This is an optimization exercise on Yosys and OpenROAD, whose aim is small area, not a production implementation.
Where RTL was checked, it was by simulation tests only, not by an equivalence proof against the original.
Not every run is shown, and edits may drop behaviour that the tests do not exercise.
Function not checked in runs 3 and 4: the RTL went through the layout flow alone.
Power is estimated from default activity; no workload was simulated.

run_1/met1.png
(2 px per um) Supply wires on this layer in gray. Cells faint in the background.
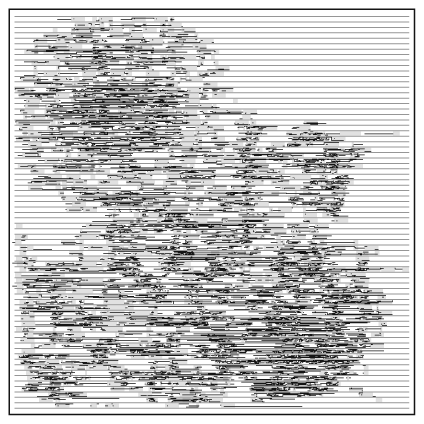
run_1/met2.png
(2 px per um)
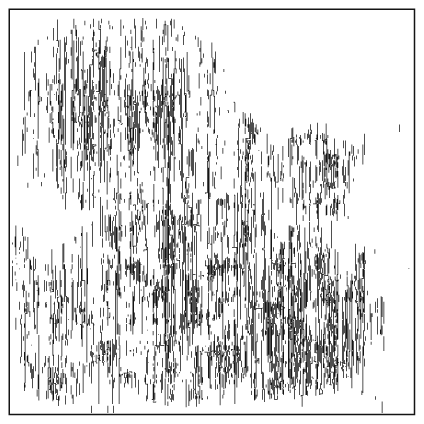
run_1/met3.png
(2 px per um) Cells faint in the background.
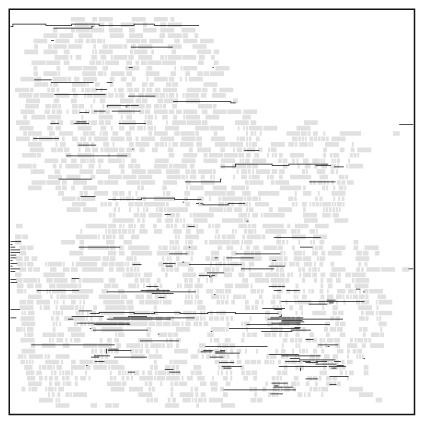
==> design/flow/design.v <==
module my_rand(clk,
               rnd_rst,
               seed0,
               num
              );
input clk;
input rnd_rst;
input [31:0]  seed0;
output [31:0] num;
reg [31:0] num;
reg [31:0] seed;
reg [31:0] seed1,seed2;
always @(posedge clk) begin
      seed <= seed0;
end
always @(posedge clk) begin
    num <= seed ^ seed1 ^ ~seed2;
end
reg [31:0] s1,s2;
always @(posedge clk) begin
  s1 = seed1;
  s2 = seed2;
  if(rnd_rst) begin
    seed1 <= 32'hab312def;
    seed2 <= 32'hcd975130;
  end else begin
	s1[31] = s2[00]|  ~s1[09]| s1[13];
	s1[30] =  ~seed[17]^  ~s1[06]|  ~s2[01];
	s1[29] = s1[08]^  ~seed[07]^ s1[03];
	s1[28] = s2[20]^ s1[02]&  ~s2[01];
	s1[27] =  ~s1[01]& seed[18]^  ~s1[13];
	s1[26] = seed[04]^ seed[16]|  ~s2[22];
	s1[25] =  ~s2[20]| s1[14]^  ~seed[05];
	s1[24] =  ~seed[04]^ seed[20]&  ~s1[22];
	s1[23] = seed[15]^  ~s2[07]^ s1[08];
	s1[22] = s2[05]| s1[13]^ s1[20];
	s1[21] =  ~s1[12]& seed[14]^  ~s1[16];
	s1[20] =  ~seed[11]^  ~s1[11]^ s2[01];
	s1[19] = s2[00]^ seed[08]^  ~s2[18];
	s1[18] =  ~s1[13]^ s2[08]^ s2[15];
	s1[17] =  ~seed[12]&  ~seed[16]| seed[15];
	s1[16] =  ~s2[14]|  ~s1[17]|  ~seed[20];
	s1[15] =  ~seed[18]&  ~s1[08]^ s2[07];
	s1[14] = seed[13]^  ~seed[15]^  ~s1[12];
	s1[13] = seed[10]^  ~s1[13]^  ~seed[22];
	s1[12] =  ~s2[07]& s2[03]& s2[01];
	s1[11] =  ~seed[06]^  ~s2[11]|  ~s1[02];
	s1[10] = s1[19]^ s1[03]^  ~s1[22];
	s1[09] = seed[15]^ s2[11]^  ~s1[10];
	s1[08] =  ~s1[15]^ s2[22]^ seed[07];
	s1[07] =  ~s1[10]&  ~s2[10]| seed[01];
	s1[06] =  ~s2[05]^  ~seed[16]^  ~s1[01];
	s1[05] = s1[22]&  ~s2[00]^ s1[07];
	s1[04] = seed[12]&  ~s1[15]^  ~seed[02];
	s1[03] =  ~s2[22]&  ~seed[12]|  ~s1[03];
	s1[02] = s2[17]^  ~s1[02]^  ~s1[21];
	s1[01] = s2[05]^  ~s2[09]^  ~seed[02];
	s1[00] = s1[31] ^ s2[16]^  ~s1[14];
	s2[31] =  ~s1[20]& s1[14]^ s1[18];
	s2[30] = s1[12]&  ~s1[04]^  ~seed[15];
	s2[29] =  ~s2[04]^ s1[02]| s1[02];
	s2[28] = s2[15]^  ~seed[10]| seed[15];
	s2[27] = s2[04]& seed[01]^ s1[18];
	s2[26] =  ~seed[09]^ s1[22]^  ~s1[20];
	s2[25] =  ~seed[08]|  ~seed[19]^  ~seed[02];
	s2[24] = seed[19]^ s1[09]|  ~seed[08];
	s2[23] = s1[21]^ s1[13]^  ~s2[02];
	s2[22] = s2[16]|  ~seed[03]|  ~s2[17];
	s2[21] = seed[07]| s1[20]^ s1[13];
	s2[20] =  ~s2[22]& seed[22]& s1[15];
	s2[19] = seed[06]& s2[04]^ s2[12];
	s2[18] = s2[21]^ s2[01]^  ~s2[21];
	s2[17] =  ~s1[00]^  ~seed[15]^ s2[08];
	s2[16] =  ~s2[21]^  ~s1[07]^  ~s1[06];
	s2[15] =  ~s2[20]^ seed[20]| s1[00];
	s2[14] =  ~s2[09]^ s2[18]^ s1[14];
	s2[13] =  ~seed[02]&  ~seed[08]^  ~s1[02];
	s2[12] =  ~seed[10]| s1[19]^  ~s2[03];
	s2[11] = seed[02]^  ~seed[15]^ seed[11];
	s2[10] = seed[15]^  ~s1[19]^  ~seed[03];
	s2[09] =  ~s2[14]^ s2[22]^  ~s1[06];
	s2[08] = seed[02]^ s1[21]|  ~s2[15];
	s2[07] =  ~s1[17]^ s1[03]^ s1[18];
	s2[06] =  ~seed[21]^ s1[16]^  ~s1[22];
	s2[05] = s2[20]^ s2[10]|  ~seed[09];
	s2[04] = s2[18]|  ~seed[21]^  ~seed[14];
	s2[03] = s2[14]^  ~s1[13]^  ~seed[10];
	s2[02] =  ~s2[06]|  ~seed[03]^  ~seed[15];
	s2[01] =  ~s2[03]^  ~seed[13]| s1[05];
	s2[00] =  ~s2[31] &  ~seed[15]&  ~s1[22];
	seed1 <= s1;
	seed2 <= s2;
  end
end
endmodule
module audio_driver( clk,
                     rst_n,
                     snd_sel,
                     audio_o
                   );
input clk;
input rst_n;
input wire[1:0] snd_sel;
output reg audio_o;
reg  [13:0] timer_1ms;
reg  [3:0]  cycle_cnt;
reg  [3:0]  tm;
reg  [2:0]  state;
reg  [1:0]  kind;
always @(posedge clk) begin
   if(!rst_n) timer_1ms <= 14'd15999;
   else       timer_1ms <= (timer_1ms==0) ? 14'd15999 : timer_1ms - 14'd1;
end
wire msec = (timer_1ms == 0);
wire [3:0] t1 = (kind == 2'd3) ? 4'd0 : 4'd3;
wire [3:0] t2 = (kind == 2'd3) ? 4'd2 : 4'd1;
wire [3:0] t3 = (kind == 2'd3) ? 4'd2 : 4'd0;
wire [3:0] t4 = (kind == 2'd3) ? 4'd2 : (kind == 2'd1) ? 4'd10 : 4'd0;
wire tz = (tm == 0);
always @(posedge clk) begin
  if(!rst_n) begin
     audio_o   <= 0;
     cycle_cnt <= 0;
     tm        <= 0;
     state     <= 0;
  end else if(snd_sel!=0 && state==0) begin
     cycle_cnt <= 10;
     state     <= 1;
     kind      <= snd_sel;
     tm        <= (snd_sel == 2'd3) ? 4'd0 : 4'd3;
  end else if(msec) begin
     case(state)
       3'd1: begin
                audio_o <= 1'b1;
                if (tz) begin state <= 2; tm <= t2; end
                else    tm <= tm - 4'd1;
             end
       3'd2: begin
                audio_o <= 1'b0;
                if (tz) begin
                   if (cycle_cnt == 0) begin
                      state <= 3; tm <= t3; cycle_cnt <= 10;
                   end else begin
                      state <= 1; tm <= t1; cycle_cnt <= cycle_cnt - 4'd1;
                   end
                end else tm <= tm - 4'd1;
             end
       3'd3: begin
                audio_o <= 1'b1;
                if (tz) begin state <= 4; tm <= t4; end
                else    tm <= tm - 4'd1;
             end
       3'd4: begin
                audio_o <= 1'b0;
                if (tz) begin
                   if (cycle_cnt == 0) begin
                      state <= 0; tm <= 0;
                   end else begin
                      state <= 3; tm <= t3; cycle_cnt <= cycle_cnt - 4'd1;
                   end
                end else tm <= tm - 4'd1;
             end
       default: ;
     endcase
  end
end
endmodule
module vid_score #(parameter NUM0_POS = 114, parameter NUM1_POS = 131)
                  (score0,
                   score1,
                   x,
                   y,
                   num
                  );
input  wire[3:0] score0;
input  wire[3:0] score1;
input  wire[7:0] x;
input  wire[7:0] y;
output reg       num;
wire [3:0] score = x[7] ? score1 : score0;
wire xl  = (x == NUM0_POS)   || (x == NUM1_POS);
wire xh  = (x == NUM0_POS+3) || (x == NUM1_POS+3);
wire xa  = (x >= NUM0_POS && x <= NUM0_POS+3) || (x >= NUM1_POS && x <= NUM1_POS+3);
wire xa1 = xa && !xl;
wire yt  = (y == 19 || y == 20);             
wire ym  = (y == 25 || y == 26);             
wire yb  = (y == 31 || y == 32);             
wire yu  = (y >= 19 && y <= 26);             
wire yl  = (y >= 25 && y <= 32);             
wire yf  = (y >= 19 && y <= 32);             
always @(*) begin
   case(score)
      4'd0: num = (xa && (yt || yb)) || ((xl || xh) && yf);
      4'd1: num = xh && yf;
      4'd2: num = (xa && (yt || ym || yb)) || (xh && yu) || (xl && yl);
      4'd3: num = (xa && (yt || yb)) || (xa1 && ym) || (xh && yf);
      4'd4: num = (xl && yu) || (xh && yf) || (xa && ym);
      4'd5: num = (xa && (yt || ym || yb)) || (xl && yu) || (xh && yl);
      4'd6: num = (xa && (yt || ym || yb)) || (xl && yf) || (xh && yl);
      4'd7: num = (xa && yt) || (xh && yf);
      4'd8: num = (xa && (yt || ym || yb)) || ((xl || xh) && yf);
      4'd9: num = (xa && (yt || ym || yb)) || (xl && yu) || (xh && yf);
      default: num = 1'b0;
   endcase
end
endmodule
module vid_timer16(clk,
                 rst_n,
                 vid_sync,
                 vid_time,
                 xstart,
                 x,
                 y
                 );
input           clk;
input           rst_n;
output reg      vid_sync;
output reg      vid_time;
output          xstart;
output [7:0]    x;
output [7:0]    y;
localparam T_FULL = 10'd939;    
localparam T_HALF = 10'd430;    
localparam T_ZERO = 10'd940;    
reg[9:0]  tq;
reg       fld;
reg[9:0]  hl;
reg       s1, s5;
reg       hs;
assign x = tq[9:2];
assign xstart = (tq == 10'd0);
assign y = hl[8:1];
wire t_full = (tq == T_FULL);
wire t_half = (tq == T_HALF);
wire t_zero = (tq == T_ZERO);
wire w_a = (tq >= 10'd941) && (tq <= 10'd1015);    
wire w_b = (tq >= 10'd431) && (tq <= 10'd505);     
wire w_c = (tq >= 10'd356) && (tq <= 10'd430);     
wire w_d = (tq >= 10'd865) && (tq <= 10'd939);     
wire half_sf = fld ? (hl >= 10'd504 && hl <= 10'd521) : (hl >= 10'd502 && hl <= 10'd519);
wire s15 = s1 | s5;
wire hp  = w_a || (w_b && half_sf);
wire h1p = w_c || (w_d && s15) || (w_b && s1);
wire hs_time = t_zero || (half_sf && t_half);
always @(posedge clk) begin
  vid_sync <= (~hs) ^ (hp && !s15) ^ (h1p && s15);
end
always @(posedge clk) begin
   if(rst_n==0) begin
      fld <= 1'b1;
      hl  <= 10'd504;
   end else if(t_full || t_half) begin
      if (hl == (fld ? 10'd525 : 10'd523)) begin
         fld <= ~fld;
         hl  <= 10'd0;
      end else begin
         hl  <= hl + 10'd1;
      end
   end
end
always @(posedge clk) begin
   if(rst_n==0) begin
      hs <= 1;
      s1 <= 0;
      s5 <= 0;
   end else begin
      hs <= s15;
      if (fld && hl == 10'd510) s1 <= 1'b1;       
      if (fld && hl == 10'd516) s1 <= 1'b0;       
      if (!fld && hl == 10'd509) s5 <= 1'b1;      
      if (!fld && hl == 10'd515) s5 <= 1'b0;      
   end
end
always @(posedge clk) begin
  if(rst_n==0) vid_time <= 0;
  else         vid_time <= ((hl <= 10'd502) || (fld && hl == 10'd503 && tq == 10'd431)) && !hp && !hs_time;
end
always @(posedge clk) begin
 if(rst_n==0)   tq <= T_ZERO;
 else           tq <= (tq==10'd1016) ? 10'h0 : tq+10'd1;
end
endmodule
module vid_driver(clk,
                  rst_n,
                  vid_time,
                  xstart,
                  x,
                  y,
                  padl0,
                  padl1,
                  vid,
                  audio_o,
                  DEMO_MODE,
                  serv_ball,
                  game_rst,
                  speed2
                 );
input  clk;
input  rst_n;
input  vid_time;
input  xstart;       
input  wire[7:0] x;
input  wire[7:0] y;
input  wire[7:0] padl0;
input  wire[7:0] padl1;
input  DEMO_MODE;
input  serv_ball;
input  game_rst;
input  speed2;
output reg vid;
output     audio_o;
localparam  X_L = 27;
localparam  X_R = 219;
localparam  Y_T = 17;
localparam  Y_B = 243;
localparam  BAR      = 124;
localparam  NUM0_POS = BAR-10;
localparam  NUM1_POS = BAR+7;
localparam  MISS     = 2'b01;
localparam  BOUNCE   = 2'b10;
localparam  HIT      = 2'b11;
localparam  DIR_STR  = 2'b00;
localparam  DIR_UP   = 2'b01;
localparam  DIR_DOWN = 2'b10;
localparam  DIR_NONE = 2'b11;
reg       GO_GAME;
reg       stop_game;
reg       winner;
reg [3:0] score0;
reg [3:0] score1;
reg [7:0] ballx;
reg       ballx_inc;    
reg [7:0] bally;
reg [1:0] bally_dir;    
reg       step2;        
wire[7:0] step = {6'd0, step2, ~step2};
reg [1:0] dir_cmd;      
reg [1:0] snd_pre;      
reg [1:0] snd_sel;
reg rst_n1, rst_n2, rst_n3, rst_n4, rst_n5, rst_n6, rst_n7;
always @(posedge clk) begin
  rst_n7 <= rst_n6;
  rst_n6 <= rst_n5;
  rst_n5 <= rst_n4;
  rst_n4 <= rst_n3;
  rst_n3 <= rst_n2;
  rst_n2 <= rst_n1;
  rst_n1 <= rst_n;
end
wire end_rst = rst_n3 & ~rst_n4;
reg  sof;
always @(posedge clk) sof <= vid_time && xstart && (y == 8'd0);
reg [7:0] pl0, pl1;
reg       ps0, ps1;
always @(posedge clk) begin
   if (sof) begin
      if (padl0 <= 17)       begin pl0 <= 8'd17;  ps0 <= 1'b1; end
      else if (padl0 <= 228) begin pl0 <= padl0;  ps0 <= 1'b0; end
      else                   begin pl0 <= 8'd229; ps0 <= 1'b1; end
      if (padl1 <= 17)       begin pl1 <= 8'd17;  ps1 <= 1'b1; end
      else if (padl1 <= 228) begin pl1 <= padl1;  ps1 <= 1'b0; end
      else                   begin pl1 <= 8'd229; ps1 <= 1'b1; end
   end
end
wire [7:0] plb = ballx[7] ? pl1 : pl0;
wire       psb = ballx[7] ? ps1 : ps0;
wire [8:0] bd  = {1'b0, bally} - {1'b0, plb};
wire hit  = ~bd[8] && (bd[7:4] == 4'd0) && !(psb && bd[3:0] == 4'd15);
wire top  = ~bd[8] && (bd[7:0] <= 8'd4);
wire bot  = hit && (bd[3:0] >= 4'd11);
wire [1:0] hdir = top ? DIR_UP : bot ? DIR_DOWN : DIR_STR;
wire [7:0] ply = x[7] ? pl1 : pl0;
wire       psy = x[7] ? ps1 : ps0;
wire [8:0] yd  = {1'b0, y} - {1'b0, ply};
wire yin = ~yd[8] && (yd[7:4] == 4'd0) && !(psy && yd[3:0] == 4'd15);
always @(posedge clk) begin
   if(!rst_n) begin
       GO_GAME <= 0;
   end else if (serv_ball) begin
       GO_GAME <= 1'b1;
   end else if (stop_game) begin
       GO_GAME <= 1'b0;
   end
end
wire go = GO_GAME | DEMO_MODE;
wire at_l = (ballx <= X_L);
wire at_r = (ballx >= X_R);
reg [1:0] pad_snd;
reg [1:0] pad_dir;
always @(*) begin
   pad_snd = 2'b00;
   pad_dir = DIR_NONE;
   if (!DEMO_MODE && !game_rst) begin
      if (at_l || at_r) begin
         pad_snd = hit ? HIT : MISS;
         if (hit) pad_dir = hdir;
      end
   end
end
always @(posedge clk) begin
   if(~rst_n || game_rst) begin
      score0    <= 0;
      score1    <= 0;
      stop_game <= 0;
      winner    <= 0;
   end else if (DEMO_MODE) begin
      stop_game <= 1'b0;
   end else begin
      if(serv_ball) stop_game <= 1'b0;
      if (at_l) begin
         if (hit) begin
            stop_game <= 1'b0;
         end else begin
            if(stop_game==0 && winner==0 && score1!=9) score1 <= score1+1;
            if(score1==9) winner <= 1;
            stop_game <= 1'b1;
         end
      end
      if (at_r) begin
         if (hit) begin
            stop_game <= 1'b0;
         end else begin
            if(stop_game==0 && winner==0 && score0!=9) score0 <= score0+1;
            if(score0==9) winner <= 1;
            stop_game <= 1'b1;
         end
      end
   end
end
reg [1:0] wall_snd;
reg [1:0] wall_dir;
wire serve = (DEMO_MODE && end_rst) || !go;
wire x_bounce = ballx_inc ? at_r : at_l;
wire x_up     = ballx_inc ^ x_bounce;
wire y_top    = (bally <= Y_T);
wire y_bot    = (bally >= Y_B);
wire y_up     = bally_dir[1] ? !y_bot : y_top;    
always @(*) begin
   wall_snd = 2'b00;
   wall_dir = DIR_NONE;
   if (serve) begin
      case (rnd_data[9:8])
         2'b00: wall_dir = DIR_NONE;
         2'b01: wall_dir = DIR_UP;
         2'b10: wall_dir = DIR_DOWN;
         2'b11: wall_dir = DIR_STR;
      endcase
   end else if (sof) begin
      if (x_bounce) wall_snd = BOUNCE;
      if (bally_dir == 2'b01 && y_top) begin
         wall_snd = BOUNCE;
         wall_dir = DIR_DOWN;
      end
      if (bally_dir == 2'b10 && y_bot) begin
         wall_snd = BOUNCE;
         wall_dir = DIR_UP;
      end
   end
end
always @(posedge clk) begin
   if (rst_n) begin
      if (serve) begin
         ballx     <= 8'd124;
         step2     <= speed2;
         ballx_inc <= ~rnd_data[13];
         bally     <= rnd_data[6:0] + 8'd67;
      end else if (sof) begin
         ballx <= ballx + (x_up ? step : -step);
         if (x_bounce) ballx_inc <= ~ballx_inc;
         if (bally_dir == 2'b01 || bally_dir == 2'b10) bally <= bally + (y_up ? step : -step);
      end
   end
end
wire [1:0] next_cmd = (pad_dir == DIR_UP   || wall_dir == DIR_UP)   ? DIR_UP :
                      (pad_dir == DIR_DOWN || wall_dir == DIR_DOWN) ? DIR_DOWN :
                      (pad_dir == DIR_STR  || wall_dir == DIR_STR)  ? DIR_STR : DIR_NONE;
always @(posedge clk) begin
   if (~rst_n) begin
      dir_cmd   <= DIR_NONE;
      snd_pre   <= 2'b00;
      snd_sel   <= 2'b00;
      bally_dir <= 2'b00;
   end else begin
      dir_cmd   <= next_cmd;
      snd_pre   <= (pad_snd != 2'b00) ? pad_snd : wall_snd;
      snd_sel   <= snd_pre;
      if (dir_cmd != DIR_NONE) bally_dir <= dir_cmd;
   end
end
reg xlr8_pix;    
always @(posedge clk) begin
   xlr8_pix <= ( y==80 &&                              (x>=79 && x<=90 )) ||
               ((y==81 || y==82 || y==101|| y==102) && (x==91 || x==102)) ||
               ((y==83 || y==84 || y==99 || y==100) && (x==92 || x==101)) ||
               ((y==85 || y==86 || y==97 || y==98 ) && (x==93 || x==100)) ||
               ((y==87 || y==88 || y==95 || y==96 ) && (x==94 || x==99)) ||
               ((y==89 || y==90 || y==93 || y==94 ) && (x==95 || x==98)) ||
               ((y==91 || y==92)                    && (x==96 || x==97) ) ||
               (x>=110 && x<=119 && y==102) || (x==110 && y >=80 && y<= 102) ||
               (x>=130 && x<=138 && y==80)   || (x==130 && y >=80 && y<=102) ||
               (x>=130 && x<=138 && y==91)   || (x==139 && y >=81 && y<= 90) ||
               (x==133 && (y==91  || y==92)) || (x==134 && (y==93 || y==94)) ||
               (x==135 && (y==95  || y==96)) || (x==136 && (y==97 || y==98)) ||
               (x==137 && (y==99  || y==100))|| (x==138 && (y==101 || y==102)) ||
               ((x>=139 && x<=151) && y==102) ||
               ((x>=144 && x<=150)  && (y==85 || y==92 || y==99)) ||
               ((x==143 || x==151)  && y>=86 && y<=91) ||
               ((x==143 || x==151)  && y>=93 && y<=98);
end
wire num;
vid_score #(.NUM0_POS (NUM0_POS), .NUM1_POS (NUM1_POS)) scores (.score0(score0), .score1(score1), .x(x), .y(y), .num(num));
wire pad  = (x==25 || x==26 || x==221 || x==222) && yin;
wire [8:0] byd = {1'b0, y} - {1'b0, bally};
wire bar  = (x==BAR) && (y>=18 && y<=243);
wire ball = go && (x==ballx) && (byd[8:1] == 8'd0);
reg pix;
always @(posedge clk) begin
   pix <= vid_time && (pad || bar || (winner && xlr8_pix) || (rst_n && (num || ball)));
end
always @(posedge clk) begin
   if(!rst_n) vid <= 0;
   else       vid <= pix;
end
reg [31:0]  new_sd;
wire[31:0]  rnd_data;
always @(posedge clk) begin
  if(rst_n==0 && rst_n4==1) new_sd <= 82582568;
  else                      new_sd <= {rnd_data[30:0], rnd_data[31]};
end
wire rnd_rst = (~rst_n1 & rst_n2) | (~rst_n2 & rst_n3) | (~rst_n3 & rst_n4) |
               (~rst_n4 & rst_n5) | (~rst_n5 & rst_n6) | (~rst_n6 & rst_n7);
my_rand gen_rnd(.clk     (clk),
                .rnd_rst (rnd_rst),
                .seed0   (new_sd),
                .num     (rnd_data)
               );
audio_driver audio(.clk     (clk),
                   .rst_n   (rst_n),
                   .snd_sel (snd_sel),
                   .audio_o (audio_o)
                  );
endmodule
module pong16 (sys_clk,
               rst_n,
               dm_sel,
               ramadr,
               ramwe,
               ramre,
               dbus_in,
               vid_sync_o,
               vid_o,
               audio_o
              );
input            sys_clk;
input            rst_n;
input wire       dm_sel;
input wire       ramwe;
input wire       ramre;
input wire [7:0] ramadr;
input [7:0]      dbus_in;
output      vid_sync_o;
output      vid_o;
output      audio_o;
localparam PAD0_ADDR  = 8'hE0;
localparam PAD1_ADDR  = 8'hE1;
localparam PNGCR_ADDR = 8'hE2;
wire vid_sync;
wire vid;
reg vid_sync_o;
reg vid_o;
reg[7:0]  PAD0;
reg[7:0]  PAD1;
reg       DEMO_MODE;
reg[3:0]  serv_ball_cnt;
reg[3:0]  game_rst_cnt;
reg       speed2;
wire wsel = dm_sel & ramwe & (ramadr[7:2] == 6'b111000);
wire pad0_we  = wsel & (ramadr[1:0] == 2'd0);
wire pad1_we  = wsel & (ramadr[1:0] == 2'd1);
wire pngcr_we = wsel & (ramadr[1:0] == 2'd2);
always @(posedge sys_clk) begin
  if(!rst_n)       PAD0 <= 100;
  else if(pad0_we) PAD0 <= dbus_in;
end
always @(posedge sys_clk) begin
  if(!rst_n)       PAD1 <= 100;
  else if(pad1_we) PAD1 <= dbus_in;
end
wire serv_ball = |serv_ball_cnt;
always @(posedge sys_clk) begin
  if(!rst_n) serv_ball_cnt <= 0;
  else       serv_ball_cnt <= (pngcr_we && dbus_in[1]) ? 4'd10 : serv_ball ? serv_ball_cnt-4'd1 : 4'd0;
end
wire game_rst = |game_rst_cnt;
always @(posedge sys_clk) begin
  if(!rst_n) game_rst_cnt <= 0;
  else       game_rst_cnt <= (pngcr_we && dbus_in[0]) ? 4'd10 : game_rst ? game_rst_cnt-4'd1 : 4'd0;
end
always @(posedge sys_clk) begin
  if(!rst_n) begin
     speed2    <= 1'b0;
     DEMO_MODE <= 1'b1;
  end else if(pngcr_we) begin
     speed2    <= dbus_in[4];
     DEMO_MODE <= dbus_in[7];
  end
end
reg [9:0] cntr;
always @(posedge sys_clk) begin
  if(~rst_n)          cntr <= 10'd800;
  else if(cntr != 0)  cntr <= cntr - 10'd1;
end
wire rst_na = ~((cntr >= 10'd21) && (cntr <= 10'd398));
always @(posedge sys_clk) begin
  vid_sync_o <= vid_sync;
  vid_o <= vid;
end
wire [7:0] x, y;
wire       vid_time;
wire       xstart;
vid_timer16 v_timer(.clk       (sys_clk),
                    .rst_n     (rst_na),
                    .vid_sync  (vid_sync),
                    .vid_time  (vid_time),
                    .xstart    (xstart),
                    .x         (x),
                    .y         (y)
                   );
vid_driver v_drvr(.clk        (sys_clk),
                  .rst_n      (rst_na),
                  .vid_time   (vid_time),
                  .xstart     (xstart),
                  .x          (x),
                  .y          (y),
                  .vid        (vid),
                  .audio_o    (audio_o),
                  .padl0      (PAD0),
                  .padl1      (PAD1),
                  .DEMO_MODE  (DEMO_MODE),
                  .serv_ball  (serv_ball),
                  .game_rst   (game_rst),
                  .speed2     (speed2)
                 );
endmodule
==> design/flow/run.sh <==
#!/bin/bash
# synth_recipe.tcl (not shown) runs the flow's synth.tcl, then flattens the netlist and writes it again
# the make line also repeats each setting of config.mk as NAME=value (left out here)
make -C /OpenROAD-flow-scripts/flow DESIGN_CONFIG=/design/flow/config.mk WORK_HOME=/design/flow/orfs CLKGATE_MAP_FILE= SYNTH_SCRIPT=/design/flow/synth_recipe.tcl finish
==> design/flow/config.mk <==
export PLATFORM = sky130hd
export DESIGN_NAME = pong16
export DESIGN_NICKNAME = pong16
export VERILOG_FILES = /design/flow/design.v
export SDC_FILE = /design/flow/constraint.sdc
export NUM_CORES = 4
export LEC_CHECK = 0
export CAP_MARGIN = 20
export CORE_MARGIN = 2
export CORE_UTILIZATION = 40
export CTS_BUF_LIST = sky130_fd_sc_hd__clkbuf_4
export CTS_CLUSTER_DIAMETER = 50
export CTS_CLUSTER_SIZE = 10
export SLEW_MARGIN = 20
==> design/flow/constraint.sdc <==
create_clock -name core_clock -period 10.0 [get_ports {sys_clk}]
set_input_delay 2.0000 -clock core_clock [delete_from_list [all_inputs] [get_ports {sys_clk}]]
set_output_delay 2.0000 -clock core_clock [all_outputs]
set_load 0.01 [all_outputs]
==> summary.txt, run 1 <==
Clock tree
  • PostCTS Resize Cnt: 0
  • CTS tree: yes
  • Reg clk slew, reported paths: 100 ps
  • Clock root buffer: clkbuf_4
  • CTS Hold Bufs: 0
  • Postcts setup bufs: 0
  • Clock buffer depth: 3
  • TritonCTS buffer count: 44
  • H-Tree Depth: 2
  • Sinks on Clock Net: 318

STA
  • RSZ-0062 raised after global routing: no
  • Final slew viol count: 0
  • FMAX: 259 MHz
  • Setup violators final: 0
  • Total negative setup slack: 0 ps
  • Final hold violations: 0
  • Fin crit period: 3860 ps
  • Final period utilization: 38.6%
  • Hold slack final: 326 ps
  • Final setup margin: 6140 ps
  • Worst slew margin: 30.6%
  • Skew final: 46.7 ps

Floorplan
  • FP Rows: 72
  • I/O pin cnt: 24
  • Die height: 202 um
  • Die W: 202 um
  • Die ar.: 40700 sq um
  • Core ar.: 38600 sq um

Worst setup path
  • CP startpoint: v_drvr.ballx[7]
  • RR Endpoint: v_drvr.score1[1]
  • CP Buf/Inv Count: 1
  • CP Depth: 11
  • Crit path capture type: register
  • Crit path cell chain: mux2_2 > ha_1 > inv_1 > fa_1 > a21o_1 > a221o_1 > o22ai_1 > nand2_1 > o311ai_2 > o21ai_0 > a21oi_1
  • Kind of critical path: reg2reg
  • WP data required: 10680 ps
  • Cell count of the worst reg-to-reg path: 11
  • RR Startpoint: v_drvr.ballx[7]
  • Crit path max-delay family: compound AO/OA/AOI/OAI gates
  • Reg2Reg Setup Slack: 6140 ps
  • CP peak stage delay: 840 ps
  • Nature of the critical path startpoint: register
  • Slowest stage cell, crit path: edfxtp_1
  • CP endpoint: v_drvr.score1[1]
  • Critical path peak fanout: 16

Finish
  • Final Instance Area: 16900 sq um
  • Leading cell types in the layout, fill and taps excluded: 280 x dfxtp_1, 152 x nand2_1, 147 x nor2_1
  • Non-filler cells, final: 2261
  • Commonest non-fill, non-tap cell in the layout: dfxtp_1
  • Area Overhead vs Synth: 7.82%
  • Net count, final: 1805
  • Layout cells sized above 1: 6.15%
  • Util after Layout: 43.7%

Pwr
  • Max power group: sequential cells
  • P_clk: 811 uW
  • Logic pwr share: 36.2%
  • Clk network pwr share: 17.4%
  • Power Density: 276 nW/um^2
  • Tot Pwr: 4650 uW
  • Max VDD drop: 0.200 mV
  • Seq pwr share: 46.4%
  • Net Sw Frac: 38.0%
  • P_seq: 2160 uW
  • Leakage: 0.00666 uW
  • Sw power: 1770 uW

Hold path
  • Hold crit path type: reg2reg
  • Hold path endpoint: v_drvr.gen_rnd.seed[22]
  • WHS Path Cells: 0
  • Min-delay src: v_drvr.new_sd[22]

GRT
  • Vias in the first global route: 11700
  • Total grt overflow: 0
  • First-pass GRT wire length: 60.7 mm
  • Largest net degree at the start of global routing: 36
  • Initial antenna violation count: 2
  • Total GRT Usage: 18.3%

Logic synthesis
  • Synth Flop Type: dfxtp_1
  • Synth Cell Area: 15700 sq um
  • Ys async rst share: 0%
  • Area leader, netlist: dfxtp_1
  • Mapped Nets: 1804
  • Synth unique cells: 83
  • Number of synthesized flops with an enable pin: 38
  • Synth Instances: 1715
  • Post-synthesis sequential area ratio: 43.1%
  • Synthesis-stage register bit count: 318
  • Area contributors post-synth: dfxtp_1 36%, edfxtp_1 7.3%, xnor2_1 6.8%
  • Syn avg cell area: 9.13 sq um
  • Yosys top cell area share: 35.8%
  • Cell with the most instances after synthesis: dfxtp_1

Placed design
  • HPWL after DPL: 25.7 mm
  • Pre-CTS WS: 5490 ps
  • Placed cell area: 16300 sq um
  • Port Buf Inserts: 22
  • Placed Instances: 2188

Routing
  • DRT Pass-1 Iters: 6
  • # DRC: 0
  • DR vias/cell: 5.33
  • WL/cell: 16.3 um

Flow run
  • Max-cap violations: 0

Status
  • Status: finished clean
## Picture notes: met1.png
The layer holds 47% of the routed length. The layer carries 17400 um of wire.

## Picture notes: met2.png
1465 nets have wire on it. The wires run mostly vertical. The layer carries 16700 um of wire. The longest straight run is 75.8 um. The layer holds 45% of the routed length.

## Picture notes: met3.png
The wires run mostly horizontal. 113 nets have wire on it. The longest straight run is 44.2 um. The layer holds 5.2% of the routed length.
Routed WL: 36.9 mm
vias: 12100
met3 usage: 3.56%

run 1: layout make-up:
cell class	instances	area, sq um
Multi-Input combinational cell	1244	8310
Antenna cell	4	10.0
Inverter	74	278
Fill cell	3803	21800
Sequential cell	318	6750
Clock buffer	54	405
Clock inverter	15	173
Tap cell	518	648
Timing Repair Buffer	34	310
run 1: registers in the layout (all words and copies together) (netlist names), 10 cells and up:
register	count
v_drvr.gen_rnd.seed	32
v_timer.tq	10
v_drvr.new_sd	32
cntr	10
v_drvr.gen_rnd.seed1	32
v_drvr.audio.timer_1ms	14
v_drvr.gen_rnd.seed2	32
v_timer.hl	10
v_drvr.gen_rnd.num	32
run 1: metal layers:
layer / up-vias / wire length, um / global-route usage [%]
met3: 60 / 1910 / 3.56
li1: 5993 / - / -
met4: 0 / 831 / 5.30
met2: 301 / 16700 / 29.3
met5: - / 0 / 0
met1: 5696 / 17400 / 25.1
run 1: kinds of logic after synthesis:
group | count (synthesis) | share of synthesized area (%)
compound gates | 316 | 12.8
buf+inv | 153 | 3.84
xor+xnor | 203 | 11.4
simple gates | 603 | 19.7
flops | 318 | 43.1
fa+ha+maj | 68 | 5.67
mux | 54 | 3.52
==> run 2, diff against run 1 <==
--- a/design/flow/config.mk
+++ b/design/flow/config.mk
@@ -8,7 +8,7 @@
 export CAP_MARGIN = 20
 export CORE_MARGIN = 2
 export CORE_UTILIZATION = 40
-export CTS_BUF_LIST = sky130_fd_sc_hd__clkbuf_4
-export CTS_CLUSTER_DIAMETER = 50
-export CTS_CLUSTER_SIZE = 10
+export CTS_BUF_LIST = sky130_fd_sc_hd__clkbuf_8
+export CTS_CLUSTER_DIAMETER = 60
+export CTS_CLUSTER_SIZE = 20
 export SLEW_MARGIN = 20
run_2/met2.png
(2 px per um)
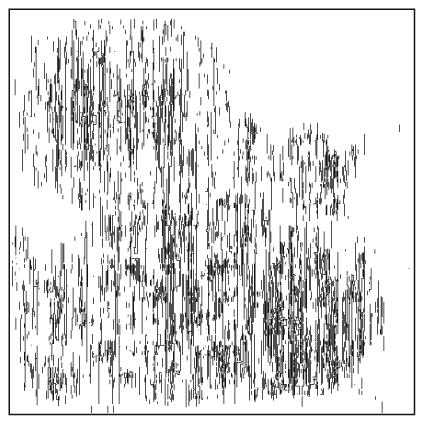
The layer carries 16500 um of wire. The longest straight run is 75.8 um.

run_2/met1.png
(2 px per um) Supply wires on this layer in gray. Cells faint in the background.
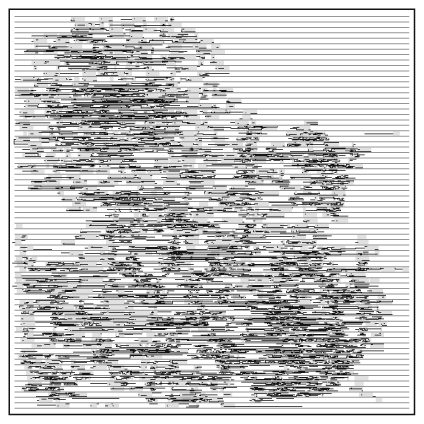
The wires run mostly horizontal. The longest straight run is 68.5 um. 1708 nets have wire on it.
routing usage on met1: 25.4%
Routed WL: 36.4 mm
vias: 11900

run_2/met4.png
(2 px per um) Supply wires on this layer in gray.
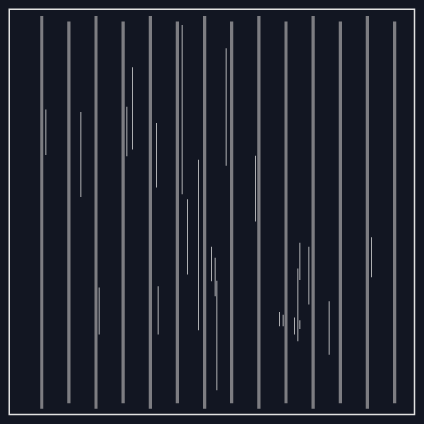
The wires run mostly vertical. 17 nets have wire on it. The layer holds 2.1% of the routed length. The layer carries 751 um of wire. The longest straight run is 85.0 um.

==> run 2 against run 1 <==
  * Cell count decreased by 0.97%
  * Die area unchanged
  * First-iteration DRC count decreased by 4.9%
  * Flip-flop and latch count unchanged
  * Clock skew decreased by 12 ps
  * Clock-buffer cell count decreased by 25
  * Total power increased by 0.65%
  * Still clean on timing, DRC and antenna
  * Register-to-register slack improved by 50 ps
  * Sequential share of layout area decreased by 0.12 points
  * Synthesized area unchanged
  * Sequential power about the same
  * Largest cell class unchanged
  * Synthesized cell count unchanged
  * Largest power group unchanged
==> summary.txt, run 2 <==
Status
  • Status: finished clean (unchanged)

Flow run
  • Max-cap violations: 0 (unchanged)

Clock tree
  • CTS tree: yes (unchanged)
  • Postcts setup bufs: 0 (unchanged)
  • PostCTS Resize Cnt: 0 (unchanged)
  • H-Tree Depth: 1 (was 2)
  • Reg clk slew, reported paths: 100 ps (about the same)
  • Clock buffer depth: 3 (unchanged)
  • Sinks on Clock Net: 318 (unchanged)
  • CTS Hold Bufs: 0 (unchanged)
  • Clock root buffer: clkbuf_8 (was clkbuf_4)
  • TritonCTS buffer count: 29 (was 44)

Worst setup path
  • CP Depth: 11 (unchanged)
  • Reg2Reg Setup Slack: 6190 ps (was 6140 ps)
  • Slowest stage cell, crit path: edfxtp_1 (unchanged)
  • RR Endpoint: v_drvr.score1[3] (was v_drvr.score1[1])
  • CP endpoint: v_drvr.score1[3] (was v_drvr.score1[1])
  • CP Buf/Inv Count: 1 (unchanged)
  • Critical path peak fanout: 16 (unchanged)
  • CP peak stage delay: 850 ps (was 840 ps)
  • CP startpoint: v_drvr.ballx[7] (unchanged)
  • Cell count of the worst reg-to-reg path: 11 (unchanged)
  • Nature of the critical path startpoint: register (unchanged)
  • Crit path cell chain: mux2_2 > ha_1 > inv_1 > fa_1 > a21o_1 > a221o_1 > o22ai_1 > nand2_1 > o311ai_2 > o21ai_0 > a21oi_1 (unchanged)
  • WP data required: 10540 ps (was 10680 ps)
  • RR Startpoint: v_drvr.ballx[7] (unchanged)
  • Kind of critical path: reg2reg (unchanged)
  • Crit path max-delay family: compound AO/OA/AOI/OAI gates (unchanged)

Finish
  • Net count, final: 1790 (was 1805)
  • Register area: 6750 sq um (unchanged)
  • Commonest non-fill, non-tap cell in the layout: dfxtp_1 (unchanged)
  • Fillers: 3773 (was 3803)
  • Final Instance Area: 16900 sq um (about the same)
  • Multi-input logic area: 8310 sq um (unchanged)
  • Area Overhead vs Synth: 8.15% (was 7.82%)
  • Layout cells sized above 1: 5.11% (was 6.15%)
  • N_diodes: 0 (was 4)
  • Leading cell types in the layout, fill and taps excluded: 280 x dfxtp_1, 152 x nand2_1, 147 x nor2_1 (unchanged)

Routing
  • DR vias/cell: 5.33 (about the same)
  • # DRC: 0 (unchanged)
  • WL/cell: 16.3 um (about the same)
  • DRT Pass-1 Iters: 5 (was 6)
  • Initial DRC Count: 801 (was 842)

Logic synthesis
  • Cell with the most instances after synthesis: dfxtp_1 (unchanged)
  • Post-Synth Adder-Cell Area: 5.67% (unchanged)
  • Ys async rst share: 0% (unchanged)
  • Number of synthesized flops with an enable pin: 38 (unchanged)
  • Area contributors post-synth: dfxtp_1 36%, edfxtp_1 7.3%, xnor2_1 6.8% (unchanged)
  • Yosys top cell area share: 35.8% (unchanged)
  • Synth Cell Area: 15700 sq um (unchanged)
  • Synth unique cells: 83 (unchanged)
  • Synth Area in XOR/XNOR: 11.4% (unchanged)
  • Synth Flop Type: dfxtp_1 (unchanged)
  • Synthesis-stage register bit count: 318 (unchanged)
  • Post-synthesis sequential area ratio: 43.1% (unchanged)
  • Mux contribution to synthesized area: 3.52% (unchanged)
  • Synth Instances: 1715 (unchanged)
  • Syn avg cell area: 9.13 sq um (unchanged)
  • Mapped Nets: 1804 (unchanged)
  • Synth Area in Compound Gates: 12.8% (unchanged)
  • Synth Area in Simple Gates: 19.7% (unchanged)
  • Main combinational cell family by area after synthesis: simple AND/OR/NAND/NOR gates (unchanged)
  • Area leader, netlist: dfxtp_1 (unchanged)

Pwr
  • Seq pwr share: 46.1% (was 46.4%)
  • Power Density: 276 nW/um^2 (about the same)
  • Leakage: 0.00667 uW (was 0.00666 uW)
  • Net Sw Frac: 38.9% (was 38.0%)
  • Max VDD drop: 0.229 mV (was 0.200 mV)
  • Internal Power: 2860 uW (was 2880 uW)
  • Sw power: 1820 uW (was 1770 uW)
  • Clk network pwr share: 18.0% (was 17.4%)

STA
  • Fin crit period: 3810 ps (was 3860 ps)
  • RSZ-0062 raised after global routing: no (unchanged)
  • Worst slew margin: 26.6% (was 30.6%)
  • FMAX: 262 MHz (was 259 MHz)
  • Final setup margin: 6190 ps (was 6140 ps)
  • Skew final: 34.9 ps (was 46.7 ps)
  • Final period utilization: 38.1% (was 38.6%)
  • Setup violators final: 0 (unchanged)
  • Final hold violations: 0 (unchanged)
  • Final slew viol count: 0 (unchanged)
  • Total negative setup slack: 0 ps (unchanged)

Floorplan
  • Die height: 202 um (unchanged)
  • Core ar.: 38600 sq um (unchanged)
  • I/O pin cnt: 24 (unchanged)
  • Die ar.: 40700 sq um (unchanged)
  • FP Rows: 72 (unchanged)
  • Die W: 202 um (unchanged)

GRT
  • Vias in the first global route: 11400 (was 11700)
  • First-pass GRT wire length: 59.9 mm (was 60.7 mm)
  • Largest net degree at the start of global routing: 36 (unchanged)
  • Total GRT Usage: 17.9% (was 18.3%)
  • Initial antenna violation count: 0 (was 2)
  • Total grt overflow: 0 (unchanged)

Hold path
  • Min-delay src: v_drvr.new_sd[28] (was v_drvr.new_sd[22])
  • WHS Path Cells: 0 (unchanged)
  • Hold path endpoint: v_drvr.gen_rnd.seed[28] (was v_drvr.gen_rnd.seed[22])
  • Hold crit path type: reg2reg (unchanged)

Placed design
  • HPWL after DPL: 25.7 mm (unchanged)
  • Pre-CTS WS: 5490 ps (unchanged)
  • Port Buf Inserts: 22 (unchanged)
  • Placed cell area: 16300 sq um (unchanged)
-- run 2: cell counts after synthesis --
Identical to the previous run, type by type.
-- run 2: layout make-up --
| cell class | instances | share of cell area, % |
|---|---|---|
| Sequential cell | 318 | 39.8 |
| Clock buffer | 29 | 2.36 |
| Multi-Input combinational cell | 1244 | 49.1 |
| Timing Repair Buffer | 34 | 1.83 |
| Tap cell | 518 | 3.83 |
| Clock inverter | 22 | 1.43 |
| Inverter | 74 | 1.64 |
-- run 2: metal layers --
layer	global-route usage (%)	vias up	wire length, um
met3	2.35	56	1820
met4	4.41	0	750
met5	0	-	0
met1	25.4	5645	17400
met2	28.8	287	16500
li1	-	5945	-
-- run 2: stage by stage --
step | power, uW | utilization (%) | hold WS (ps) | cells
CTS | 4720 | 43.8 | 317 | 2239
detailed placement | 3860 | 42.2 | 312 | 2188
global placement | 3830 | 42.2 | 309 | 2188
global route | 5040 | 43.8 | 313 | 2239
floorplan | 3420 | - | 310 | 1715
finish | 4680 | 43.8 | 317 | 2239
-- run 2: power groups by stage --
stage               sequential, uW  clock [uW]  combinational, uW
finish                        2160         841               1680
CTS                           2160         874               1690
global route                  2210         924               1900
global placement              2170           0               1660
floorplan                     1950           0               1460
detailed placement            2180           0               1680
==> run 3, diff against run 2 <==
--- a/design/flow/design.v
+++ b/design/flow/design.v
@@ -218,18 +218,18 @@
 output reg      vid_time;
 output          xstart;
 output [7:0]    x;
-output [7:0]    y;
+output reg[7:0] y;
 localparam T_FULL = 10'd939;    
 localparam T_HALF = 10'd430;    
+localparam T_A    = 10'd864;    
+localparam T_B    = 10'd355;    
 localparam T_ZERO = 10'd940;    
+reg[10:0] sf_cnt;
 reg[9:0]  tq;
-reg       fld;
-reg[9:0]  hl;
-reg       s1, s5;
+reg[2:0]  state;
 reg       hs;
 assign x = tq[9:2];
 assign xstart = (tq == 10'd0);
-assign y = hl[8:1];
 wire t_full = (tq == T_FULL);
 wire t_half = (tq == T_HALF);
 wire t_zero = (tq == T_ZERO);
@@ -237,43 +237,46 @@
 wire w_b = (tq >= 10'd431) && (tq <= 10'd505);     
 wire w_c = (tq >= 10'd356) && (tq <= 10'd430);     
 wire w_d = (tq >= 10'd865) && (tq <= 10'd939);     
-wire half_sf = fld ? (hl >= 10'd504 && hl <= 10'd521) : (hl >= 10'd502 && hl <= 10'd519);
-wire s15 = s1 | s5;
+wire half_sf = ((sf_cnt >= 11'd1) && (sf_cnt <= 11'd17)) || ((sf_cnt >= 11'd525) && (sf_cnt <= 11'd541));
+wire s1  = (state == 3'd1);
+wire s15 = (state == 3'd1) || (state == 3'd5);
 wire hp  = w_a || (w_b && half_sf);
 wire h1p = w_c || (w_d && s15) || (w_b && s1);
-wire hs_time = t_zero || (half_sf && t_half);
 always @(posedge clk) begin
   vid_sync <= (~hs) ^ (hp && !s15) ^ (h1p && s15);
 end
 always @(posedge clk) begin
    if(rst_n==0) begin
-      fld <= 1'b1;
-      hl  <= 10'd504;
+      sf_cnt  <= 0;
    end else if(t_full || t_half) begin
-      if (hl == (fld ? 10'd525 : 10'd523)) begin
-         fld <= ~fld;
-         hl  <= 10'd0;
-      end else begin
-         hl  <= hl + 10'd1;
-      end
+      sf_cnt <= (sf_cnt==11'd1049) ? 11'h0 : sf_cnt+11'h1;
    end
 end
+wire hs_time = t_zero || (((sf_cnt<=11'd17) || (sf_cnt>=11'd524 && sf_cnt<=11'd541)) && t_half);
 always @(posedge clk) begin
    if(rst_n==0) begin
       hs <= 1;
-      s1 <= 0;
-      s5 <= 0;
+      state <= 0;
    end else begin
       hs <= s15;
-      if (fld && hl == 10'd510) s1 <= 1'b1;       
-      if (fld && hl == 10'd516) s1 <= 1'b0;       
-      if (!fld && hl == 10'd509) s5 <= 1'b1;      
-      if (!fld && hl == 10'd515) s5 <= 1'b0;      
+      case(state)
+        3'h0: if(sf_cnt== 6)    state <= 3'h1;
+        3'h1: if(sf_cnt== 12)   state <= 3'h2;
+        3'h2: if(sf_cnt== 18)   state <= 3'h3;
+        3'h3: if(sf_cnt== 525)  state <= 3'h4;
+        3'h4: if(sf_cnt== 531)  state <= 3'h5;
+        3'h5: if(sf_cnt== 537)  state <= 3'h6;
+        3'h6: if(sf_cnt== 542)  state <= 3'h7;
+        3'h7: if(sf_cnt== 1049) state <= 3'h0;
+      endcase
    end
 end
 always @(posedge clk) begin
   if(rst_n==0) vid_time <= 0;
-  else         vid_time <= ((hl <= 10'd502) || (fld && hl == 10'd503 && tq == 10'd431)) && !hp && !hs_time;
+  else         vid_time <= ((state==3 && sf_cnt>21) || (state==7 && sf_cnt>545)) && !hp && !hs_time;
+end
+always @(posedge clk) begin
+  y <= ((state==3 && sf_cnt==22) || (state==7 && sf_cnt==546)) ? 8'h00 : t_zero ? y+8'h01 : y;
 end
 always @(posedge clk) begin
  if(rst_n==0)   tq <= T_ZERO;
--- a/design/flow/config.mk
+++ b/design/flow/config.mk
@@ -8,7 +8,4 @@
 export CAP_MARGIN = 20
 export CORE_MARGIN = 2
 export CORE_UTILIZATION = 40
-export CTS_BUF_LIST = sky130_fd_sc_hd__clkbuf_8
-export CTS_CLUSTER_DIAMETER = 60
-export CTS_CLUSTER_SIZE = 20
 export SLEW_MARGIN = 20
run_3/met3.png
(2 px per um) Cells faint in the background.
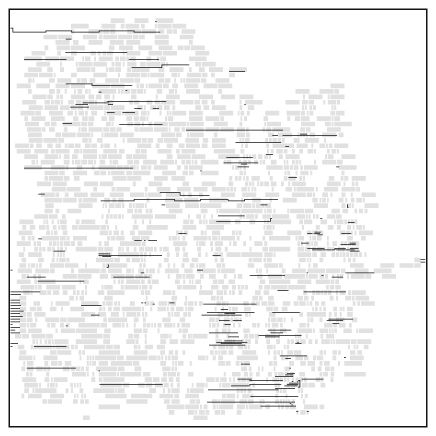
The layer carries 1630 um of wire. The longest straight run is 54.3 um. 116 nets have wire on it.

run_3/cts_layout.png
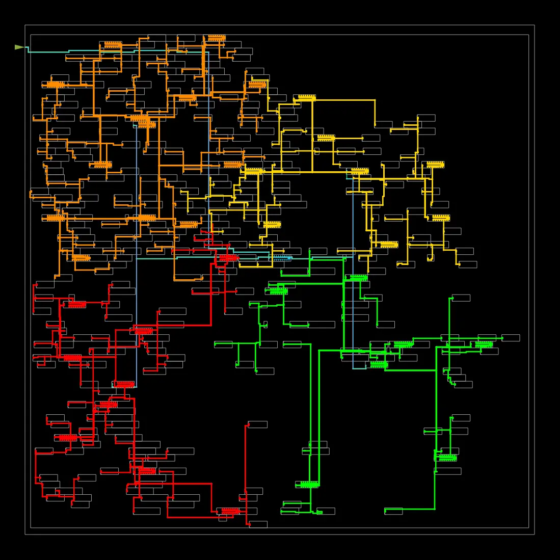
TritonCTS buffer count: 38
Sinks on Clock Net: 327

run_3/met2.png
(2 px per um)
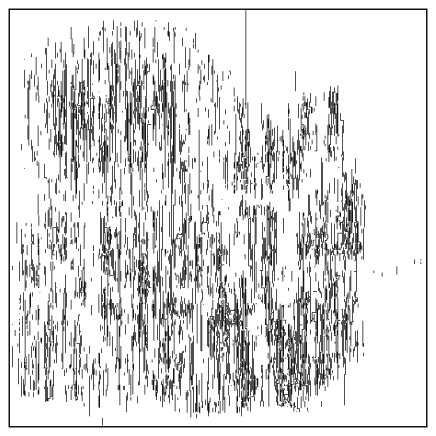
The layer carries 17400 um of wire. The layer holds 45% of the routed length. 1535 nets have wire on it. The longest straight run is 59.5 um.

==> run 3 against run 2 <==
  * Still clean on timing, DRC and antenna
  * Routed wire length increased by 5.7%
  * Sequential power about the same
  * Core utilization increased by 1.6 points
  * Highest routed layer unchanged
==> summary.txt, run 3 <==
Placed design
  • Placed Instances: 2314 (was 2188)
  • Pre-CTS WS: 5690 ps (was 5490 ps)
  • Placed cell area: 17200 sq um (was 16300 sq um)
  • HPWL after DPL: 26.9 mm (was 25.7 mm)

Logic synthesis
  • Yosys top cell area share: 34.8% (was 35.8%)
  • Syn avg cell area: 9.05 sq um (was 9.13 sq um)
  • Area leader, netlist: dfxtp_1 (unchanged)
  • Post-Synth Adder-Cell Area: 5.64% (was 5.67%)
  • Synth Flop Type: dfxtp_1 (unchanged)
  • Synth Area in Simple Gates: 21.7% (was 19.7%)
  • Cell with the most instances after synthesis: dfxtp_1 (unchanged)
  • Synth unique cells: 89 (was 83)
  • Mapped Nets: 1932 (was 1804)
  • Number of synthesized flops with an enable pin: 38 (unchanged)
  • Area contributors post-synth: dfxtp_1 35%, edfxtp_1 6.9%, xnor2_1 6.3% (was dfxtp_1 36%, edfxtp_1 7.3%, xnor2_1 6.8%)
  • Synth Cell Area: 16600 sq um (was 15700 sq um)
  • Synthesis-stage register bit count: 327 (was 318)
  • Mux contribution to synthesized area: 2.93% (was 3.52%)
  • Ys async rst share: 0% (unchanged)
  • Main combinational cell family by area after synthesis: simple AND/OR/NAND/NOR gates (unchanged)
  • Post-synthesis sequential area ratio: 41.6% (was 43.1%)
  • Synth Instances: 1839 (was 1715)

Worst setup path
  • CP Buf/Inv Count: 1 (unchanged)
  • Critical path peak fanout: 9 (was 16)
  • Kind of critical path: in2reg (was reg2reg)
  • Crit path cell chain: clkdlybuf4s50_1 > nand4b_1 > or4_1 > nor2_1 > nand2_1 > nand2_1 > nand3_1 (was mux2_2 > ha_1 > inv_1 > fa_1 > a21o_1 > a221o_1 > o22ai_1 > nand2_1 > o311ai_2 > o21ai_0 > a21oi_1)
  • Nature of the critical path startpoint: input pin (was register)
  • CP peak stage delay: 560 ps (was 850 ps)
  • Crit path max-delay family: simple AND/OR/NAND/NOR gates (was compound AO/OA/AOI/OAI gates)
  • WP data required: 10410 ps (was 10540 ps)
  • Slowest stage cell, crit path: or4_1 (was edfxtp_1)

STA
  • Worst slew margin: 32.9% (was 26.6%)
  • Total negative setup slack: 0 ps (unchanged)
  • Final slew viol count: 0 (unchanged)
  • Final hold violations: 0 (unchanged)
  • RSZ-0062 raised after global routing: no (unchanged)
  • FMAX: 272 MHz (was 262 MHz)
  • Final setup margin: 6320 ps (was 6190 ps)
  • Setup violators final: 0 (unchanged)
  • Fin crit period: 3680 ps (was 3810 ps)
  • Hold slack final: 323 ps (was 317 ps)

Pwr
  • Max power group: sequential cells (unchanged)
  • Comb. pwr: 1680 uW (about the same)
  • Power Density: 285 nW/um^2 (was 276 nW/um^2)
  • Tot Pwr: 5290 uW (was 4680 uW)
  • P_clk: 1450 uW (was 841 uW)
  • Leakage: 0.00731 uW (was 0.00667 uW)
  • Net Sw Frac: 35.0% (was 38.9%)
  • Clk network pwr share: 27.4% (was 18.0%)
  • Internal Power: 3440 uW (was 2860 uW)
  • Logic pwr share: 31.7% (was 36.0%)
  • Seq pwr share: 40.9% (was 46.1%)
  • Sw power: 1850 uW (was 1820 uW)
  • P_seq: 2160 uW (about the same)

Floorplan
  • Die W: 208 um (was 202 um)
  • Die height: 208 um (was 202 um)
  • Core ar.: 40900 sq um (was 38600 sq um)
  • Initial Utilization: 40.7% (was 40.5%)
  • FP Rows: 74 (was 72)
  • I/O pin cnt: 24 (unchanged)
  • Die ar.: 43200 sq um (was 40700 sq um)

Finish
  • Util after Layout: 45.4% (was 43.8%)
  • N_diodes: 0 (unchanged)
  • Leading cell types in the layout, fill and taps excluded: 288 x dfxtp_1, 173 x nor2_1, 145 x nand2_1 (was 280 x dfxtp_1, 152 x nand2_1, 147 x nor2_1)
  • Non-filler cells, final: 2384 (was 2239)
  • Layout cells sized above 1: 6.05% (was 5.11%)
  • Net count, final: 1915 (was 1790)
  • Final Instance Area: 18600 sq um (was 16900 sq um)

Routing
  • # DRC: 0 (unchanged)
  • Post-DRT Antenna Nets: 0 (unchanged)
  • Routed WL: 38.5 mm (was 36.4 mm)
  • Vias: 12900 (was 11900)
  • DR vias/cell: 5.41 (was 5.33)
  • DRT Pass-1 Iters: 7 (was 5)
  • Initial DRC Count: 906 (was 801)
  • WL/cell: 16.1 um (was 16.3 um)

Clock tree
  • CTS tree: yes (unchanged)
  • Reg clk slew, reported paths: 60 ps (was 100 ps)
  • Clock root buffer: clkbuf_16 (was clkbuf_8)
  • CTS Hold Bufs: 0 (unchanged)
  • Clock buffer depth: 3 (unchanged)
  • Postcts setup bufs: 0 (unchanged)
  • PostCTS Resize Cnt: 0 (unchanged)
  • H-Tree Depth: 2 (was 1)

GRT
  • Total GRT Usage: 17.6% (was 17.9%)
  • Total grt overflow: 0 (unchanged)
  • First-pass GRT wire length: 63.5 mm (was 59.9 mm)
  • Initial antenna violation count: 0 (unchanged)
  • Largest net degree at the start of global routing: 37 (was 36)

Status
  • Status: finished clean (unchanged)

Hold path
  • Hold crit path type: reg2reg (unchanged)

Flow run
  • Max-cap violations: 0 (unchanged)
run 3: changes by cell type after synthesis, moves of 8 or more:
cell and delta:
nand3_1 +12, dfxtp_1 +9, clkbuf_1 +13, or3_1 -8, a21oi_1 +12, nor2_1 +26
nand3b_1 +8
run 3: worst paths after layout:
path / start / endpoint / slack [ps] / depth (start not counted)
min: v_drvr.new_sd[17] / v_drvr.gen_rnd.seed[17] / 320 / 0
min reg2reg: v_drvr.new_sd[17] / v_drvr.gen_rnd.seed[17] / 320 / 0
max: ramadr[7] / PAD1[2] / 6320 / 7
max reg2reg: v_drvr.ballx[7] / v_drvr.score1[3] / 6370 / 11
run 3: per-layer routing:
layer | GRT usage, % | part of all wire [%]
met1 | 24.6 | 48
met2 | 27.8 | 45
met5 | 0 | 0
met4 | 6.02 | 2.5
met3 | 2.49 | 4.2
run 3: layout make-up:
type                    instances  area, sq um
fillers                      3925        22300
multi-input cells            1349         9080
flip-flops and latches        327         6930
clock buffers                  51         1080
well taps                     532          666
repair buffers                 32          295
inverters                      74          278
clock inverters                19          255
==> run 4, diff against run 3 <==
--- a/design/flow/design.v
+++ b/design/flow/design.v
@@ -165,23 +165,22 @@
   end
 end
 endmodule
-module vid_score #(parameter NUM0_POS = 114, parameter NUM1_POS = 131)
-                  (score0,
-                   score1,
+module vid_score #(parameter POSITION = 114 )
+                  (score,
                    x,
                    y,
                    num
                   );
-input  wire[3:0] score0;
-input  wire[3:0] score1;
+localparam NUM_LOW = POSITION;
+localparam NUM_HI  = POSITION+3;
+input  wire[3:0] score;
 input  wire[7:0] x;
 input  wire[7:0] y;
 output reg       num;
-wire [3:0] score = x[7] ? score1 : score0;
-wire xl  = (x == NUM0_POS)   || (x == NUM1_POS);
-wire xh  = (x == NUM0_POS+3) || (x == NUM1_POS+3);
-wire xa  = (x >= NUM0_POS && x <= NUM0_POS+3) || (x >= NUM1_POS && x <= NUM1_POS+3);
-wire xa1 = xa && !xl;
+wire xl  = (x == NUM_LOW);
+wire xh  = (x == NUM_HI);
+wire xa  = (x >= NUM_LOW && x <= NUM_HI);
+wire xa1 = (x >= NUM_LOW+1 && x <= NUM_HI);
 wire yt  = (y == 19 || y == 20);             
 wire ym  = (y == 25 || y == 26);             
 wire yb  = (y == 31 || y == 32);             
@@ -365,17 +364,20 @@
       else                   begin pl1 <= 8'd229; ps1 <= 1'b1; end
    end
 end
-wire [7:0] plb = ballx[7] ? pl1 : pl0;
-wire       psb = ballx[7] ? ps1 : ps0;
-wire [8:0] bd  = {1'b0, bally} - {1'b0, plb};
-wire hit  = ~bd[8] && (bd[7:4] == 4'd0) && !(psb && bd[3:0] == 4'd15);
-wire top  = ~bd[8] && (bd[7:0] <= 8'd4);
-wire bot  = hit && (bd[3:0] >= 4'd11);
-wire [1:0] hdir = top ? DIR_UP : bot ? DIR_DOWN : DIR_STR;
-wire [7:0] ply = x[7] ? pl1 : pl0;
-wire       psy = x[7] ? ps1 : ps0;
-wire [8:0] yd  = {1'b0, y} - {1'b0, ply};
-wire yin = ~yd[8] && (yd[7:4] == 4'd0) && !(psy && yd[3:0] == 4'd15);
+wire [8:0] bd0 = {1'b0, bally} - {1'b0, pl0};
+wire [8:0] bd1 = {1'b0, bally} - {1'b0, pl1};
+wire hit0 = ~bd0[8] && (bd0[7:4] == 4'd0) && !(ps0 && bd0[3:0] == 4'd15);
+wire hit1 = ~bd1[8] && (bd1[7:4] == 4'd0) && !(ps1 && bd1[3:0] == 4'd15);
+wire top0 = ~bd0[8] && (bd0[7:0] <= 8'd4);
+wire top1 = ~bd1[8] && (bd1[7:0] <= 8'd4);
+wire bot0 = hit0 && (bd0[3:0] >= 4'd11);
+wire bot1 = hit1 && (bd1[3:0] >= 4'd11);
+wire [1:0] hdir0 = top0 ? DIR_UP : bot0 ? DIR_DOWN : DIR_STR;
+wire [1:0] hdir1 = top1 ? DIR_UP : bot1 ? DIR_DOWN : DIR_STR;
+wire [8:0] yd0 = {1'b0, y} - {1'b0, pl0};
+wire [8:0] yd1 = {1'b0, y} - {1'b0, pl1};
+wire yin0 = ~yd0[8] && (yd0[7:4] == 4'd0) && !(ps0 && yd0[3:0] == 4'd15);
+wire yin1 = ~yd1[8] && (yd1[7:4] == 4'd0) && !(ps1 && yd1[3:0] == 4'd15);
 always @(posedge clk) begin
    if(!rst_n) begin
        GO_GAME <= 0;
@@ -394,9 +396,13 @@
    pad_snd = 2'b00;
    pad_dir = DIR_NONE;
    if (!DEMO_MODE && !game_rst) begin
-      if (at_l || at_r) begin
-         pad_snd = hit ? HIT : MISS;
-         if (hit) pad_dir = hdir;
+      if (at_l) begin
+         pad_snd = hit0 ? HIT : MISS;
+         if (hit0) pad_dir = hdir0;
+      end
+      if (at_r) begin
+         pad_snd = hit1 ? HIT : MISS;
+         if (hit1) pad_dir = hdir1;
       end
    end
 end
@@ -411,7 +417,7 @@
    end else begin
       if(serv_ball) stop_game <= 1'b0;
       if (at_l) begin
-         if (hit) begin
+         if (hit0) begin
             stop_game <= 1'b0;
          end else begin
             if(stop_game==0 && winner==0 && score1!=9) score1 <= score1+1;
@@ -420,7 +426,7 @@
          end
       end
       if (at_r) begin
-         if (hit) begin
+         if (hit1) begin
             stop_game <= 1'b0;
          end else begin
             if(stop_game==0 && winner==0 && score0!=9) score0 <= score0+1;
@@ -433,11 +439,6 @@
 reg [1:0] wall_snd;
 reg [1:0] wall_dir;
 wire serve = (DEMO_MODE && end_rst) || !go;
-wire x_bounce = ballx_inc ? at_r : at_l;
-wire x_up     = ballx_inc ^ x_bounce;
-wire y_top    = (bally <= Y_T);
-wire y_bot    = (bally >= Y_B);
-wire y_up     = bally_dir[1] ? !y_bot : y_top;    
 always @(*) begin
    wall_snd = 2'b00;
    wall_dir = DIR_NONE;
@@ -449,12 +450,12 @@
          2'b11: wall_dir = DIR_STR;
       endcase
    end else if (sof) begin
-      if (x_bounce) wall_snd = BOUNCE;
-      if (bally_dir == 2'b01 && y_top) begin
+      if ((!ballx_inc && at_l) || (ballx_inc && at_r)) wall_snd = BOUNCE;
+      if (bally_dir == 2'b01 && bally <= Y_T) begin
          wall_snd = BOUNCE;
          wall_dir = DIR_DOWN;
       end
-      if (bally_dir == 2'b10 && y_bot) begin
+      if (bally_dir == 2'b10 && bally >= Y_B) begin
          wall_snd = BOUNCE;
          wall_dir = DIR_UP;
       end
@@ -468,9 +469,23 @@
          ballx_inc <= ~rnd_data[13];
          bally     <= rnd_data[6:0] + 8'd67;
       end else if (sof) begin
-         ballx <= ballx + (x_up ? step : -step);
-         if (x_bounce) ballx_inc <= ~ballx_inc;
-         if (bally_dir == 2'b01 || bally_dir == 2'b10) bally <= bally + (y_up ? step : -step);
+         if (!ballx_inc) begin
+            if (at_l) begin
+               ballx     <= ballx + step;
+               ballx_inc <= 1'b1;
+            end else begin
+               ballx     <= ballx - step;
+            end
+         end else begin
+            if (at_r) begin
+               ballx     <= ballx - step;
+               ballx_inc <= 1'b0;
+            end else begin
+               ballx     <= ballx + step;
+            end
+         end
+         if (bally_dir == 2'b01) bally <= (bally <= Y_T) ? bally + step : bally - step;
+         if (bally_dir == 2'b10) bally <= (bally >= Y_B) ? bally - step : bally + step;
       end
    end
 end
@@ -510,15 +525,16 @@
                ((x==143 || x==151)  && y>=86 && y<=91) ||
                ((x==143 || x==151)  && y>=93 && y<=98);
 end
-wire num;
-vid_score #(.NUM0_POS (NUM0_POS), .NUM1_POS (NUM1_POS)) scores (.score0(score0), .score1(score1), .x(x), .y(y), .num(num));
-wire pad  = (x==25 || x==26 || x==221 || x==222) && yin;
-wire [8:0] byd = {1'b0, y} - {1'b0, bally};
+wire num0, num1;
+vid_score #(.POSITION (NUM0_POS)) p0_score (.score(score0), .x(x), .y(y), .num(num0));
+vid_score #(.POSITION (NUM1_POS)) p1_score (.score(score1), .x(x), .y(y), .num(num1));
+wire p0   = (x==25  || x==26)  && yin0;
+wire p1   = (x==221 || x==222) && yin1;
 wire bar  = (x==BAR) && (y>=18 && y<=243);
-wire ball = go && (x==ballx) && (byd[8:1] == 8'd0);
+wire ball = go && (x==ballx) && (y==bally || {1'b0,y}=={1'b0,bally}+9'd1);
 reg pix;
 always @(posedge clk) begin
-   pix <= vid_time && (pad || bar || (winner && xlr8_pix) || (rst_n && (num || ball)));
+   pix <= vid_time && (p0 || p1 || bar || (winner && xlr8_pix) || (rst_n && (num0 || num1 || ball)));
 end
 always @(posedge clk) begin
    if(!rst_n) vid <= 0;
run_4/met3.png
(2 px per um) Cells faint in the background.
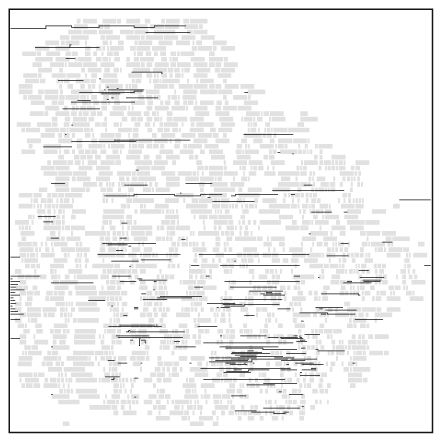
133 nets have wire on it. The longest straight run is 55.0 um. The layer holds 5.5% of the routed length. The wires run mostly horizontal. The layer carries 2270 um of wire.
met3 usage: 2.82%
Routed WL: 41.6 mm
vias: 13600

run_4/met2.png
(2 px per um)
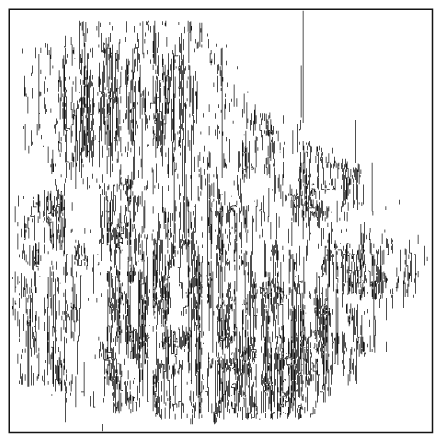
1625 nets have wire on it. The layer holds 44% of the routed length. The wires run mostly vertical. The longest straight run is 64.9 um.

run_4/cts_layout.png
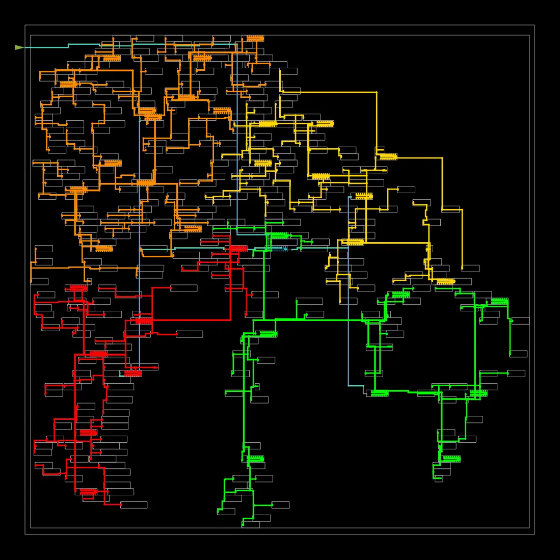
FFs & Latches: 327
TritonCTS buffer count: 37
clock root buffer: clkbuf_16

==> run 4 against run 3 <==
  * Routed wire length increased by 8.2%
  * Critical endpoint is now v_drvr.dir_cmd[1]
  * Highest routed layer unchanged
  * Maximum frequency increased by 0.59%
  * Largest cell class unchanged
  * Flip-flop and latch count unchanged
  * Synthesized area increased by 2.9%
  * Critical path type is now reg2reg
  * Non-clock buffer count increased by 3
  * Clock skew increased by 1.7 ps
==> summary.txt, run 4 <==
Routing
  • Met3 wire length: 2.27 mm (was 1.63 mm)
  • Max layer used: met4 (unchanged)
  • Initial DRC Count: 932 (was 906)
  • Met1 Wirelength: 19.5 mm (was 18.4 mm)
  • WL/cell: 16.7 um (was 16.1 um)
  • Metal2 WL: 18.5 mm (was 17.4 mm)
  • DRT Pass-1 Iters: 6 (was 7)
  • # DRC: 0 (unchanged)
  • DR vias/cell: 5.47 (was 5.41)

GRT
  • Routing usage on met1: 26.2% (was 24.6%)
  • Vias in the first global route: 13100 (was 12300)
  • GR Layer Usage met2: 29.4% (was 27.8%)
  • First-pass GRT wire length: 68.0 mm (was 63.5 mm)
  • Largest net degree at the start of global routing: 35 (was 37)
  • Total grt overflow: 0 (unchanged)
  • Most Crowded Layer GR: met2 (unchanged)
  • Initial antenna violation count: 0 (unchanged)
  • Total GRT Usage: 18.8% (was 17.6%)

Pwr
  • Tot Pwr: 5460 uW (was 5290 uW)
  • Power Density: 286 nW/um^2 (was 285 nW/um^2)
  • Comb. pwr: 1860 uW (was 1680 uW)
  • Max power group: sequential cells (unchanged)
  • Leakage: 0.00747 uW (was 0.00731 uW)
  • Internal Power: 3480 uW (was 3440 uW)
  • Max VDD drop: 0.189 mV (was 0.234 mV)
  • P_clk: 1410 uW (was 1450 uW)
  • Net Sw Frac: 36.3% (was 35.0%)
  • P_seq: 2180 uW (was 2160 uW)
  • Seq pwr share: 40.0% (was 40.9%)
  • Sw power: 1980 uW (was 1850 uW)
  • Clk network pwr share: 25.9% (was 27.4%)

STA
  • FMAX: 273 MHz (was 272 MHz)
  • Hold slack final: 326 ps (was 323 ps)
  • Final setup margin: 6340 ps (was 6320 ps)
  • Fin crit period: 3660 ps (was 3680 ps)
  • Worst slew margin: 33.4% (was 32.9%)
  • RSZ-0062 raised after global routing: no (unchanged)
  • Final slew viol count: 0 (unchanged)
  • Total negative setup slack: 0 ps (unchanged)
  • Skew final: 31.0 ps (was 29.3 ps)
  • Setup violators final: 0 (unchanged)
  • Final period utilization: 36.6% (was 36.8%)
  • Final hold violations: 0 (unchanged)

Logic synthesis
  • Syn avg cell area: 8.82 sq um (was 9.05 sq um)
  • Synth Instances: 1943 (was 1839)
  • Synth Flop Type: dfxtp_1 (unchanged)
  • Area leader, netlist: dfxtp_1 (unchanged)
  • Post-synthesis sequential area ratio: 40.4% (was 41.6%)
  • Synthesis-stage register bit count: 327 (unchanged)
  • Synth unique cells: 82 (was 89)
  • Ys async rst share: 0% (unchanged)
  • Area contributors post-synth: dfxtp_1 34%, edfxtp_1 6.7%, xnor2_1 6.6% (was dfxtp_1 35%, edfxtp_1 6.9%, xnor2_1 6.3%)
  • Yosys top cell area share: 33.8% (was 34.8%)
  • Yosys warnings: 7 (was 6)
  • Synth Cell Area: 17100 sq um (was 16600 sq um)
  • Number of synthesized flops with an enable pin: 38 (unchanged)
  • Mapped Nets: 2049 (was 1932)
  • Cell with the most instances after synthesis: dfxtp_1 (unchanged)

Clock tree
  • Reg clk slew, reported paths: 60 ps (about the same)
  • Worst-Skew Late Latency: 580 ps (about the same)
  • Postcts setup bufs: 0 (unchanged)
  • Clock buffer depth: 3 (unchanged)
  • PostCTS Resize Cnt: 0 (unchanged)
  • H-Tree Depth: 2 (unchanged)
  • CTS Hold Bufs: 0 (unchanged)
  • CTS tree: yes (unchanged)

Placed design
  • Placed Instances: 2420 (was 2314)
  • Pre-CTS WS: 5770 ps (was 5690 ps)
  • Placed cell area: 17800 sq um (was 17200 sq um)
  • HPWL after DPL: 29.5 mm (was 26.9 mm)
  • Port Buf Inserts: 22 (unchanged)

Worst setup path
  • CP peak stage delay: 560 ps (about the same)
  • Crit path capture type: register (unchanged)
  • Kind of critical path: reg2reg (was in2reg)
  • Crit path max-delay family: compound AO/OA/AOI/OAI gates (was simple AND/OR/NAND/NOR gates)
  • Cell count of the worst reg-to-reg path: 12 (was 11)
  • Crit path cell chain: inv_1 > ha_1 > inv_1 > fa_1 > a211oi_1 > o21ai_0 > a21oi_1 > nor2_1 > o21ai_1 > a2bb2oi_1 > o31ai_1 > a211o_1 (was clkdlybuf4s50_1 > nand4b_1 > or4_1 > nor2_1 > nand2_1 > nand2_1 > nand3_1)
  • WP data required: 10450 ps (was 10410 ps)
  • CP Depth: 12 (was 7)
  • Nature of the critical path startpoint: register (was input pin)
  • CP Buf/Inv Count: 2 (was 1)
  • Slowest stage cell, crit path: o21ai_1 (was or4_1)

Floorplan
  • Die ar.: 44500 sq um (was 43200 sq um)
  • I/O pin cnt: 24 (unchanged)
  • Core ar.: 42100 sq um (was 40900 sq um)
  • FP Rows: 75 (was 74)
  • Initial Utilization: 40.7% (about the same)
  • Die height: 211 um (was 208 um)
  • Die W: 211 um (was 208 um)

Finish
  • Net count, final: 2026 (was 1915)
  • Final Instance Area: 19100 sq um (was 18600 sq um)
  • Util after Layout: 45.3% (was 45.4%)
  • Layout cells sized above 1: 5.18% (was 6.05%)
  • N_diodes: 0 (unchanged)
  • Leading cell types in the layout, fill and taps excluded: 289 x dfxtp_1, 189 x nor2_1, 163 x nand2_1 (was 288 x dfxtp_1, 173 x nor2_1, 145 x nand2_1)
  • Non-filler cells, final: 2487 (was 2384)
  • Commonest non-fill, non-tap cell in the layout: dfxtp_1 (unchanged)
  • Area Overhead vs Synth: 11.3% (was 11.7%)

Hold path
  • Hold crit path type: reg2reg (unchanged)
  • WHS Path Cells: 0 (unchanged)

Status
  • Status: finished clean (unchanged)
run 4: cell count changes after synthesis, sizes merged, moves of 13 or more:
cell and change:
clkbuf +21, nor2b +18, nand2 +19, buf -13, nor2 +16, a21oi -16, xor2 +13
run 4: path summary, 6_finish.rpt:
kind	end	slack (ps)	startpoint
worst max register to register	v_drvr.dir_cmd[1]	6340	v_drvr.bally[0]
worst min-delay path	v_drvr.gen_rnd.seed[22]	330	v_drvr.new_sd[22]
worst min register to register	v_drvr.gen_rnd.seed[22]	330	v_drvr.new_sd[22]
worst max-delay path	v_drvr.dir_cmd[1]	6340	v_drvr.bally[0]
run 4: logic make-up (layout without fill, tap and decap cells):
logic type	after synthesis	after routing	share of synthesized area, %
AOI/OAI and AO/OA	353	353	13.4
DFF	327	327	40.4
buffers and inverters	184	189	4.05
xor gates and xnor gates	231	231	11.8
adders and majority gates	85	85	6.56
and+or+nand+nor	728	728	21.7
muxes	35	35	2.07
run 4: layout make-up:
class,instances,area [sq um]
Clock buffer,48,1050
Clock inverter,19,262
Fill cell,4006,23100
Inverter,87,327
Multi-Input combinational cell,1432,9520
Sequential cell,327,6930
Tap cell,539,674
Timing Repair Buffer,35,318
==> run 5, diff against run 4 <==
--- a/design/flow/design.v
+++ b/design/flow/design.v
@@ -102,16 +102,19 @@
 input rst_n;
 input wire[1:0] snd_sel;
 output reg audio_o;
+localparam MS_START = 14'd2298;
+localparam MS_END   = 14'd1149;
 reg  [13:0] timer_1ms;
 reg  [3:0]  cycle_cnt;
 reg  [3:0]  tm;
 reg  [2:0]  state;
 reg  [1:0]  kind;
+wire msec = (timer_1ms == MS_END);
+wire ms_fb = timer_1ms[13] ^ timer_1ms[11] ^ timer_1ms[1] ^ timer_1ms[0] ^ msec;
 always @(posedge clk) begin
-   if(!rst_n) timer_1ms <= 14'd15999;
-   else       timer_1ms <= (timer_1ms==0) ? 14'd15999 : timer_1ms - 14'd1;
+   if(!rst_n) timer_1ms <= MS_START;
+   else       timer_1ms <= {timer_1ms[12:0], ms_fb};
 end
-wire msec = (timer_1ms == 0);
 wire [3:0] t1 = (kind == 2'd3) ? 4'd0 : 4'd3;
 wire [3:0] t2 = (kind == 2'd3) ? 4'd2 : 4'd1;
 wire [3:0] t3 = (kind == 2'd3) ? 4'd2 : 4'd0;
@@ -165,22 +168,23 @@
   end
 end
 endmodule
-module vid_score #(parameter POSITION = 114 )
-                  (score,
+module vid_score #(parameter NUM0_POS = 114, parameter NUM1_POS = 131)
+                  (score0,
+                   score1,
                    x,
                    y,
                    num
                   );
-localparam NUM_LOW = POSITION;
-localparam NUM_HI  = POSITION+3;
-input  wire[3:0] score;
+input  wire[3:0] score0;
+input  wire[3:0] score1;
 input  wire[7:0] x;
 input  wire[7:0] y;
 output reg       num;
-wire xl  = (x == NUM_LOW);
-wire xh  = (x == NUM_HI);
-wire xa  = (x >= NUM_LOW && x <= NUM_HI);
-wire xa1 = (x >= NUM_LOW+1 && x <= NUM_HI);
+wire [3:0] score = x[7] ? score1 : score0;
+wire xl  = (x == NUM0_POS)   || (x == NUM1_POS);
+wire xh  = (x == NUM0_POS+3) || (x == NUM1_POS+3);
+wire xa  = (x >= NUM0_POS && x <= NUM0_POS+3) || (x >= NUM1_POS && x <= NUM1_POS+3);
+wire xa1 = xa && !xl;
 wire yt  = (y == 19 || y == 20);             
 wire ym  = (y == 25 || y == 26);             
 wire yb  = (y == 31 || y == 32);             
@@ -217,18 +221,18 @@
 output reg      vid_time;
 output          xstart;
 output [7:0]    x;
-output reg[7:0] y;
+output [7:0]    y;
 localparam T_FULL = 10'd939;    
 localparam T_HALF = 10'd430;    
-localparam T_A    = 10'd864;    
-localparam T_B    = 10'd355;    
 localparam T_ZERO = 10'd940;    
-reg[10:0] sf_cnt;
 reg[9:0]  tq;
-reg[2:0]  state;
+reg       fld;
+reg[9:0]  hl;
+reg       s1, s5;
 reg       hs;
 assign x = tq[9:2];
 assign xstart = (tq == 10'd0);
+assign y = hl[8:1];
 wire t_full = (tq == T_FULL);
 wire t_half = (tq == T_HALF);
 wire t_zero = (tq == T_ZERO);
@@ -236,46 +240,43 @@
 wire w_b = (tq >= 10'd431) && (tq <= 10'd505);     
 wire w_c = (tq >= 10'd356) && (tq <= 10'd430);     
 wire w_d = (tq >= 10'd865) && (tq <= 10'd939);     
-wire half_sf = ((sf_cnt >= 11'd1) && (sf_cnt <= 11'd17)) || ((sf_cnt >= 11'd525) && (sf_cnt <= 11'd541));
-wire s1  = (state == 3'd1);
-wire s15 = (state == 3'd1) || (state == 3'd5);
+wire half_sf = fld ? (hl >= 10'd504 && hl <= 10'd521) : (hl >= 10'd502 && hl <= 10'd519);
+wire s15 = s1 | s5;
 wire hp  = w_a || (w_b && half_sf);
 wire h1p = w_c || (w_d && s15) || (w_b && s1);
+wire hs_time = t_zero || (half_sf && t_half);
 always @(posedge clk) begin
   vid_sync <= (~hs) ^ (hp && !s15) ^ (h1p && s15);
 end
 always @(posedge clk) begin
    if(rst_n==0) begin
-      sf_cnt  <= 0;
+      fld <= 1'b1;
+      hl  <= 10'd504;
    end else if(t_full || t_half) begin
-      sf_cnt <= (sf_cnt==11'd1049) ? 11'h0 : sf_cnt+11'h1;
+      if (hl == (fld ? 10'd525 : 10'd523)) begin
+         fld <= ~fld;
+         hl  <= 10'd0;
+      end else begin
+         hl  <= hl + 10'd1;
+      end
    end
 end
-wire hs_time = t_zero || (((sf_cnt<=11'd17) || (sf_cnt>=11'd524 && sf_cnt<=11'd541)) && t_half);
 always @(posedge clk) begin
    if(rst_n==0) begin
       hs <= 1;
-      state <= 0;
+      s1 <= 0;
+      s5 <= 0;
    end else begin
       hs <= s15;
-      case(state)
-        3'h0: if(sf_cnt== 6)    state <= 3'h1;
-        3'h1: if(sf_cnt== 12)   state <= 3'h2;
-        3'h2: if(sf_cnt== 18)   state <= 3'h3;
-        3'h3: if(sf_cnt== 525)  state <= 3'h4;
-        3'h4: if(sf_cnt== 531)  state <= 3'h5;
-        3'h5: if(sf_cnt== 537)  state <= 3'h6;
-        3'h6: if(sf_cnt== 542)  state <= 3'h7;
-        3'h7: if(sf_cnt== 1049) state <= 3'h0;
-      endcase
+      if (fld && hl == 10'd510) s1 <= 1'b1;       
+      if (fld && hl == 10'd516) s1 <= 1'b0;       
+      if (!fld && hl == 10'd509) s5 <= 1'b1;      
+      if (!fld && hl == 10'd515) s5 <= 1'b0;      
    end
 end
 always @(posedge clk) begin
   if(rst_n==0) vid_time <= 0;
-  else         vid_time <= ((state==3 && sf_cnt>21) || (state==7 && sf_cnt>545)) && !hp && !hs_time;
-end
-always @(posedge clk) begin
-  y <= ((state==3 && sf_cnt==22) || (state==7 && sf_cnt==546)) ? 8'h00 : t_zero ? y+8'h01 : y;
+  else         vid_time <= ((hl <= 10'd502) || (fld && hl == 10'd503 && tq == 10'd431)) && !hp && !hs_time;
 end
 always @(posedge clk) begin
  if(rst_n==0)   tq <= T_ZERO;
@@ -364,20 +365,17 @@
       else                   begin pl1 <= 8'd229; ps1 <= 1'b1; end
    end
 end
-wire [8:0] bd0 = {1'b0, bally} - {1'b0, pl0};
-wire [8:0] bd1 = {1'b0, bally} - {1'b0, pl1};
-wire hit0 = ~bd0[8] && (bd0[7:4] == 4'd0) && !(ps0 && bd0[3:0] == 4'd15);
-wire hit1 = ~bd1[8] && (bd1[7:4] == 4'd0) && !(ps1 && bd1[3:0] == 4'd15);
-wire top0 = ~bd0[8] && (bd0[7:0] <= 8'd4);
-wire top1 = ~bd1[8] && (bd1[7:0] <= 8'd4);
-wire bot0 = hit0 && (bd0[3:0] >= 4'd11);
-wire bot1 = hit1 && (bd1[3:0] >= 4'd11);
-wire [1:0] hdir0 = top0 ? DIR_UP : bot0 ? DIR_DOWN : DIR_STR;
-wire [1:0] hdir1 = top1 ? DIR_UP : bot1 ? DIR_DOWN : DIR_STR;
-wire [8:0] yd0 = {1'b0, y} - {1'b0, pl0};
-wire [8:0] yd1 = {1'b0, y} - {1'b0, pl1};
-wire yin0 = ~yd0[8] && (yd0[7:4] == 4'd0) && !(ps0 && yd0[3:0] == 4'd15);
-wire yin1 = ~yd1[8] && (yd1[7:4] == 4'd0) && !(ps1 && yd1[3:0] == 4'd15);
+wire [7:0] plb = ballx[7] ? pl1 : pl0;
+wire       psb = ballx[7] ? ps1 : ps0;
+wire [8:0] bd  = {1'b0, bally} - {1'b0, plb};
+wire hit  = ~bd[8] && (bd[7:4] == 4'd0) && !(psb && bd[3:0] == 4'd15);
+wire top  = ~bd[8] && (bd[7:0] <= 8'd4);
+wire bot  = hit && (bd[3:0] >= 4'd11);
+wire [1:0] hdir = top ? DIR_UP : bot ? DIR_DOWN : DIR_STR;
+wire [7:0] ply = x[7] ? pl1 : pl0;
+wire       psy = x[7] ? ps1 : ps0;
+wire [8:0] yd  = {1'b0, y} - {1'b0, ply};
+wire yin = ~yd[8] && (yd[7:4] == 4'd0) && !(psy && yd[3:0] == 4'd15);
 always @(posedge clk) begin
    if(!rst_n) begin
        GO_GAME <= 0;
@@ -396,13 +394,9 @@
    pad_snd = 2'b00;
    pad_dir = DIR_NONE;
    if (!DEMO_MODE && !game_rst) begin
-      if (at_l) begin
-         pad_snd = hit0 ? HIT : MISS;
-         if (hit0) pad_dir = hdir0;
-      end
-      if (at_r) begin
-         pad_snd = hit1 ? HIT : MISS;
-         if (hit1) pad_dir = hdir1;
+      if (at_l || at_r) begin
+         pad_snd = hit ? HIT : MISS;
+         if (hit) pad_dir = hdir;
       end
    end
 end
@@ -417,7 +411,7 @@
    end else begin
       if(serv_ball) stop_game <= 1'b0;
       if (at_l) begin
-         if (hit0) begin
+         if (hit) begin
             stop_game <= 1'b0;
          end else begin
             if(stop_game==0 && winner==0 && score1!=9) score1 <= score1+1;
@@ -426,7 +420,7 @@
          end
       end
       if (at_r) begin
-         if (hit1) begin
+         if (hit) begin
             stop_game <= 1'b0;
          end else begin
             if(stop_game==0 && winner==0 && score0!=9) score0 <= score0+1;
@@ -439,6 +433,11 @@
 reg [1:0] wall_snd;
 reg [1:0] wall_dir;
 wire serve = (DEMO_MODE && end_rst) || !go;
+wire x_bounce = ballx_inc ? at_r : at_l;
+wire x_up     = ballx_inc ^ x_bounce;
+wire y_top    = (bally <= Y_T);
+wire y_bot    = (bally >= Y_B);
+wire y_up     = bally_dir[1] ? !y_bot : y_top;    
 always @(*) begin
    wall_snd = 2'b00;
    wall_dir = DIR_NONE;
@@ -450,12 +449,12 @@
          2'b11: wall_dir = DIR_STR;
       endcase
    end else if (sof) begin
-      if ((!ballx_inc && at_l) || (ballx_inc && at_r)) wall_snd = BOUNCE;
-      if (bally_dir == 2'b01 && bally <= Y_T) begin
+      if (x_bounce) wall_snd = BOUNCE;
+      if (bally_dir == 2'b01 && y_top) begin
          wall_snd = BOUNCE;
          wall_dir = DIR_DOWN;
       end
-      if (bally_dir == 2'b10 && bally >= Y_B) begin
+      if (bally_dir == 2'b10 && y_bot) begin
          wall_snd = BOUNCE;
          wall_dir = DIR_UP;
       end
@@ -469,23 +468,9 @@
          ballx_inc <= ~rnd_data[13];
          bally     <= rnd_data[6:0] + 8'd67;
       end else if (sof) begin
-         if (!ballx_inc) begin
-            if (at_l) begin
-               ballx     <= ballx + step;
-               ballx_inc <= 1'b1;
-            end else begin
-               ballx     <= ballx - step;
-            end
-         end else begin
-            if (at_r) begin
-               ballx     <= ballx - step;
-               ballx_inc <= 1'b0;
-            end else begin
-               ballx     <= ballx + step;
-            end
-         end
-         if (bally_dir == 2'b01) bally <= (bally <= Y_T) ? bally + step : bally - step;
-         if (bally_dir == 2'b10) bally <= (bally >= Y_B) ? bally - step : bally + step;
+         ballx <= ballx + (x_up ? step : -step);
+         if (x_bounce) ballx_inc <= ~ballx_inc;
+         if (bally_dir == 2'b01 || bally_dir == 2'b10) bally <= bally + (y_up ? step : -step);
       end
    end
 end
@@ -525,16 +510,15 @@
                ((x==143 || x==151)  && y>=86 && y<=91) ||
                ((x==143 || x==151)  && y>=93 && y<=98);
 end
-wire num0, num1;
-vid_score #(.POSITION (NUM0_POS)) p0_score (.score(score0), .x(x), .y(y), .num(num0));
-vid_score #(.POSITION (NUM1_POS)) p1_score (.score(score1), .x(x), .y(y), .num(num1));
-wire p0   = (x==25  || x==26)  && yin0;
-wire p1   = (x==221 || x==222) && yin1;
+wire num;
+vid_score #(.NUM0_POS (NUM0_POS), .NUM1_POS (NUM1_POS)) scores (.score0(score0), .score1(score1), .x(x), .y(y), .num(num));
+wire pad  = (x==25 || x==26 || x==221 || x==222) && yin;
+wire [8:0] byd = {1'b0, y} - {1'b0, bally};
 wire bar  = (x==BAR) && (y>=18 && y<=243);
-wire ball = go && (x==ballx) && (y==bally || {1'b0,y}=={1'b0,bally}+9'd1);
+wire ball = go && (x==ballx) && (byd[8:1] == 8'd0);
 reg pix;
 always @(posedge clk) begin
-   pix <= vid_time && (p0 || p1 || bar || (winner && xlr8_pix) || (rst_n && (num0 || num1 || ball)));
+   pix <= vid_time && (pad || bar || (winner && xlr8_pix) || (rst_n && (num || ball)));
 end
 always @(posedge clk) begin
    if(!rst_n) vid <= 0;
==> design/flow/flow/run.sh (new file) <==
#!/bin/bash
# Layout flow: the standard synthesis, then the combinational logic
# re-mapped by ABC for area (the registers, their names and cell types are
# left as the standard synthesis made them), then the standard layout.
set -euo pipefail
W=$(pwd)
R=$W/orfs/results/$FLOW_PLATFORM/pong16/base
LIB=$FLOW_HOME/platforms/$FLOW_PLATFORM/lib/sky130_fd_sc_hd__tt_025C_1v80.lib
YOSYS=$FLOW_HOME/../tools/install/yosys/bin/yosys
[ -x "$YOSYS" ] || YOSYS=$(command -v yosys)

# 1. standard synthesis
bash standard.sh "$R/1_2_yosys.v" > "$W/flow_synth.log" 2>&1

# 2. re-map the combinational logic
DONT=$(sed -n '/DONT_USE_CELLS += /,/^$/p' "$FLOW_HOME/platforms/$FLOW_PLATFORM/config.mk" \
       | grep -o 'sky130_fd_sc_hd__[a-z0-9_]*' | sed 's/^/-dont_use /' | tr '\n' ' ')
FLOPS=$(grep -o '^ *sky130_fd_sc_hd__[a-z0-9_]*' "$R/1_2_yosys.v" | sort -u | grep -E 'df|dl|sdf|edf' | tr '\n' ' ')
cp "$R/1_2_yosys.v" "$W/std_synth.v"
sed -e "s#@LIB@#$LIB#g" -e "s#@DONT@#$DONT#g" -e "s#@FLOPS@#$FLOPS#g" \
    -e "s#@IN@#$W/std_synth.v#g" -e "s#@OUT@#$W/reabc.v#g" -e "s#@TOP@#$FLOW_TOP#g" \
    "$W/flow/reabc.ys.in" > "$W/reabc.ys"
"$YOSYS" -s "$W/reabc.ys" > "$W/flow_reabc.log" 2>&1
cp "$W/reabc.v" "$R/1_2_yosys.v"

# 3. the rest of the standard layout
bash standard.sh "$@" > "$W/flow_layout.log" 2>&1
==> design/flow/flow/reabc.ys.in (new file) <==
read_liberty -ignore_miss_func -ignore_miss_dir @LIB@
read_verilog @IN@
hierarchy -top @TOP@
blackbox @FLOPS@
flatten
hierarchy -top @TOP@
opt_clean
tee -o std_stat.txt stat
abc -liberty @LIB@ @DONT@ -script +strash;ifraig;scorr;dc2;dch,-f;map,-a;topo
opt_clean -purge
hilomap -singleton -hicell sky130_fd_sc_hd__conb_1 HI -locell sky130_fd_sc_hd__conb_1 LO
insbuf -buf sky130_fd_sc_hd__buf_1 A X
read_liberty -lib -ignore_miss_dir @LIB@
tee -o reabc_stat.txt stat -liberty @LIB@
check -assert -mapped
write_verilog -noattr -nohex -nodec @OUT@
==> design/flow/standard.sh (new file) <==
#!/bin/bash
# synth_recipe.tcl (not shown) runs the flow's synth.tcl, then flattens the netlist and writes it again
# the make line also repeats each setting of config.mk as NAME=value (left out here)
make -C /OpenROAD-flow-scripts/flow DESIGN_CONFIG=/design/flow/config.mk WORK_HOME=/design/flow/orfs CLKGATE_MAP_FILE= SYNTH_SCRIPT=/design/flow/synth_recipe.tcl "${@:-finish}"
--- a/design/flow/config.mk
+++ b/design/flow/config.mk
@@ -8,4 +8,7 @@
 export CAP_MARGIN = 20
 export CORE_MARGIN = 2
 export CORE_UTILIZATION = 40
+export CTS_BUF_LIST = sky130_fd_sc_hd__clkbuf_4
+export CTS_CLUSTER_DIAMETER = 50
+export CTS_CLUSTER_SIZE = 10
 export SLEW_MARGIN = 20
removed: design/flow/run.sh
run_5/cts_layout.png
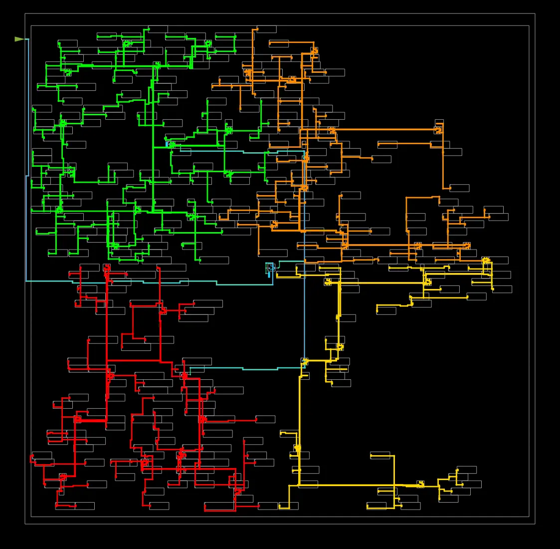
H-Tree Depth: 2
TritonCTS buffer count: 42
Sinks on Clock Net: 318

run_5/met1.png
(2 px per um) Supply wires on this layer in gray. Cells faint in the background.
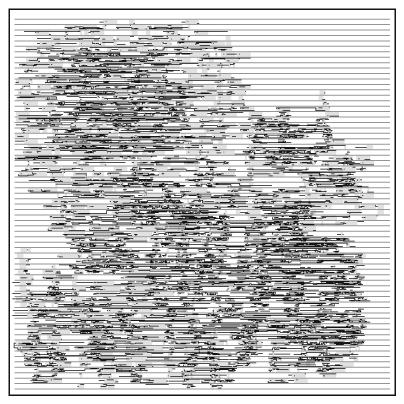
The wires run mostly horizontal. The layer holds 48% of the routed length. The layer carries 17800 um of wire.
Routed WL: 36.8 mm
routing usage on met1: 28.5%
vias: 12300

run_5/met4.png
(2 px per um) Supply wires on this layer in gray.
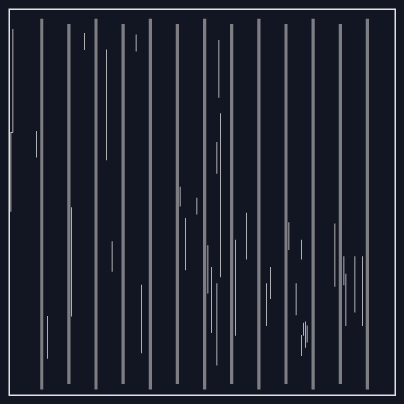
The wires run mostly vertical. The longest straight run is 81.6 um. 25 nets have wire on it. The layer holds 2.4% of the routed length.

==> run 5 against run 4 <==
  * Clock-buffer cell count is 6 higher
  * Core utilization is 0.33 points lower
  * Synthesized cell count is 6.0% lower
  * Routed wire length is 12% lower
  * Maximum frequency is 9.4% lower
  * Worst setup slack worse by 380 ps
  * Sequential share of layout area is 6.9 points higher
  * Critical path type unchanged
  * Critical endpoint is now v_drvr.score1[3]
  * Highest routed layer unchanged
==> summary.txt, run 5 <==
Routing
  • DR vias/cell: 5.18 (was 5.47)
  • Max layer used: met4 (unchanged)
  • WL/cell: 15.4 um (was 16.7 um)
  • Initial DRC Count: 892 (was 932)
  • Met3 wire length: 2.21 mm (was 2.27 mm)
  • # DRC: 0 (unchanged)
  • Met1 Wirelength: 17.8 mm (was 19.5 mm)
  • Post-DRT Antenna Nets: 0 (unchanged)
  • DRT Pass-1 Iters: 6 (unchanged)

Clock tree
  • Clock buffer depth: 3 (unchanged)
  • CTS tree: yes (unchanged)
  • Reg clk slew, reported paths: 110 ps (was 60 ps)
  • Clock root buffer: clkbuf_4 (was clkbuf_16)
  • Postcts setup bufs: 0 (unchanged)
  • PostCTS Resize Cnt: 0 (unchanged)

STA
  • Total negative setup slack: 0 ps (unchanged)
  • Final hold violations: 0 (unchanged)
  • Fin crit period: 4040 ps (was 3660 ps)
  • Skew final: 44.4 ps (was 31.0 ps)
  • RSZ-0062 raised after global routing: no (unchanged)
  • FMAX: 247 MHz (was 273 MHz)
  • Setup violators final: 0 (unchanged)
  • Final setup margin: 5960 ps (was 6340 ps)
  • Worst slew margin: 33.8% (was 33.4%)
  • Final period utilization: 40.4% (was 36.6%)

GRT
  • Total grt overflow: 0 (unchanged)
  • Most Crowded Layer GR: met2 (unchanged)
  • Largest net degree at the start of global routing: 37 (was 35)
  • Initial antenna violation count: 2 (was 0)
  • Met3 usage: 4.20% (was 2.82%)
  • First-pass GRT wire length: 59.9 mm (was 68.0 mm)
  • Vias in the first global route: 11600 (was 13100)
  • Total GRT Usage: 20.5% (was 18.8%)

Status
  • Status: finished clean (unchanged)

Hold path
  • Hold crit path type: reg2reg (unchanged)
  • Min-delay src: v_drvr.new_sd[10] (was v_drvr.new_sd[22])

Flow run
  • Max-cap violations: 0 (unchanged)

Pwr
  • Tot Pwr: 4470 uW (was 5460 uW)
  • Leakage: 0.00585 uW (was 0.00747 uW)
  • Max VDD drop: 0.199 mV (was 0.189 mV)
  • Power Density: 287 nW/um^2 (was 286 nW/um^2)

Worst setup path
  • Crit path cell chain: clkinv_1 > or2_2 > o21ai_0 > nor2_1 > nor2_1 > a21oi_1 > maj3_1 > xnor2_1 > o2111ai_1 > o2111ai_1 > a221oi_1 > nand2_1 > clkinv_1 > nor3_1 > nand3_1 > clkinv_1 > nand2_1 > nor2_1 > nand2_1 > a21oi_1 (was inv_1 > ha_1 > inv_1 > fa_1 > a211oi_1 > o21ai_0 > a21oi_1 > nor2_1 > o21ai_1 > a2bb2oi_1 > o31ai_1 > a211o_1)
  • WP data required: 10620 ps (was 10450 ps)
  • RR Startpoint: v_drvr.ballx[7] (was v_drvr.bally[0])
  • CP startpoint: v_drvr.ballx[7] (was v_drvr.bally[0])
  • Crit path capture type: register (unchanged)
  • Critical path peak fanout: 19 (was 8)
  • Crit path max-delay family: simple AND/OR/NAND/NOR gates (was compound AO/OA/AOI/OAI gates)
  • Cell count of the worst reg-to-reg path: 20 (was 12)
  • Slowest stage cell, crit path: edfxtp_1 (was o21ai_1)
  • CP Depth: 20 (was 12)
  • Reg2Reg Setup Slack: 5960 ps (was 6340 ps)
  • CP Buf/Inv Count: 3 (was 2)
  • CP endpoint: v_drvr.score1[3] (was v_drvr.dir_cmd[1])
  • Nature of the critical path startpoint: register (unchanged)
  • CP peak stage delay: 680 ps (was 560 ps)

Placed design
  • Routability Congestion: 0.911 (was 0.914)
  • Port Buf Inserts: 22 (unchanged)
  • HPWL after DPL: 27.5 mm (was 29.5 mm)
  • Pre-CTS WS: 5880 ps (was 5770 ps)
  • Placed Instances: 2312 (was 2420)
  • Placed cell area: 15000 sq um (was 17800 sq um)

Floorplan
  • Die height: 192 um (was 211 um)
  • Die W: 192 um (was 211 um)
  • Initial Utilization: 40.8% (was 40.7%)
  • Core ar.: 34700 sq um (was 42100 sq um)
  • Die ar.: 37000 sq um (was 44500 sq um)
  • FP Rows: 68 (was 75)

Logic synthesis
  • Yosys warnings: 6 (was 7)
  • Synth Cell Area: 14200 sq um (was 17100 sq um)
  • Synth Instances: 1826 (was 1943)
  • Mapped Nets: 1847 (was 2049)
  • Syn avg cell area: 7.76 sq um (was 8.82 sq um)

Finish
  • Layout cells sized above 1: 5.71% (was 5.18%)
  • Commonest non-fill, non-tap cell in the layout: nor2_1 (was dfxtp_1)
  • Net count, final: 1923 (was 2026)
  • Leading cell types in the layout, fill and taps excluded: 287 x nor2_1, 285 x clkinv_1, 280 x dfxtp_1 (was 289 x dfxtp_1, 189 x nor2_1, 163 x nand2_1)
  • Fillers: 3584 (was 4006)
  • Area Overhead vs Synth: 10.0% (was 11.3%)
  • Register area: 6750 sq um (was 6930 sq um)
  • Final Instance Area: 15600 sq um (was 19100 sq um)
  • Multi-input logic area: 6370 sq um (was 9520 sq um)
  • Util after Layout: 44.9% (was 45.3%)
## run 5: final cells by class
| cell class | count | share of cell area, % |
|---|---|---|
| well taps | 455 | 3.65 |
| multi-input cells | 1224 | 40.8 |
| inverters | 284 | 6.83 |
| clock buffers | 54 | 2.60 |
| repair buffers | 32 | 1.94 |
| diodes | 2 | 0.0321 |
| clock inverters | 13 | 0.866 |
| flip-flops and latches | 318 | 43.3 |
## run 5: where the power goes
part / switching (uW) / internal (uW) / total, uW / leakage (uW)
clock network: 451 / 311 / 762 / 0.000312
registers: 344 / 1740 / 2090 / 0.00267
logic: 974 / 647 / 1620 / 0.00287
## run 5: worst min-delay path by stage
stage	cells past startpoint	to	slack, ps
CTS	0	v_drvr.gen_rnd.seed[14]	330
global route	0	v_drvr.gen_rnd.seed[14]	330
finish	0	v_drvr.gen_rnd.seed[10]	320
detailed placement	0	v_drvr.gen_rnd.seed[12]	310
floorplan	0	v_drvr.gen_rnd.seed[0]	310
global placement	0	v_drvr.gen_rnd.seed[24]	310
==> run 6, diff against run 5 <==
--- a/design/flow/flow/run.sh
+++ b/design/flow/flow/run.sh
@@ -23,5 +23,8 @@
 "$YOSYS" -s "$W/reabc.ys" > "$W/flow_reabc.log" 2>&1
 cp "$W/reabc.v" "$R/1_2_yosys.v"
 
-# 3. the rest of the standard layout
+# 3. the rest of the standard layout, with smaller port buffers and a
+# clock tree of clkbuf_4 without dummy loads
+export BUFFER_PORTS_ARGS="-buffer_cell sky130_fd_sc_hd__buf_1"
+export CTS_ARGS="-sink_clustering_enable -repair_clock_nets -sink_clustering_size 10 -sink_clustering_max_diameter 50 -buf_list sky130_fd_sc_hd__clkbuf_4 -dont_use_dummy_load"
 bash standard.sh "$@" > "$W/flow_layout.log" 2>&1
--- a/design/flow/flow/reabc.ys.in
+++ b/design/flow/flow/reabc.ys.in
@@ -6,7 +6,7 @@
 hierarchy -top @TOP@
 opt_clean
 tee -o std_stat.txt stat
-abc -liberty @LIB@ @DONT@ -script +strash;ifraig;scorr;dc2;dch,-f;map,-a;topo
+abc -liberty @LIB@ @DONT@ -script +strash;dch,-f;amap,-F,2;topo
 opt_clean -purge
 hilomap -singleton -hicell sky130_fd_sc_hd__conb_1 HI -locell sky130_fd_sc_hd__conb_1 LO
 insbuf -buf sky130_fd_sc_hd__buf_1 A X
--- a/design/flow/config.mk
+++ b/design/flow/config.mk
@@ -8,7 +8,4 @@
 export CAP_MARGIN = 20
 export CORE_MARGIN = 2
 export CORE_UTILIZATION = 40
-export CTS_BUF_LIST = sky130_fd_sc_hd__clkbuf_4
-export CTS_CLUSTER_DIAMETER = 50
-export CTS_CLUSTER_SIZE = 10
 export SLEW_MARGIN = 20
run_6/cts_layout.png
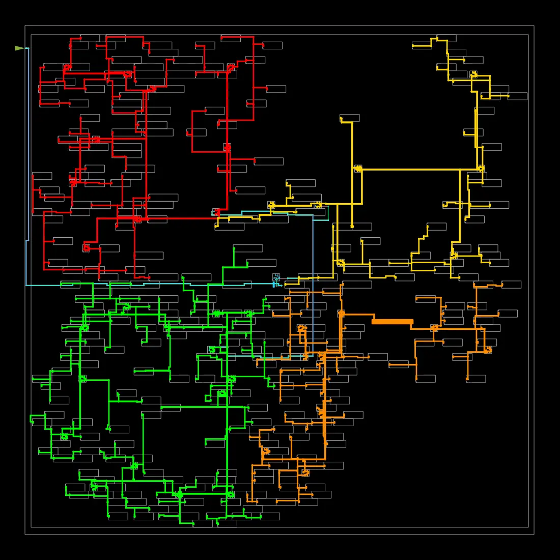
clock root buffer: clkbuf_4
FFs & Latches: 318

run_6/met4.png
(2 px per um) Supply wires on this layer in gray.
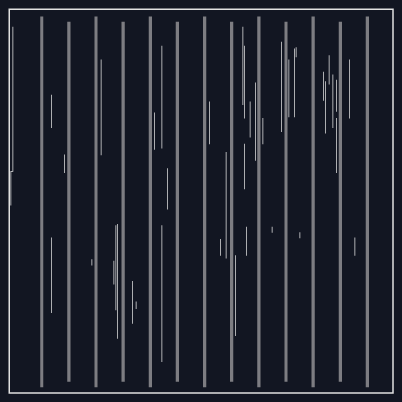
The layer carries 1080 um of wire. The longest straight run is 72.2 um. The wires run mostly vertical.

run_6/met3.png
(2 px per um) Cells faint in the background.
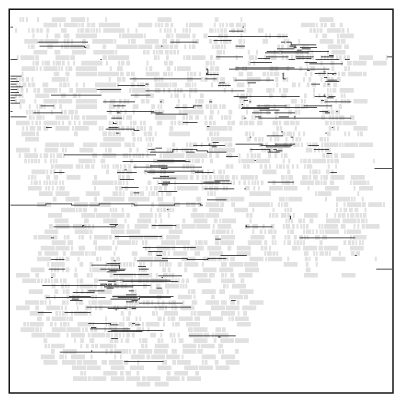
The longest straight run is 52.0 um. 163 nets have wire on it.

==> run 6 against run 5 <==
  * Cell count decreased by 3.7%
  * Via count increased by 3.9%
  * Routed wire length increased by 2.6%
  * Register-to-register slack got worse by 590 ps
  * Synthesized cell count decreased by 3.5%
  * Die area decreased by 1.2%
  * Sequential power decreased by 3%
  * Largest power group unchanged
  * Final area decreased by 3.3%
  * Synthesized area decreased by 1.2%
  * First-iteration DRC count increased by 3.3%
  * Combinational power decreased by 21%
  * Maximum frequency decreased by 13%
==> summary.txt, run 6 <==
Routing
  • Met3 wire length: 2.58 mm (was 2.21 mm)
  • WL/cell: 16.5 um (was 15.4 um)
  • Vias: 12800 (was 12300)
  • Metal2 WL: 16.5 mm (was 15.9 mm)
  • Met1 Wirelength: 17.5 mm (was 17.8 mm)
  • DR vias/cell: 5.59 (was 5.18)
  • Initial DRC Count: 921 (was 892)
  • Max layer used: met5 (was met4)
  • DRT Pass-1 Iters: 5 (was 6)
  • Routed WL: 37.8 mm (was 36.8 mm)
  • # DRC: 0 (unchanged)
  • Post-DRT Antenna Nets: 0 (unchanged)

Floorplan
  • FP Rows: 68 (unchanged)
  • I/O pin cnt: 24 (unchanged)
  • Core ar.: 34500 sq um (was 34700 sq um)
  • Die height: 191 um (was 192 um)
  • Initial Utilization: 40.5% (was 40.8%)
  • Die W: 191 um (was 192 um)
  • Die ar.: 36500 sq um (was 37000 sq um)

STA
  • Skew final: 97.5 ps (was 44.4 ps)
  • RSZ-0062 raised after global routing: no (unchanged)
  • Total negative setup slack: 0 ps (unchanged)
  • Measured slew at the worst slew-check pin: 962 ps (was 988 ps)
  • Final slew viol count: 0 (unchanged)
  • FMAX: 216 MHz (was 247 MHz)
  • Final setup margin: 5370 ps (was 5960 ps)
  • Fin crit period: 4630 ps (was 4040 ps)
  • Final period utilization: 46.3% (was 40.4%)
  • Worst slew margin: 35.6% (was 33.8%)
  • Final hold violations: 0 (unchanged)
  • Setup violators final: 0 (unchanged)

Finish
  • Register area: 6750 sq um (unchanged)
  • Area Overhead vs Synth: 7.65% (was 10.0%)
  • Fillers: 3568 (was 3584)
  • Final Instance Area: 15100 sq um (was 15600 sq um)
  • Util after Layout: 43.6% (was 44.9%)
  • Leading cell types in the layout, fill and taps excluded: 315 x nor2_1, 280 x dfxtp_1, 231 x clkinv_1 (was 287 x nor2_1, 285 x clkinv_1, 280 x dfxtp_1)
  • Net count, final: 1860 (was 1923)
  • Multi-input logic area: 6420 sq um (was 6370 sq um)
  • Commonest non-fill, non-tap cell in the layout: nor2_1 (unchanged)
  • Layout cells sized above 1: 2.99% (was 5.71%)

Status
  • Status: finished clean (unchanged)

Clock tree
  • Reg clk slew, reported paths: 120 ps (was 110 ps)
  • Postcts setup bufs: 0 (unchanged)
  • CTS tree: yes (unchanged)
  • Clock buffer depth: 3 (unchanged)
  • CTS Hold Bufs: 0 (unchanged)
  • H-Tree Depth: 2 (unchanged)
  • PostCTS Resize Cnt: 0 (unchanged)
  • TritonCTS buffer count: 41 (was 42)
  • Worst-Skew Late Latency: 700 ps (was 720 ps)
  • Sinks on Clock Net: 318 (unchanged)

Worst setup path
  • CP startpoint: v_drvr.ballx[7] (unchanged)
  • Crit path max-delay family: simple AND/OR/NAND/NOR gates (unchanged)
  • Nature of the critical path startpoint: register (unchanged)
  • Crit path capture type: register (unchanged)
  • Arr. time, crit path: 5210 ps (was 4660 ps)
  • RR Startpoint: v_drvr.ballx[7] (unchanged)
  • CP Buf/Inv Count: 2 (was 3)
  • Critical path peak fanout: 16 (was 19)
  • WP data required: 10570 ps (was 10620 ps)
  • Crit path top cell by count: nor2_1
  • Slowest stage cell, crit path: edfxtp_1 (unchanged)
  • Crit path cell chain: clkinv_1 > o22ai_1 > nor2_1 > nor2_1 > nor2_1 > a21oi_1 > nand2_1 > o21ai_0 > nor2b_1 > nor2_1 > nor3_1 > nor4b_1 > o21ai_0 > clkinv_1 > or3_1 > nor2_1 > nor2_1 > a21oi_1 > nor2_1 (was clkinv_1 > or2_2 > o21ai_0 > nor2_1 > nor2_1 > a21oi_1 > maj3_1 > xnor2_1 > o2111ai_1 > o2111ai_1 > a221oi_1 > nand2_1 > clkinv_1 > nor3_1 > nand3_1 > clkinv_1 > nand2_1 > nor2_1 > nand2_1 > a21oi_1)
  • Kind of critical path: reg2reg (unchanged)
  • CP peak stage delay: 680 ps (about the same)

Logic synthesis
  • Synth Cell Area: 14000 sq um (was 14200 sq um)
  • Synth Instances: 1763 (was 1826)
  • Syn avg cell area: 7.94 sq um (was 7.76 sq um)
  • Yosys warnings: 6 (unchanged)
  • Mapped Nets: 1784 (was 1847)

Pwr
  • Max VDD drop: 0.139 mV (was 0.199 mV)
  • Power Density: 258 nW/um^2 (was 287 nW/um^2)
  • Leakage: 0.00523 uW (was 0.00585 uW)
  • Tot Pwr: 3890 uW (was 4470 uW)

GRT
  • Vias in the first global route: 11800 (was 11600)
  • Largest net degree at the start of global routing: 44 (was 37)
  • Initial antenna violation count: 3 (was 2)
  • Total GRT Usage: 20.8% (was 20.5%)
  • First-pass GRT wire length: 61.3 mm (was 59.9 mm)
  • Total grt overflow: 0 (unchanged)

Placed design
  • Placed cell area: 14800 sq um (was 15000 sq um)
  • HPWL after DPL: 27.6 mm (was 27.5 mm)
  • Pre-CTS WS: 5540 ps (was 5880 ps)
  • Routability Congestion: 0.943 (was 0.911)
  • Port Buf Inserts: 22 (unchanged)

Hold path
  • Hold crit path type: reg2reg (unchanged)
  • Min-delay src: v_drvr.new_sd[14] (was v_drvr.new_sd[10])

Flow run
  • Max-cap violations: 0 (unchanged)
run 6: cell type report:
cell class	instances	share of cell area, %
Antenna cell	1	0.0166
Clock buffer	41	2.04
Inverter	231	5.75
Multi-Input combinational cell	1214	42.6
Sequential cell	318	44.7
Tap cell	455	3.78
Timing Repair Buffer	33	1.10
run 6: power breakdown:
part           total [uW]  switching [uW]  internal [uW]
Combinational        1280             825            454
Sequential           2020             309           1710
Clock                 588             399            189
run 6: metrics by stage:
| step | hold WS [ps] | std cells |
|---|---|---|
| 6_report | 293 | 2293 |
| 4_1_cts | 286 | 2292 |
| 5_1_grt | 297 | 2293 |
| 3_5_place_dp | 312 | 2251 |
| 3_3_place_gp | 311 | 2251 |
| 2_1_floorplan | 310 | 1763 |
run 6: routing by layer:
metal | vias to the layer above | track usage (%)
met5 | - | 0
met4 | 4 | 6.98
met3 | 93 | 3.51
met2 | 449 | 32.9
met1 | 5830 | 28.8
li1 | 6450 | -
run 6: path summary, 6_finish.rpt:
path	to	slack (ps)	cells past startpoint
setup / recovery	v_drvr.score1[2]	5370	19
setup reg to reg	v_drvr.score1[2]	5370	19
hold reg to reg	v_drvr.gen_rnd.seed[14]	290	0
hold / removal	v_drvr.gen_rnd.seed[14]	290	0
==> run 7, diff against run 6 <==
--- a/design/flow/design.v
+++ b/design/flow/design.v
@@ -179,33 +179,38 @@
 input  wire[3:0] score1;
 input  wire[7:0] x;
 input  wire[7:0] y;
-output reg       num;
+output wire      num;
 wire [3:0] score = x[7] ? score1 : score0;
+reg [6:0] seg;    
+always @(*) begin
+   case(score)
+      4'd0: seg = 7'b1111110;
+      4'd1: seg = 7'b0110000;
+      4'd2: seg = 7'b1101101;
+      4'd3: seg = 7'b1111001;
+      4'd4: seg = 7'b0110011;
+      4'd5: seg = 7'b1011011;
+      4'd6: seg = 7'b1011111;
+      4'd7: seg = 7'b1110000;
+      4'd8: seg = 7'b1111111;
+      4'd9: seg = 7'b1111011;
+      default: seg = 7'b0000000;
+   endcase
+end
+wire sa = seg[6], sb = seg[5], sc = seg[4], sd = seg[3], se = seg[2], sf = seg[1], sg = seg[0];
 wire xl  = (x == NUM0_POS)   || (x == NUM1_POS);
 wire xh  = (x == NUM0_POS+3) || (x == NUM1_POS+3);
-wire xa  = (x >= NUM0_POS && x <= NUM0_POS+3) || (x >= NUM1_POS && x <= NUM1_POS+3);
-wire xa1 = xa && !xl;
+wire xm  = (x == NUM0_POS+1) || (x == NUM0_POS+2) || (x == NUM1_POS+1) || (x == NUM1_POS+2);
 wire yt  = (y == 19 || y == 20);             
 wire ym  = (y == 25 || y == 26);             
 wire yb  = (y == 31 || y == 32);             
 wire yu  = (y >= 19 && y <= 26);             
 wire yl  = (y >= 25 && y <= 32);             
-wire yf  = (y >= 19 && y <= 32);             
-always @(*) begin
-   case(score)
-      4'd0: num = (xa && (yt || yb)) || ((xl || xh) && yf);
-      4'd1: num = xh && yf;
-      4'd2: num = (xa && (yt || ym || yb)) || (xh && yu) || (xl && yl);
-      4'd3: num = (xa && (yt || yb)) || (xa1 && ym) || (xh && yf);
-      4'd4: num = (xl && yu) || (xh && yf) || (xa && ym);
-      4'd5: num = (xa && (yt || ym || yb)) || (xl && yu) || (xh && yl);
-      4'd6: num = (xa && (yt || ym || yb)) || (xl && yf) || (xh && yl);
-      4'd7: num = (xa && yt) || (xh && yf);
-      4'd8: num = (xa && (yt || ym || yb)) || ((xl || xh) && yf);
-      4'd9: num = (xa && (yt || ym || yb)) || (xl && yu) || (xh && yf);
-      default: num = 1'b0;
-   endcase
-end
+wire horiz = (yt && sa) || (yb && sd);
+assign num = ((xl || xm || xh) && horiz) ||
+             ((xm || xh) && ym && sg) ||
+             (xl && ((yu && sf) || (yl && se))) ||
+             (xh && ((yu && sb) || (yl && sc)));
 endmodule
 module vid_timer16(clk,
                  rst_n,
@@ -336,7 +341,6 @@
 reg [7:0] bally;
 reg [1:0] bally_dir;    
 reg       step2;        
-wire[7:0] step = {6'd0, step2, ~step2};
 reg [1:0] dir_cmd;      
 reg [1:0] snd_pre;      
 reg [1:0] snd_sel;
@@ -438,6 +442,8 @@
 wire y_top    = (bally <= Y_T);
 wire y_bot    = (bally >= Y_B);
 wire y_up     = bally_dir[1] ? !y_bot : y_top;    
+wire [7:0] x_delta = {{6{~x_up}}, step2 | ~x_up, ~step2};
+wire [7:0] y_delta = {{6{~y_up}}, step2 | ~y_up, ~step2};
 always @(*) begin
    wall_snd = 2'b00;
    wall_dir = DIR_NONE;
@@ -468,9 +474,9 @@
          ballx_inc <= ~rnd_data[13];
          bally     <= rnd_data[6:0] + 8'd67;
       end else if (sof) begin
-         ballx <= ballx + (x_up ? step : -step);
+         ballx <= ballx + x_delta;
          if (x_bounce) ballx_inc <= ~ballx_inc;
-         if (bally_dir == 2'b01 || bally_dir == 2'b10) bally <= bally + (y_up ? step : -step);
+         if (bally_dir == 2'b01 || bally_dir == 2'b10) bally <= bally + y_delta;
       end
    end
 end
@@ -589,15 +595,19 @@
   if(!rst_n)       PAD1 <= 100;
   else if(pad1_we) PAD1 <= dbus_in;
 end
+localparam PULSE_START = 4'd6;
+localparam PULSE_LAST  = 4'd8;
 wire serv_ball = |serv_ball_cnt;
 always @(posedge sys_clk) begin
-  if(!rst_n) serv_ball_cnt <= 0;
-  else       serv_ball_cnt <= (pngcr_we && dbus_in[1]) ? 4'd10 : serv_ball ? serv_ball_cnt-4'd1 : 4'd0;
+  if(!rst_n)                      serv_ball_cnt <= 4'd0;
+  else if(pngcr_we && dbus_in[1]) serv_ball_cnt <= PULSE_START;
+  else                            serv_ball_cnt <= {serv_ball_cnt[2:0], (serv_ball_cnt[3] ^ serv_ball_cnt[2]) & (serv_ball_cnt != PULSE_LAST)};
 end
 wire game_rst = |game_rst_cnt;
 always @(posedge sys_clk) begin
-  if(!rst_n) game_rst_cnt <= 0;
-  else       game_rst_cnt <= (pngcr_we && dbus_in[0]) ? 4'd10 : game_rst ? game_rst_cnt-4'd1 : 4'd0;
+  if(!rst_n)                      game_rst_cnt <= 4'd0;
+  else if(pngcr_we && dbus_in[0]) game_rst_cnt <= PULSE_START;
+  else                            game_rst_cnt <= {game_rst_cnt[2:0], (game_rst_cnt[3] ^ game_rst_cnt[2]) & (game_rst_cnt != PULSE_LAST)};
 end
 always @(posedge sys_clk) begin
   if(!rst_n) begin
@@ -608,12 +618,21 @@
      DEMO_MODE <= dbus_in[7];
   end
 end
+localparam CNT_START = 10'd732;
+localparam CNT_FALL  = 10'd838;
+localparam CNT_RISE  = 10'd690;
+localparam CNT_LAST  = 10'd512;
 reg [9:0] cntr;
+reg       rst_na;
+always @(posedge sys_clk) begin
+  if(~rst_n) cntr <= CNT_START;
+  else       cntr <= {cntr[8:0], (cntr[9] ^ cntr[6]) & (cntr != CNT_LAST)};
+end
 always @(posedge sys_clk) begin
-  if(~rst_n)          cntr <= 10'd800;
-  else if(cntr != 0)  cntr <= cntr - 10'd1;
+  if(~rst_n)                  rst_na <= 1'b1;
+  else if(cntr == CNT_FALL)   rst_na <= 1'b0;
+  else if(cntr == CNT_RISE)   rst_na <= 1'b1;
 end
-wire rst_na = ~((cntr >= 10'd21) && (cntr <= 10'd398));
 always @(posedge sys_clk) begin
   vid_sync_o <= vid_sync;
   vid_o <= vid;
--- a/design/flow/config.mk
+++ b/design/flow/config.mk
@@ -5,7 +5,7 @@
 export SDC_FILE = /design/flow/constraint.sdc
 export NUM_CORES = 4
 export LEC_CHECK = 0
-export CAP_MARGIN = 20
+export CAP_MARGIN = 5
 export CORE_MARGIN = 2
 export CORE_UTILIZATION = 40
-export SLEW_MARGIN = 20
+export SLEW_MARGIN = 5
run_7/met2.png
(2 px per um)
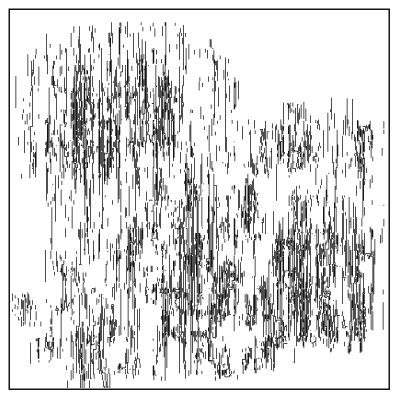
1440 nets have wire on it. The layer holds 43% of the routed length.

run_7/met4.png
(2 px per um) Supply wires on this layer in gray.
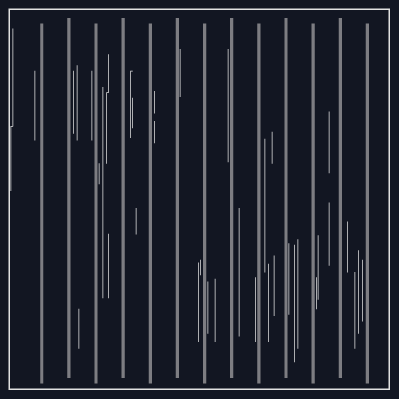
27 nets have wire on it. The wires run mostly vertical. The layer holds 3.8% of the routed length. The layer carries 1350 um of wire.
Routed WL: 35.9 mm
vias: 12200

run_7/met1.png
(2 px per um) Supply wires on this layer in gray. Cells faint in the background.
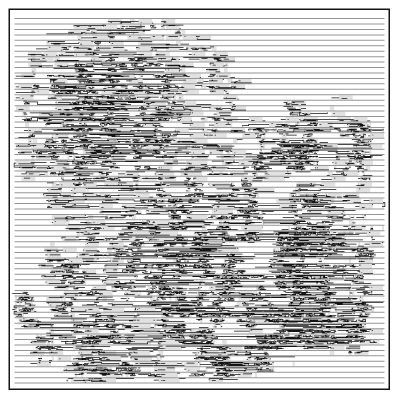
The layer holds 47% of the routed length. 1730 nets have wire on it. The wires run mostly horizontal.
routing usage on met1: 28.0%

==> run 7 against run 6 <==
  * Still clean on timing, DRC and antenna
  * Maximum frequency rose by 4.1%
  * Cell count fell by 3.3%
  * Register-to-register slack improved by 180 ps
  * Core utilization grew 0.21 points
  * Sequential share of layout area rose by 1.0 points
  * Synthesized area fell by 2.0%
  * Sequential power is 2% lower
  * Critical path type unchanged
  * Highest routed layer is now met4
==> summary.txt, run 7 <==
Pwr
  • P_seq: 1980 uW (was 2020 uW)
  • Leakage: 0.00519 uW (was 0.00523 uW)
  • Max power group: sequential cells (unchanged)
  • Comb. pwr: 1190 uW (was 1280 uW)
  • Power Density: 255 nW/um^2 (was 258 nW/um^2)
  • Max VDD drop: 0.168 mV (was 0.139 mV)
  • Net Sw Frac: 38.6% (was 39.4%)
  • Sw power: 1460 uW (was 1530 uW)
  • Clk network pwr share: 16.0% (was 15.1%)
  • Logic pwr share: 31.5% (was 32.9%)
  • P_clk: 605 uW (was 588 uW)
  • Internal Power: 2320 uW (was 2350 uW)
  • Seq pwr share: 52.4% (was 52.0%)

Clock tree
  • Clock buffer depth: 3 (unchanged)
  • Clock root buffer: clkbuf_4 (unchanged)
  • Sinks on Clock Net: 319 (was 318)
  • Reg clk slew, reported paths: 110 ps (was 120 ps)
  • Postcts setup bufs: 0 (unchanged)
  • PostCTS Resize Cnt: 0 (unchanged)
  • Worst-Skew Late Latency: 780 ps (was 700 ps)
  • CTS Hold Bufs: 0 (unchanged)
  • TritonCTS buffer count: 43 (was 41)
  • CTS tree: yes (unchanged)
  • H-Tree Depth: 2 (unchanged)

Worst setup path
  • CP Buf/Inv Count: 4 (was 2)
  • Crit path max-delay family: simple AND/OR/NAND/NOR gates (unchanged)
  • Nature of the critical path startpoint: register (unchanged)
  • Reg2Reg Setup Slack: 5550 ps (was 5370 ps)
  • RR Endpoint: v_drvr.score1[3] (was v_drvr.score1[2])
  • Kind of critical path: reg2reg (unchanged)
  • Slowest stage cell, crit path: edfxtp_1 (unchanged)
  • CP startpoint: v_drvr.ballx[7] (unchanged)
  • Critical path peak fanout: 14 (was 16)
  • CP peak stage delay: 650 ps (was 680 ps)
  • RR Startpoint: v_drvr.ballx[7] (unchanged)
  • Crit path cell chain: clkinv_1 > o22ai_1 > nor2_1 > nor2_1 > nor2_1 > a21oi_1 > nand2_1 > o21ai_0 > nor2_1 > nor2_1 > clkinv_1 > o221ai_1 > clkinv_1 > nor4b_1 > nand2_1 > clkinv_1 > nand2_1 > nor2_1 > nor2_1 > a21oi_1 > nor2_1 (was clkinv_1 > o22ai_1 > nor2_1 > nor2_1 > nor2_1 > a21oi_1 > nand2_1 > o21ai_0 > nor2b_1 > nor2_1 > nor3_1 > nor4b_1 > o21ai_0 > clkinv_1 > or3_1 > nor2_1 > nor2_1 > a21oi_1 > nor2_1)
  • Crit path top cell by count: nor2_1 (unchanged)
  • WP data required: 10570 ps (about the same)
  • CP Depth: 21 (was 19)
  • CP endpoint: v_drvr.score1[3] (was v_drvr.score1[2])
  • Cell count of the worst reg-to-reg path: 21 (was 19)
  • Crit path capture type: register (unchanged)
  • Arr. time, crit path: 5020 ps (was 5210 ps)

Logic synthesis
  • Yosys warnings: 6 (unchanged)
  • Mapped Nets: 1715 (was 1784)
  • Syn avg cell area: 8.10 sq um (was 7.94 sq um)
  • Synth Cell Area: 13700 sq um (was 14000 sq um)
  • Synth Instances: 1694 (was 1763)

Finish
  • Net count, final: 1792 (was 1860)
  • Commonest non-fill, non-tap cell in the layout: nor2_1 (unchanged)
  • Fillers: 3391 (was 3568)
  • Area Overhead vs Synth: 7.66% (was 7.65%)
  • Util after Layout: 43.9% (was 43.6%)
  • Leading cell types in the layout, fill and taps excluded: 294 x nor2_1, 281 x dfxtp_1, 218 x clkinv_1 (was 315 x nor2_1, 280 x dfxtp_1, 231 x clkinv_1)
  • Non-filler cells, final: 2218 (was 2293)
  • Layout cells sized above 1: 3.11% (was 2.99%)

Routing
  • Initial DRC Count: 1209 (was 921)
  • WL/cell: 16.2 um (was 16.5 um)
  • Post-DRT Antenna Nets: 0 (unchanged)
  • DRT Pass-1 Iters: 8 (was 5)
  • # DRC: 0 (unchanged)
  • DR vias/cell: 5.51 (was 5.59)

GRT
  • Vias in the first global route: 11200 (was 11800)
  • Total grt overflow: 0 (unchanged)
  • First-pass GRT wire length: 58.2 mm (was 61.3 mm)
  • Total GRT Usage: 20.3% (was 20.8%)
  • Largest net degree at the start of global routing: 41 (was 44)
  • Initial antenna violation count: 1 (was 3)

Floorplan
  • Die W: 189 um (was 191 um)
  • Core ar.: 33700 sq um (was 34500 sq um)
  • Die ar.: 35800 sq um (was 36500 sq um)
  • Initial Utilization: 40.7% (was 40.5%)
  • I/O pin cnt: 24 (unchanged)
  • FP Rows: 67 (was 68)
  • Die height: 189 um (was 191 um)

STA
  • Fin crit period: 4450 ps (was 4630 ps)
  • Worst slew margin: 26.9% (was 35.6%)
  • Final hold violations: 0 (unchanged)
  • Final slew viol count: 0 (unchanged)
  • Setup violators final: 0 (unchanged)
  • Skew final: 151 ps (was 97.5 ps)
  • FMAX: 225 MHz (was 216 MHz)
  • Total negative setup slack: 0 ps (unchanged)
  • Measured slew at the worst slew-check pin: 1100 ps (was 962 ps)
  • RSZ-0062 raised after global routing: no (unchanged)
  • Final period utilization: 44.5% (was 46.3%)

Status
  • Status: finished clean (unchanged)

Hold path
  • Hold path endpoint: v_drvr.gen_rnd.seed[10] (was v_drvr.gen_rnd.seed[14])
  • Min-delay src: v_drvr.new_sd[10] (was v_drvr.new_sd[14])
  • Hold crit path type: reg2reg (unchanged)
  • WHS Path Cells: 0 (unchanged)

Placed design
  • Placed Instances: 2174 (was 2251)
  • HPWL after DPL: 26.4 mm (was 27.6 mm)
  • Routability Congestion: 0.927 (was 0.943)
  • Port Buf Inserts: 22 (unchanged)

Flow run
  • Max-cap violations: 0 (unchanged)
run 7: area by class of cell:
| class | instances | area (sq um) | share of cell area, % |
|---|---|---|---|
| Sequential cell | 319 | 6770 | 45.8 |
| Multi-Input combinational cell | 1157 | 6150 | 41.6 |
| Inverter | 218 | 818 | 5.54 |
| Tap cell | 448 | 561 | 3.79 |
| Clock buffer | 43 | 323 | 2.18 |
| Timing Repair Buffer | 32 | 158 | 1.07 |
| Antenna cell | 1 | 2.50 | 0.0169 |
run 7: metrics by stage:
step | hold WS [ps] | setup slack [ps] | total power, uW | area [sq um]
after global routing | 295 | 5020 | 4070 | 14800
final | 262 | 5550 | 3780 | 14800
after global placement | 310 | 5750 | 3170 | 14500
after CTS | 286 | 5640 | 3800 | 14800
after floorplan | 310 | 4840 | 2780 | 13700
after detailed placement | 312 | 5650 | 3180 | 14500
run 7: layer usage:
metal | wire, um | share of wire (%) | global-route usage, %
met5 | 0 | 0 | 0
met4 | 1350 | 3.8 | 9.24
met3 | 2200 | 6.1 | 3.32
met2 | 15500 | 43 | 31.2
met1 | 16900 | 47 | 28.0
==> run 8, diff against run 7 <==
--- a/design/flow/config.mk
+++ b/design/flow/config.mk
@@ -7,5 +7,5 @@
 export LEC_CHECK = 0
 export CAP_MARGIN = 5
 export CORE_MARGIN = 2
-export CORE_UTILIZATION = 40
+export CORE_UTILIZATION = 55
 export SLEW_MARGIN = 5
run_8/met4.png
(3 px per um) Supply wires on this layer in gray.
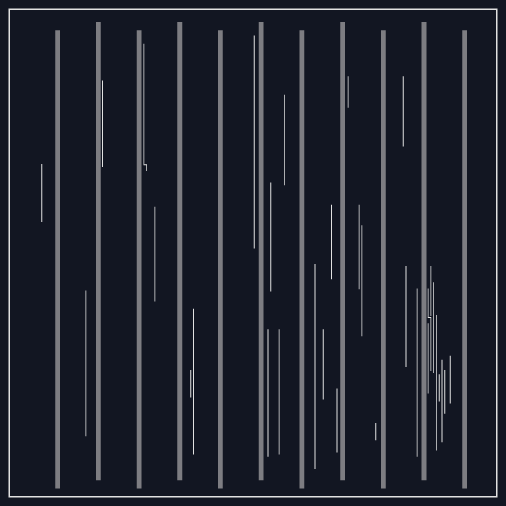
The longest straight run is 70.7 um. The wires run mostly vertical. The layer holds 2.8% of the routed length. The layer carries 985 um of wire. 23 nets have wire on it.
vias: 12200
Routed WL: 35.0 mm

run_8/met3.png
(3 px per um) Cells faint in the background.
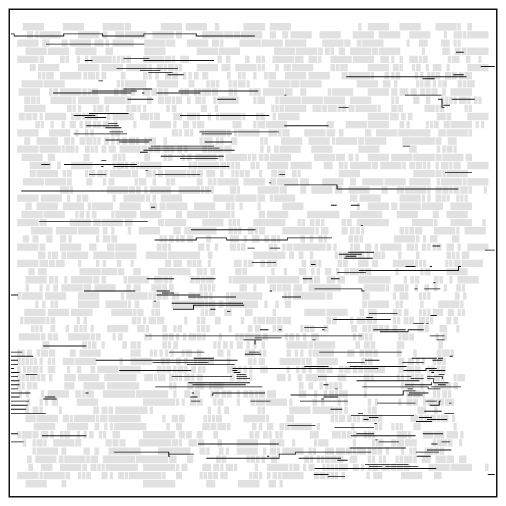
The layer holds 7.3% of the routed length. The layer carries 2540 um of wire. 168 nets have wire on it. The wires run mostly horizontal.
met3 usage: 4.62%

run_8/met1.png
(3 px per um) Supply wires on this layer in gray. Cells faint in the background.
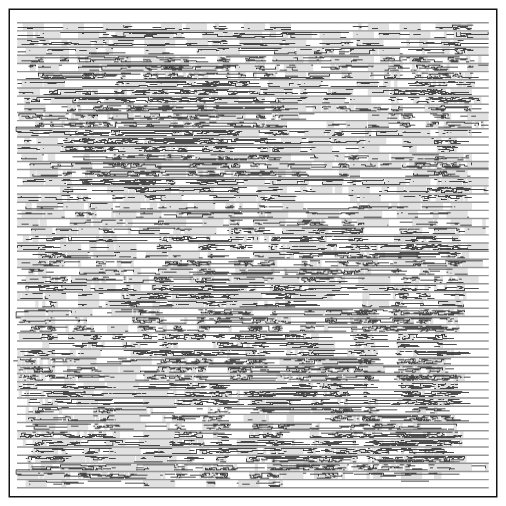
The layer carries 16500 um of wire. The wires run mostly horizontal. The layer holds 47% of the routed length. The longest straight run is 47.4 um.
routing usage on met1: 38.7%

==> run 8 against run 7 <==
  * Still clean on timing, DRC and antenna
  * Sequential power hardly changed
  * Sequential share of layout area increased by 0.56 points
  * Clock power is 2% lower
  * Global-route usage rose by 6.8 points
  * Worst hold slack improved by 61 ps
  * Routed wire length decreased by 2.6%
  * Combinational power barely moved
  * Worst setup slack got worse by 500 ps
  * Die area shrank 27%
  * Critical path type unchanged
  * Largest cell class unchanged
  * Highest routed layer unchanged
==> summary.txt, run 8 <==
Status
  • Status: finished clean (unchanged)

Placed design
  • HPWL after DPL: 25.9 mm (was 26.4 mm)
  • Port Buf Inserts: 22 (unchanged)
  • Placed Instances: 2048 (was 2174)
  • Routability Congestion: 0.930 (was 0.927)
  • Placed cell area: 14300 sq um (was 14500 sq um)
  • Pre-CTS WS: 5270 ps (was 5650 ps)

Hold path
  • WHS Path Cells: 0 (unchanged)
  • Hold crit path type: reg2reg (unchanged)
  • Hold path endpoint: vid_sync_o (was v_drvr.gen_rnd.seed[10])
  • Min-delay src: v_timer.vid_sync (was v_drvr.new_sd[10])

STA
  • Final hold violations: 0 (unchanged)
  • Final slew viol count: 0 (unchanged)
  • Measured slew at the worst slew-check pin: 1140 ps (was 1100 ps)
  • Setup violators final: 0 (unchanged)
  • Worst slew margin: 23.1% (was 26.9%)
  • Fin crit period: 4950 ps (was 4450 ps)
  • Final setup margin: 5050 ps (was 5550 ps)
  • Total negative setup slack: 0 ps (unchanged)
  • Final period utilization: 49.5% (was 44.5%)
  • FMAX: 202 MHz (was 225 MHz)
  • RSZ-0062 raised after global routing: no (unchanged)
  • Skew final: 68.2 ps (was 151 ps)
  • Hold slack final: 323 ps (was 262 ps)

Finish
  • Area Overhead vs Synth: 6.37% (was 7.66%)
  • Layout cells sized above 1: 2.94% (was 3.11%)
  • Leading cell types in the layout, fill and taps excluded: 294 x nor2_1, 281 x dfxtp_1, 218 x clkinv_1 (unchanged)
  • Final Instance Area: 14600 sq um (was 14800 sq um)
  • Fillers: 2254 (was 3391)
  • Util after Layout: 59.9% (was 43.9%)
  • Net count, final: 1789 (was 1792)
  • Commonest non-fill, non-tap cell in the layout: nor2_1 (unchanged)
  • Non-filler cells, final: 2091 (was 2218)

Worst setup path
  • Critical path peak fanout: 10 (was 14)
  • CP Buf/Inv Count: 3 (was 4)
  • Nature of the critical path startpoint: register (unchanged)
  • Kind of critical path: reg2reg (unchanged)
  • CP startpoint: v_drvr.ballx[3] (was v_drvr.ballx[7])
  • WP data required: 10370 ps (was 10570 ps)
  • Cell count of the worst reg-to-reg path: 17 (was 21)
  • Reg2Reg Setup Slack: 5050 ps (was 5550 ps)
  • Crit path cell chain: clkinv_1 > nor3_1 > o311ai_0 > clkinv_1 > nor2_1 > clkinv_1 > nor3_1 > o21bai_1 > o21ai_0 > o21ai_0 > nor2_1 > a21oi_1 > o22ai_1 > nand3_1 > o211ai_1 > xor2_1 > nor2_1 (was clkinv_1 > o22ai_1 > nor2_1 > nor2_1 > nor2_1 > a21oi_1 > nand2_1 > o21ai_0 > nor2_1 > nor2_1 > clkinv_1 > o221ai_1 > clkinv_1 > nor4b_1 > nand2_1 > clkinv_1 > nand2_1 > nor2_1 > nor2_1 > a21oi_1 > nor2_1)
  • Arr. time, crit path: 5330 ps (was 5020 ps)
  • RR Startpoint: v_drvr.ballx[3] (was v_drvr.ballx[7])
  • Slowest stage cell, crit path: o311ai_0 (was edfxtp_1)
  • CP peak stage delay: 970 ps (was 650 ps)
  • Crit path capture type: register (unchanged)
  • RR Endpoint: v_drvr.ballx[7] (was v_drvr.score1[3])
  • Crit path max-delay family: compound AO/OA/AOI/OAI gates (was simple AND/OR/NAND/NOR gates)

Pwr
  • Sw power: 1450 uW (was 1460 uW)
  • Max VDD drop: 0.214 mV (was 0.168 mV)
  • Seq pwr share: 52.6% (was 52.4%)
  • Max power group: sequential cells (unchanged)
  • Leakage: 0.00518 uW (was 0.00519 uW)
  • Net Sw Frac: 38.6% (about the same)
  • Tot Pwr: 3770 uW (was 3780 uW)
  • Logic pwr share: 31.7% (was 31.5%)
  • P_clk: 591 uW (was 605 uW)
  • Comb. pwr: 1190 uW (about the same)
  • P_seq: 1980 uW (about the same)
  • Power Density: 258 nW/um^2 (was 255 nW/um^2)
  • Clk network pwr share: 15.7% (was 16.0%)

Clock tree
  • Clock buffer depth: 3 (unchanged)
  • PostCTS Resize Cnt: 0 (unchanged)
  • Worst-Skew Late Latency: 670 ps (was 780 ps)
  • Postcts setup bufs: 0 (unchanged)
  • TritonCTS buffer count: 42 (was 43)
  • Sinks on Clock Net: 319 (unchanged)
  • Clock root buffer: clkbuf_4 (unchanged)
  • H-Tree Depth: 2 (unchanged)
  • CTS tree: yes (unchanged)
  • Reg clk slew, reported paths: 100 ps (was 110 ps)
  • CTS Hold Bufs: 0 (unchanged)

Logic synthesis
  • Synth Cell Area: 13700 sq um (unchanged)
  • Yosys warnings: 6 (unchanged)
  • Synth Instances: 1694 (unchanged)
  • Mapped Nets: 1715 (unchanged)
  • Syn avg cell area: 8.10 sq um (unchanged)

GRT
  • First-pass GRT wire length: 57.5 mm (was 58.2 mm)
  • Total grt overflow: 0 (unchanged)
  • Total GRT Usage: 27.1% (was 20.3%)
  • Vias in the first global route: 11500 (was 11200)
  • Initial antenna violation count: 2 (was 1)

Floorplan
  • FP Rows: 57 (was 67)
  • Die height: 162 um (was 189 um)
  • Die W: 162 um (was 189 um)
  • Initial Utilization: 56.3% (was 40.7%)
  • I/O pin cnt: 24 (unchanged)
  • Die ar.: 26200 sq um (was 35800 sq um)
  • Core ar.: 24400 sq um (was 33700 sq um)

Routing
  • # DRC: 0 (unchanged)
  • Initial DRC Count: 1127 (was 1209)
  • DRT Pass-1 Iters: 5 (was 8)
  • Post-DRT Antenna Nets: 0 (unchanged)
  • WL/cell: 16.7 um (was 16.2 um)

Flow run
  • Max-cap violations: 0 (unchanged)
-- run 8: routing by layer --
metal / vias to the layer above / routed length [um] / global-route usage, %
li1: 6187 / - / -
met5: - / 0 / 0
met3: 81 / 2540 / 4.62
met2: 427 / 14900 / 41.9
met4: 0 / 985 / 9.17
met1: 5552 / 16500 / 38.7
-- run 8: worst max path at each step --
stage	depth (start not counted)	endpoint	slack [ps]
finish	17	v_drvr.ballx[7]	5050
global route	17	v_drvr.ballx[7]	4620
CTS	17	v_drvr.ballx[7]	5220
detailed placement	17	v_drvr.ballx[7]	5270
global placement	17	v_drvr.ballx[7]	5280
floorplan	4	v_drvr.gen_rnd.seed2[12]	4840
-- run 8: final cells by class --
cell class	instances	area [sq um]	share of cell area, %
Antenna cell	1	2.50	0.0171
Clock buffer	42	315	2.16
Inverter	218	818	5.60
Multi-Input combinational cell	1157	6150	42.1
Sequential cell	319	6770	46.3
Tap cell	324	405	2.78
Timing Repair Buffer	30	143	0.977

==> port drivers added, routing unchanged <==
No port has a modelled driver above. Below, the same layouts with a new extraction and two added sets of constraints. Step 1 sets driving cells, clkbuf_16 on the clock port and buf_2 on the other inputs (assumed; they add their load-dependent delay and slew). Step 2 also shifts input and output timing later by t, the mid clock arrival at the registers, as if the neighbouring blocks saw the same clock. Three values: no drivers, after step 1, after step 2; two values: the first two.
| run | shift t [ns] | setup slack, ns |
|---|---|---|
| run 1 | 0.822 | 6.141 / 6.141 / 5.527 |
| run 2 | 0.657 | 6.187 / 6.187 / 5.559 |
| run 3 | 0.617 | 6.319 / 6.341 / 5.725 |
| run 4 | 0.619 | 6.340 / 6.340 / 5.750 |
| run 5 | 0.742 | 5.959 / 5.959 / 5.934 |
| run 6 | 0.686 | 5.366 / 5.366 / 5.366 |
| run 7 | 0.749 | 5.547 / 5.547 / 5.547 |
| run 8 | 0.672 | 5.046 / 5.046 / 5.046 |
After both steps every run listed still meets setup and hold.
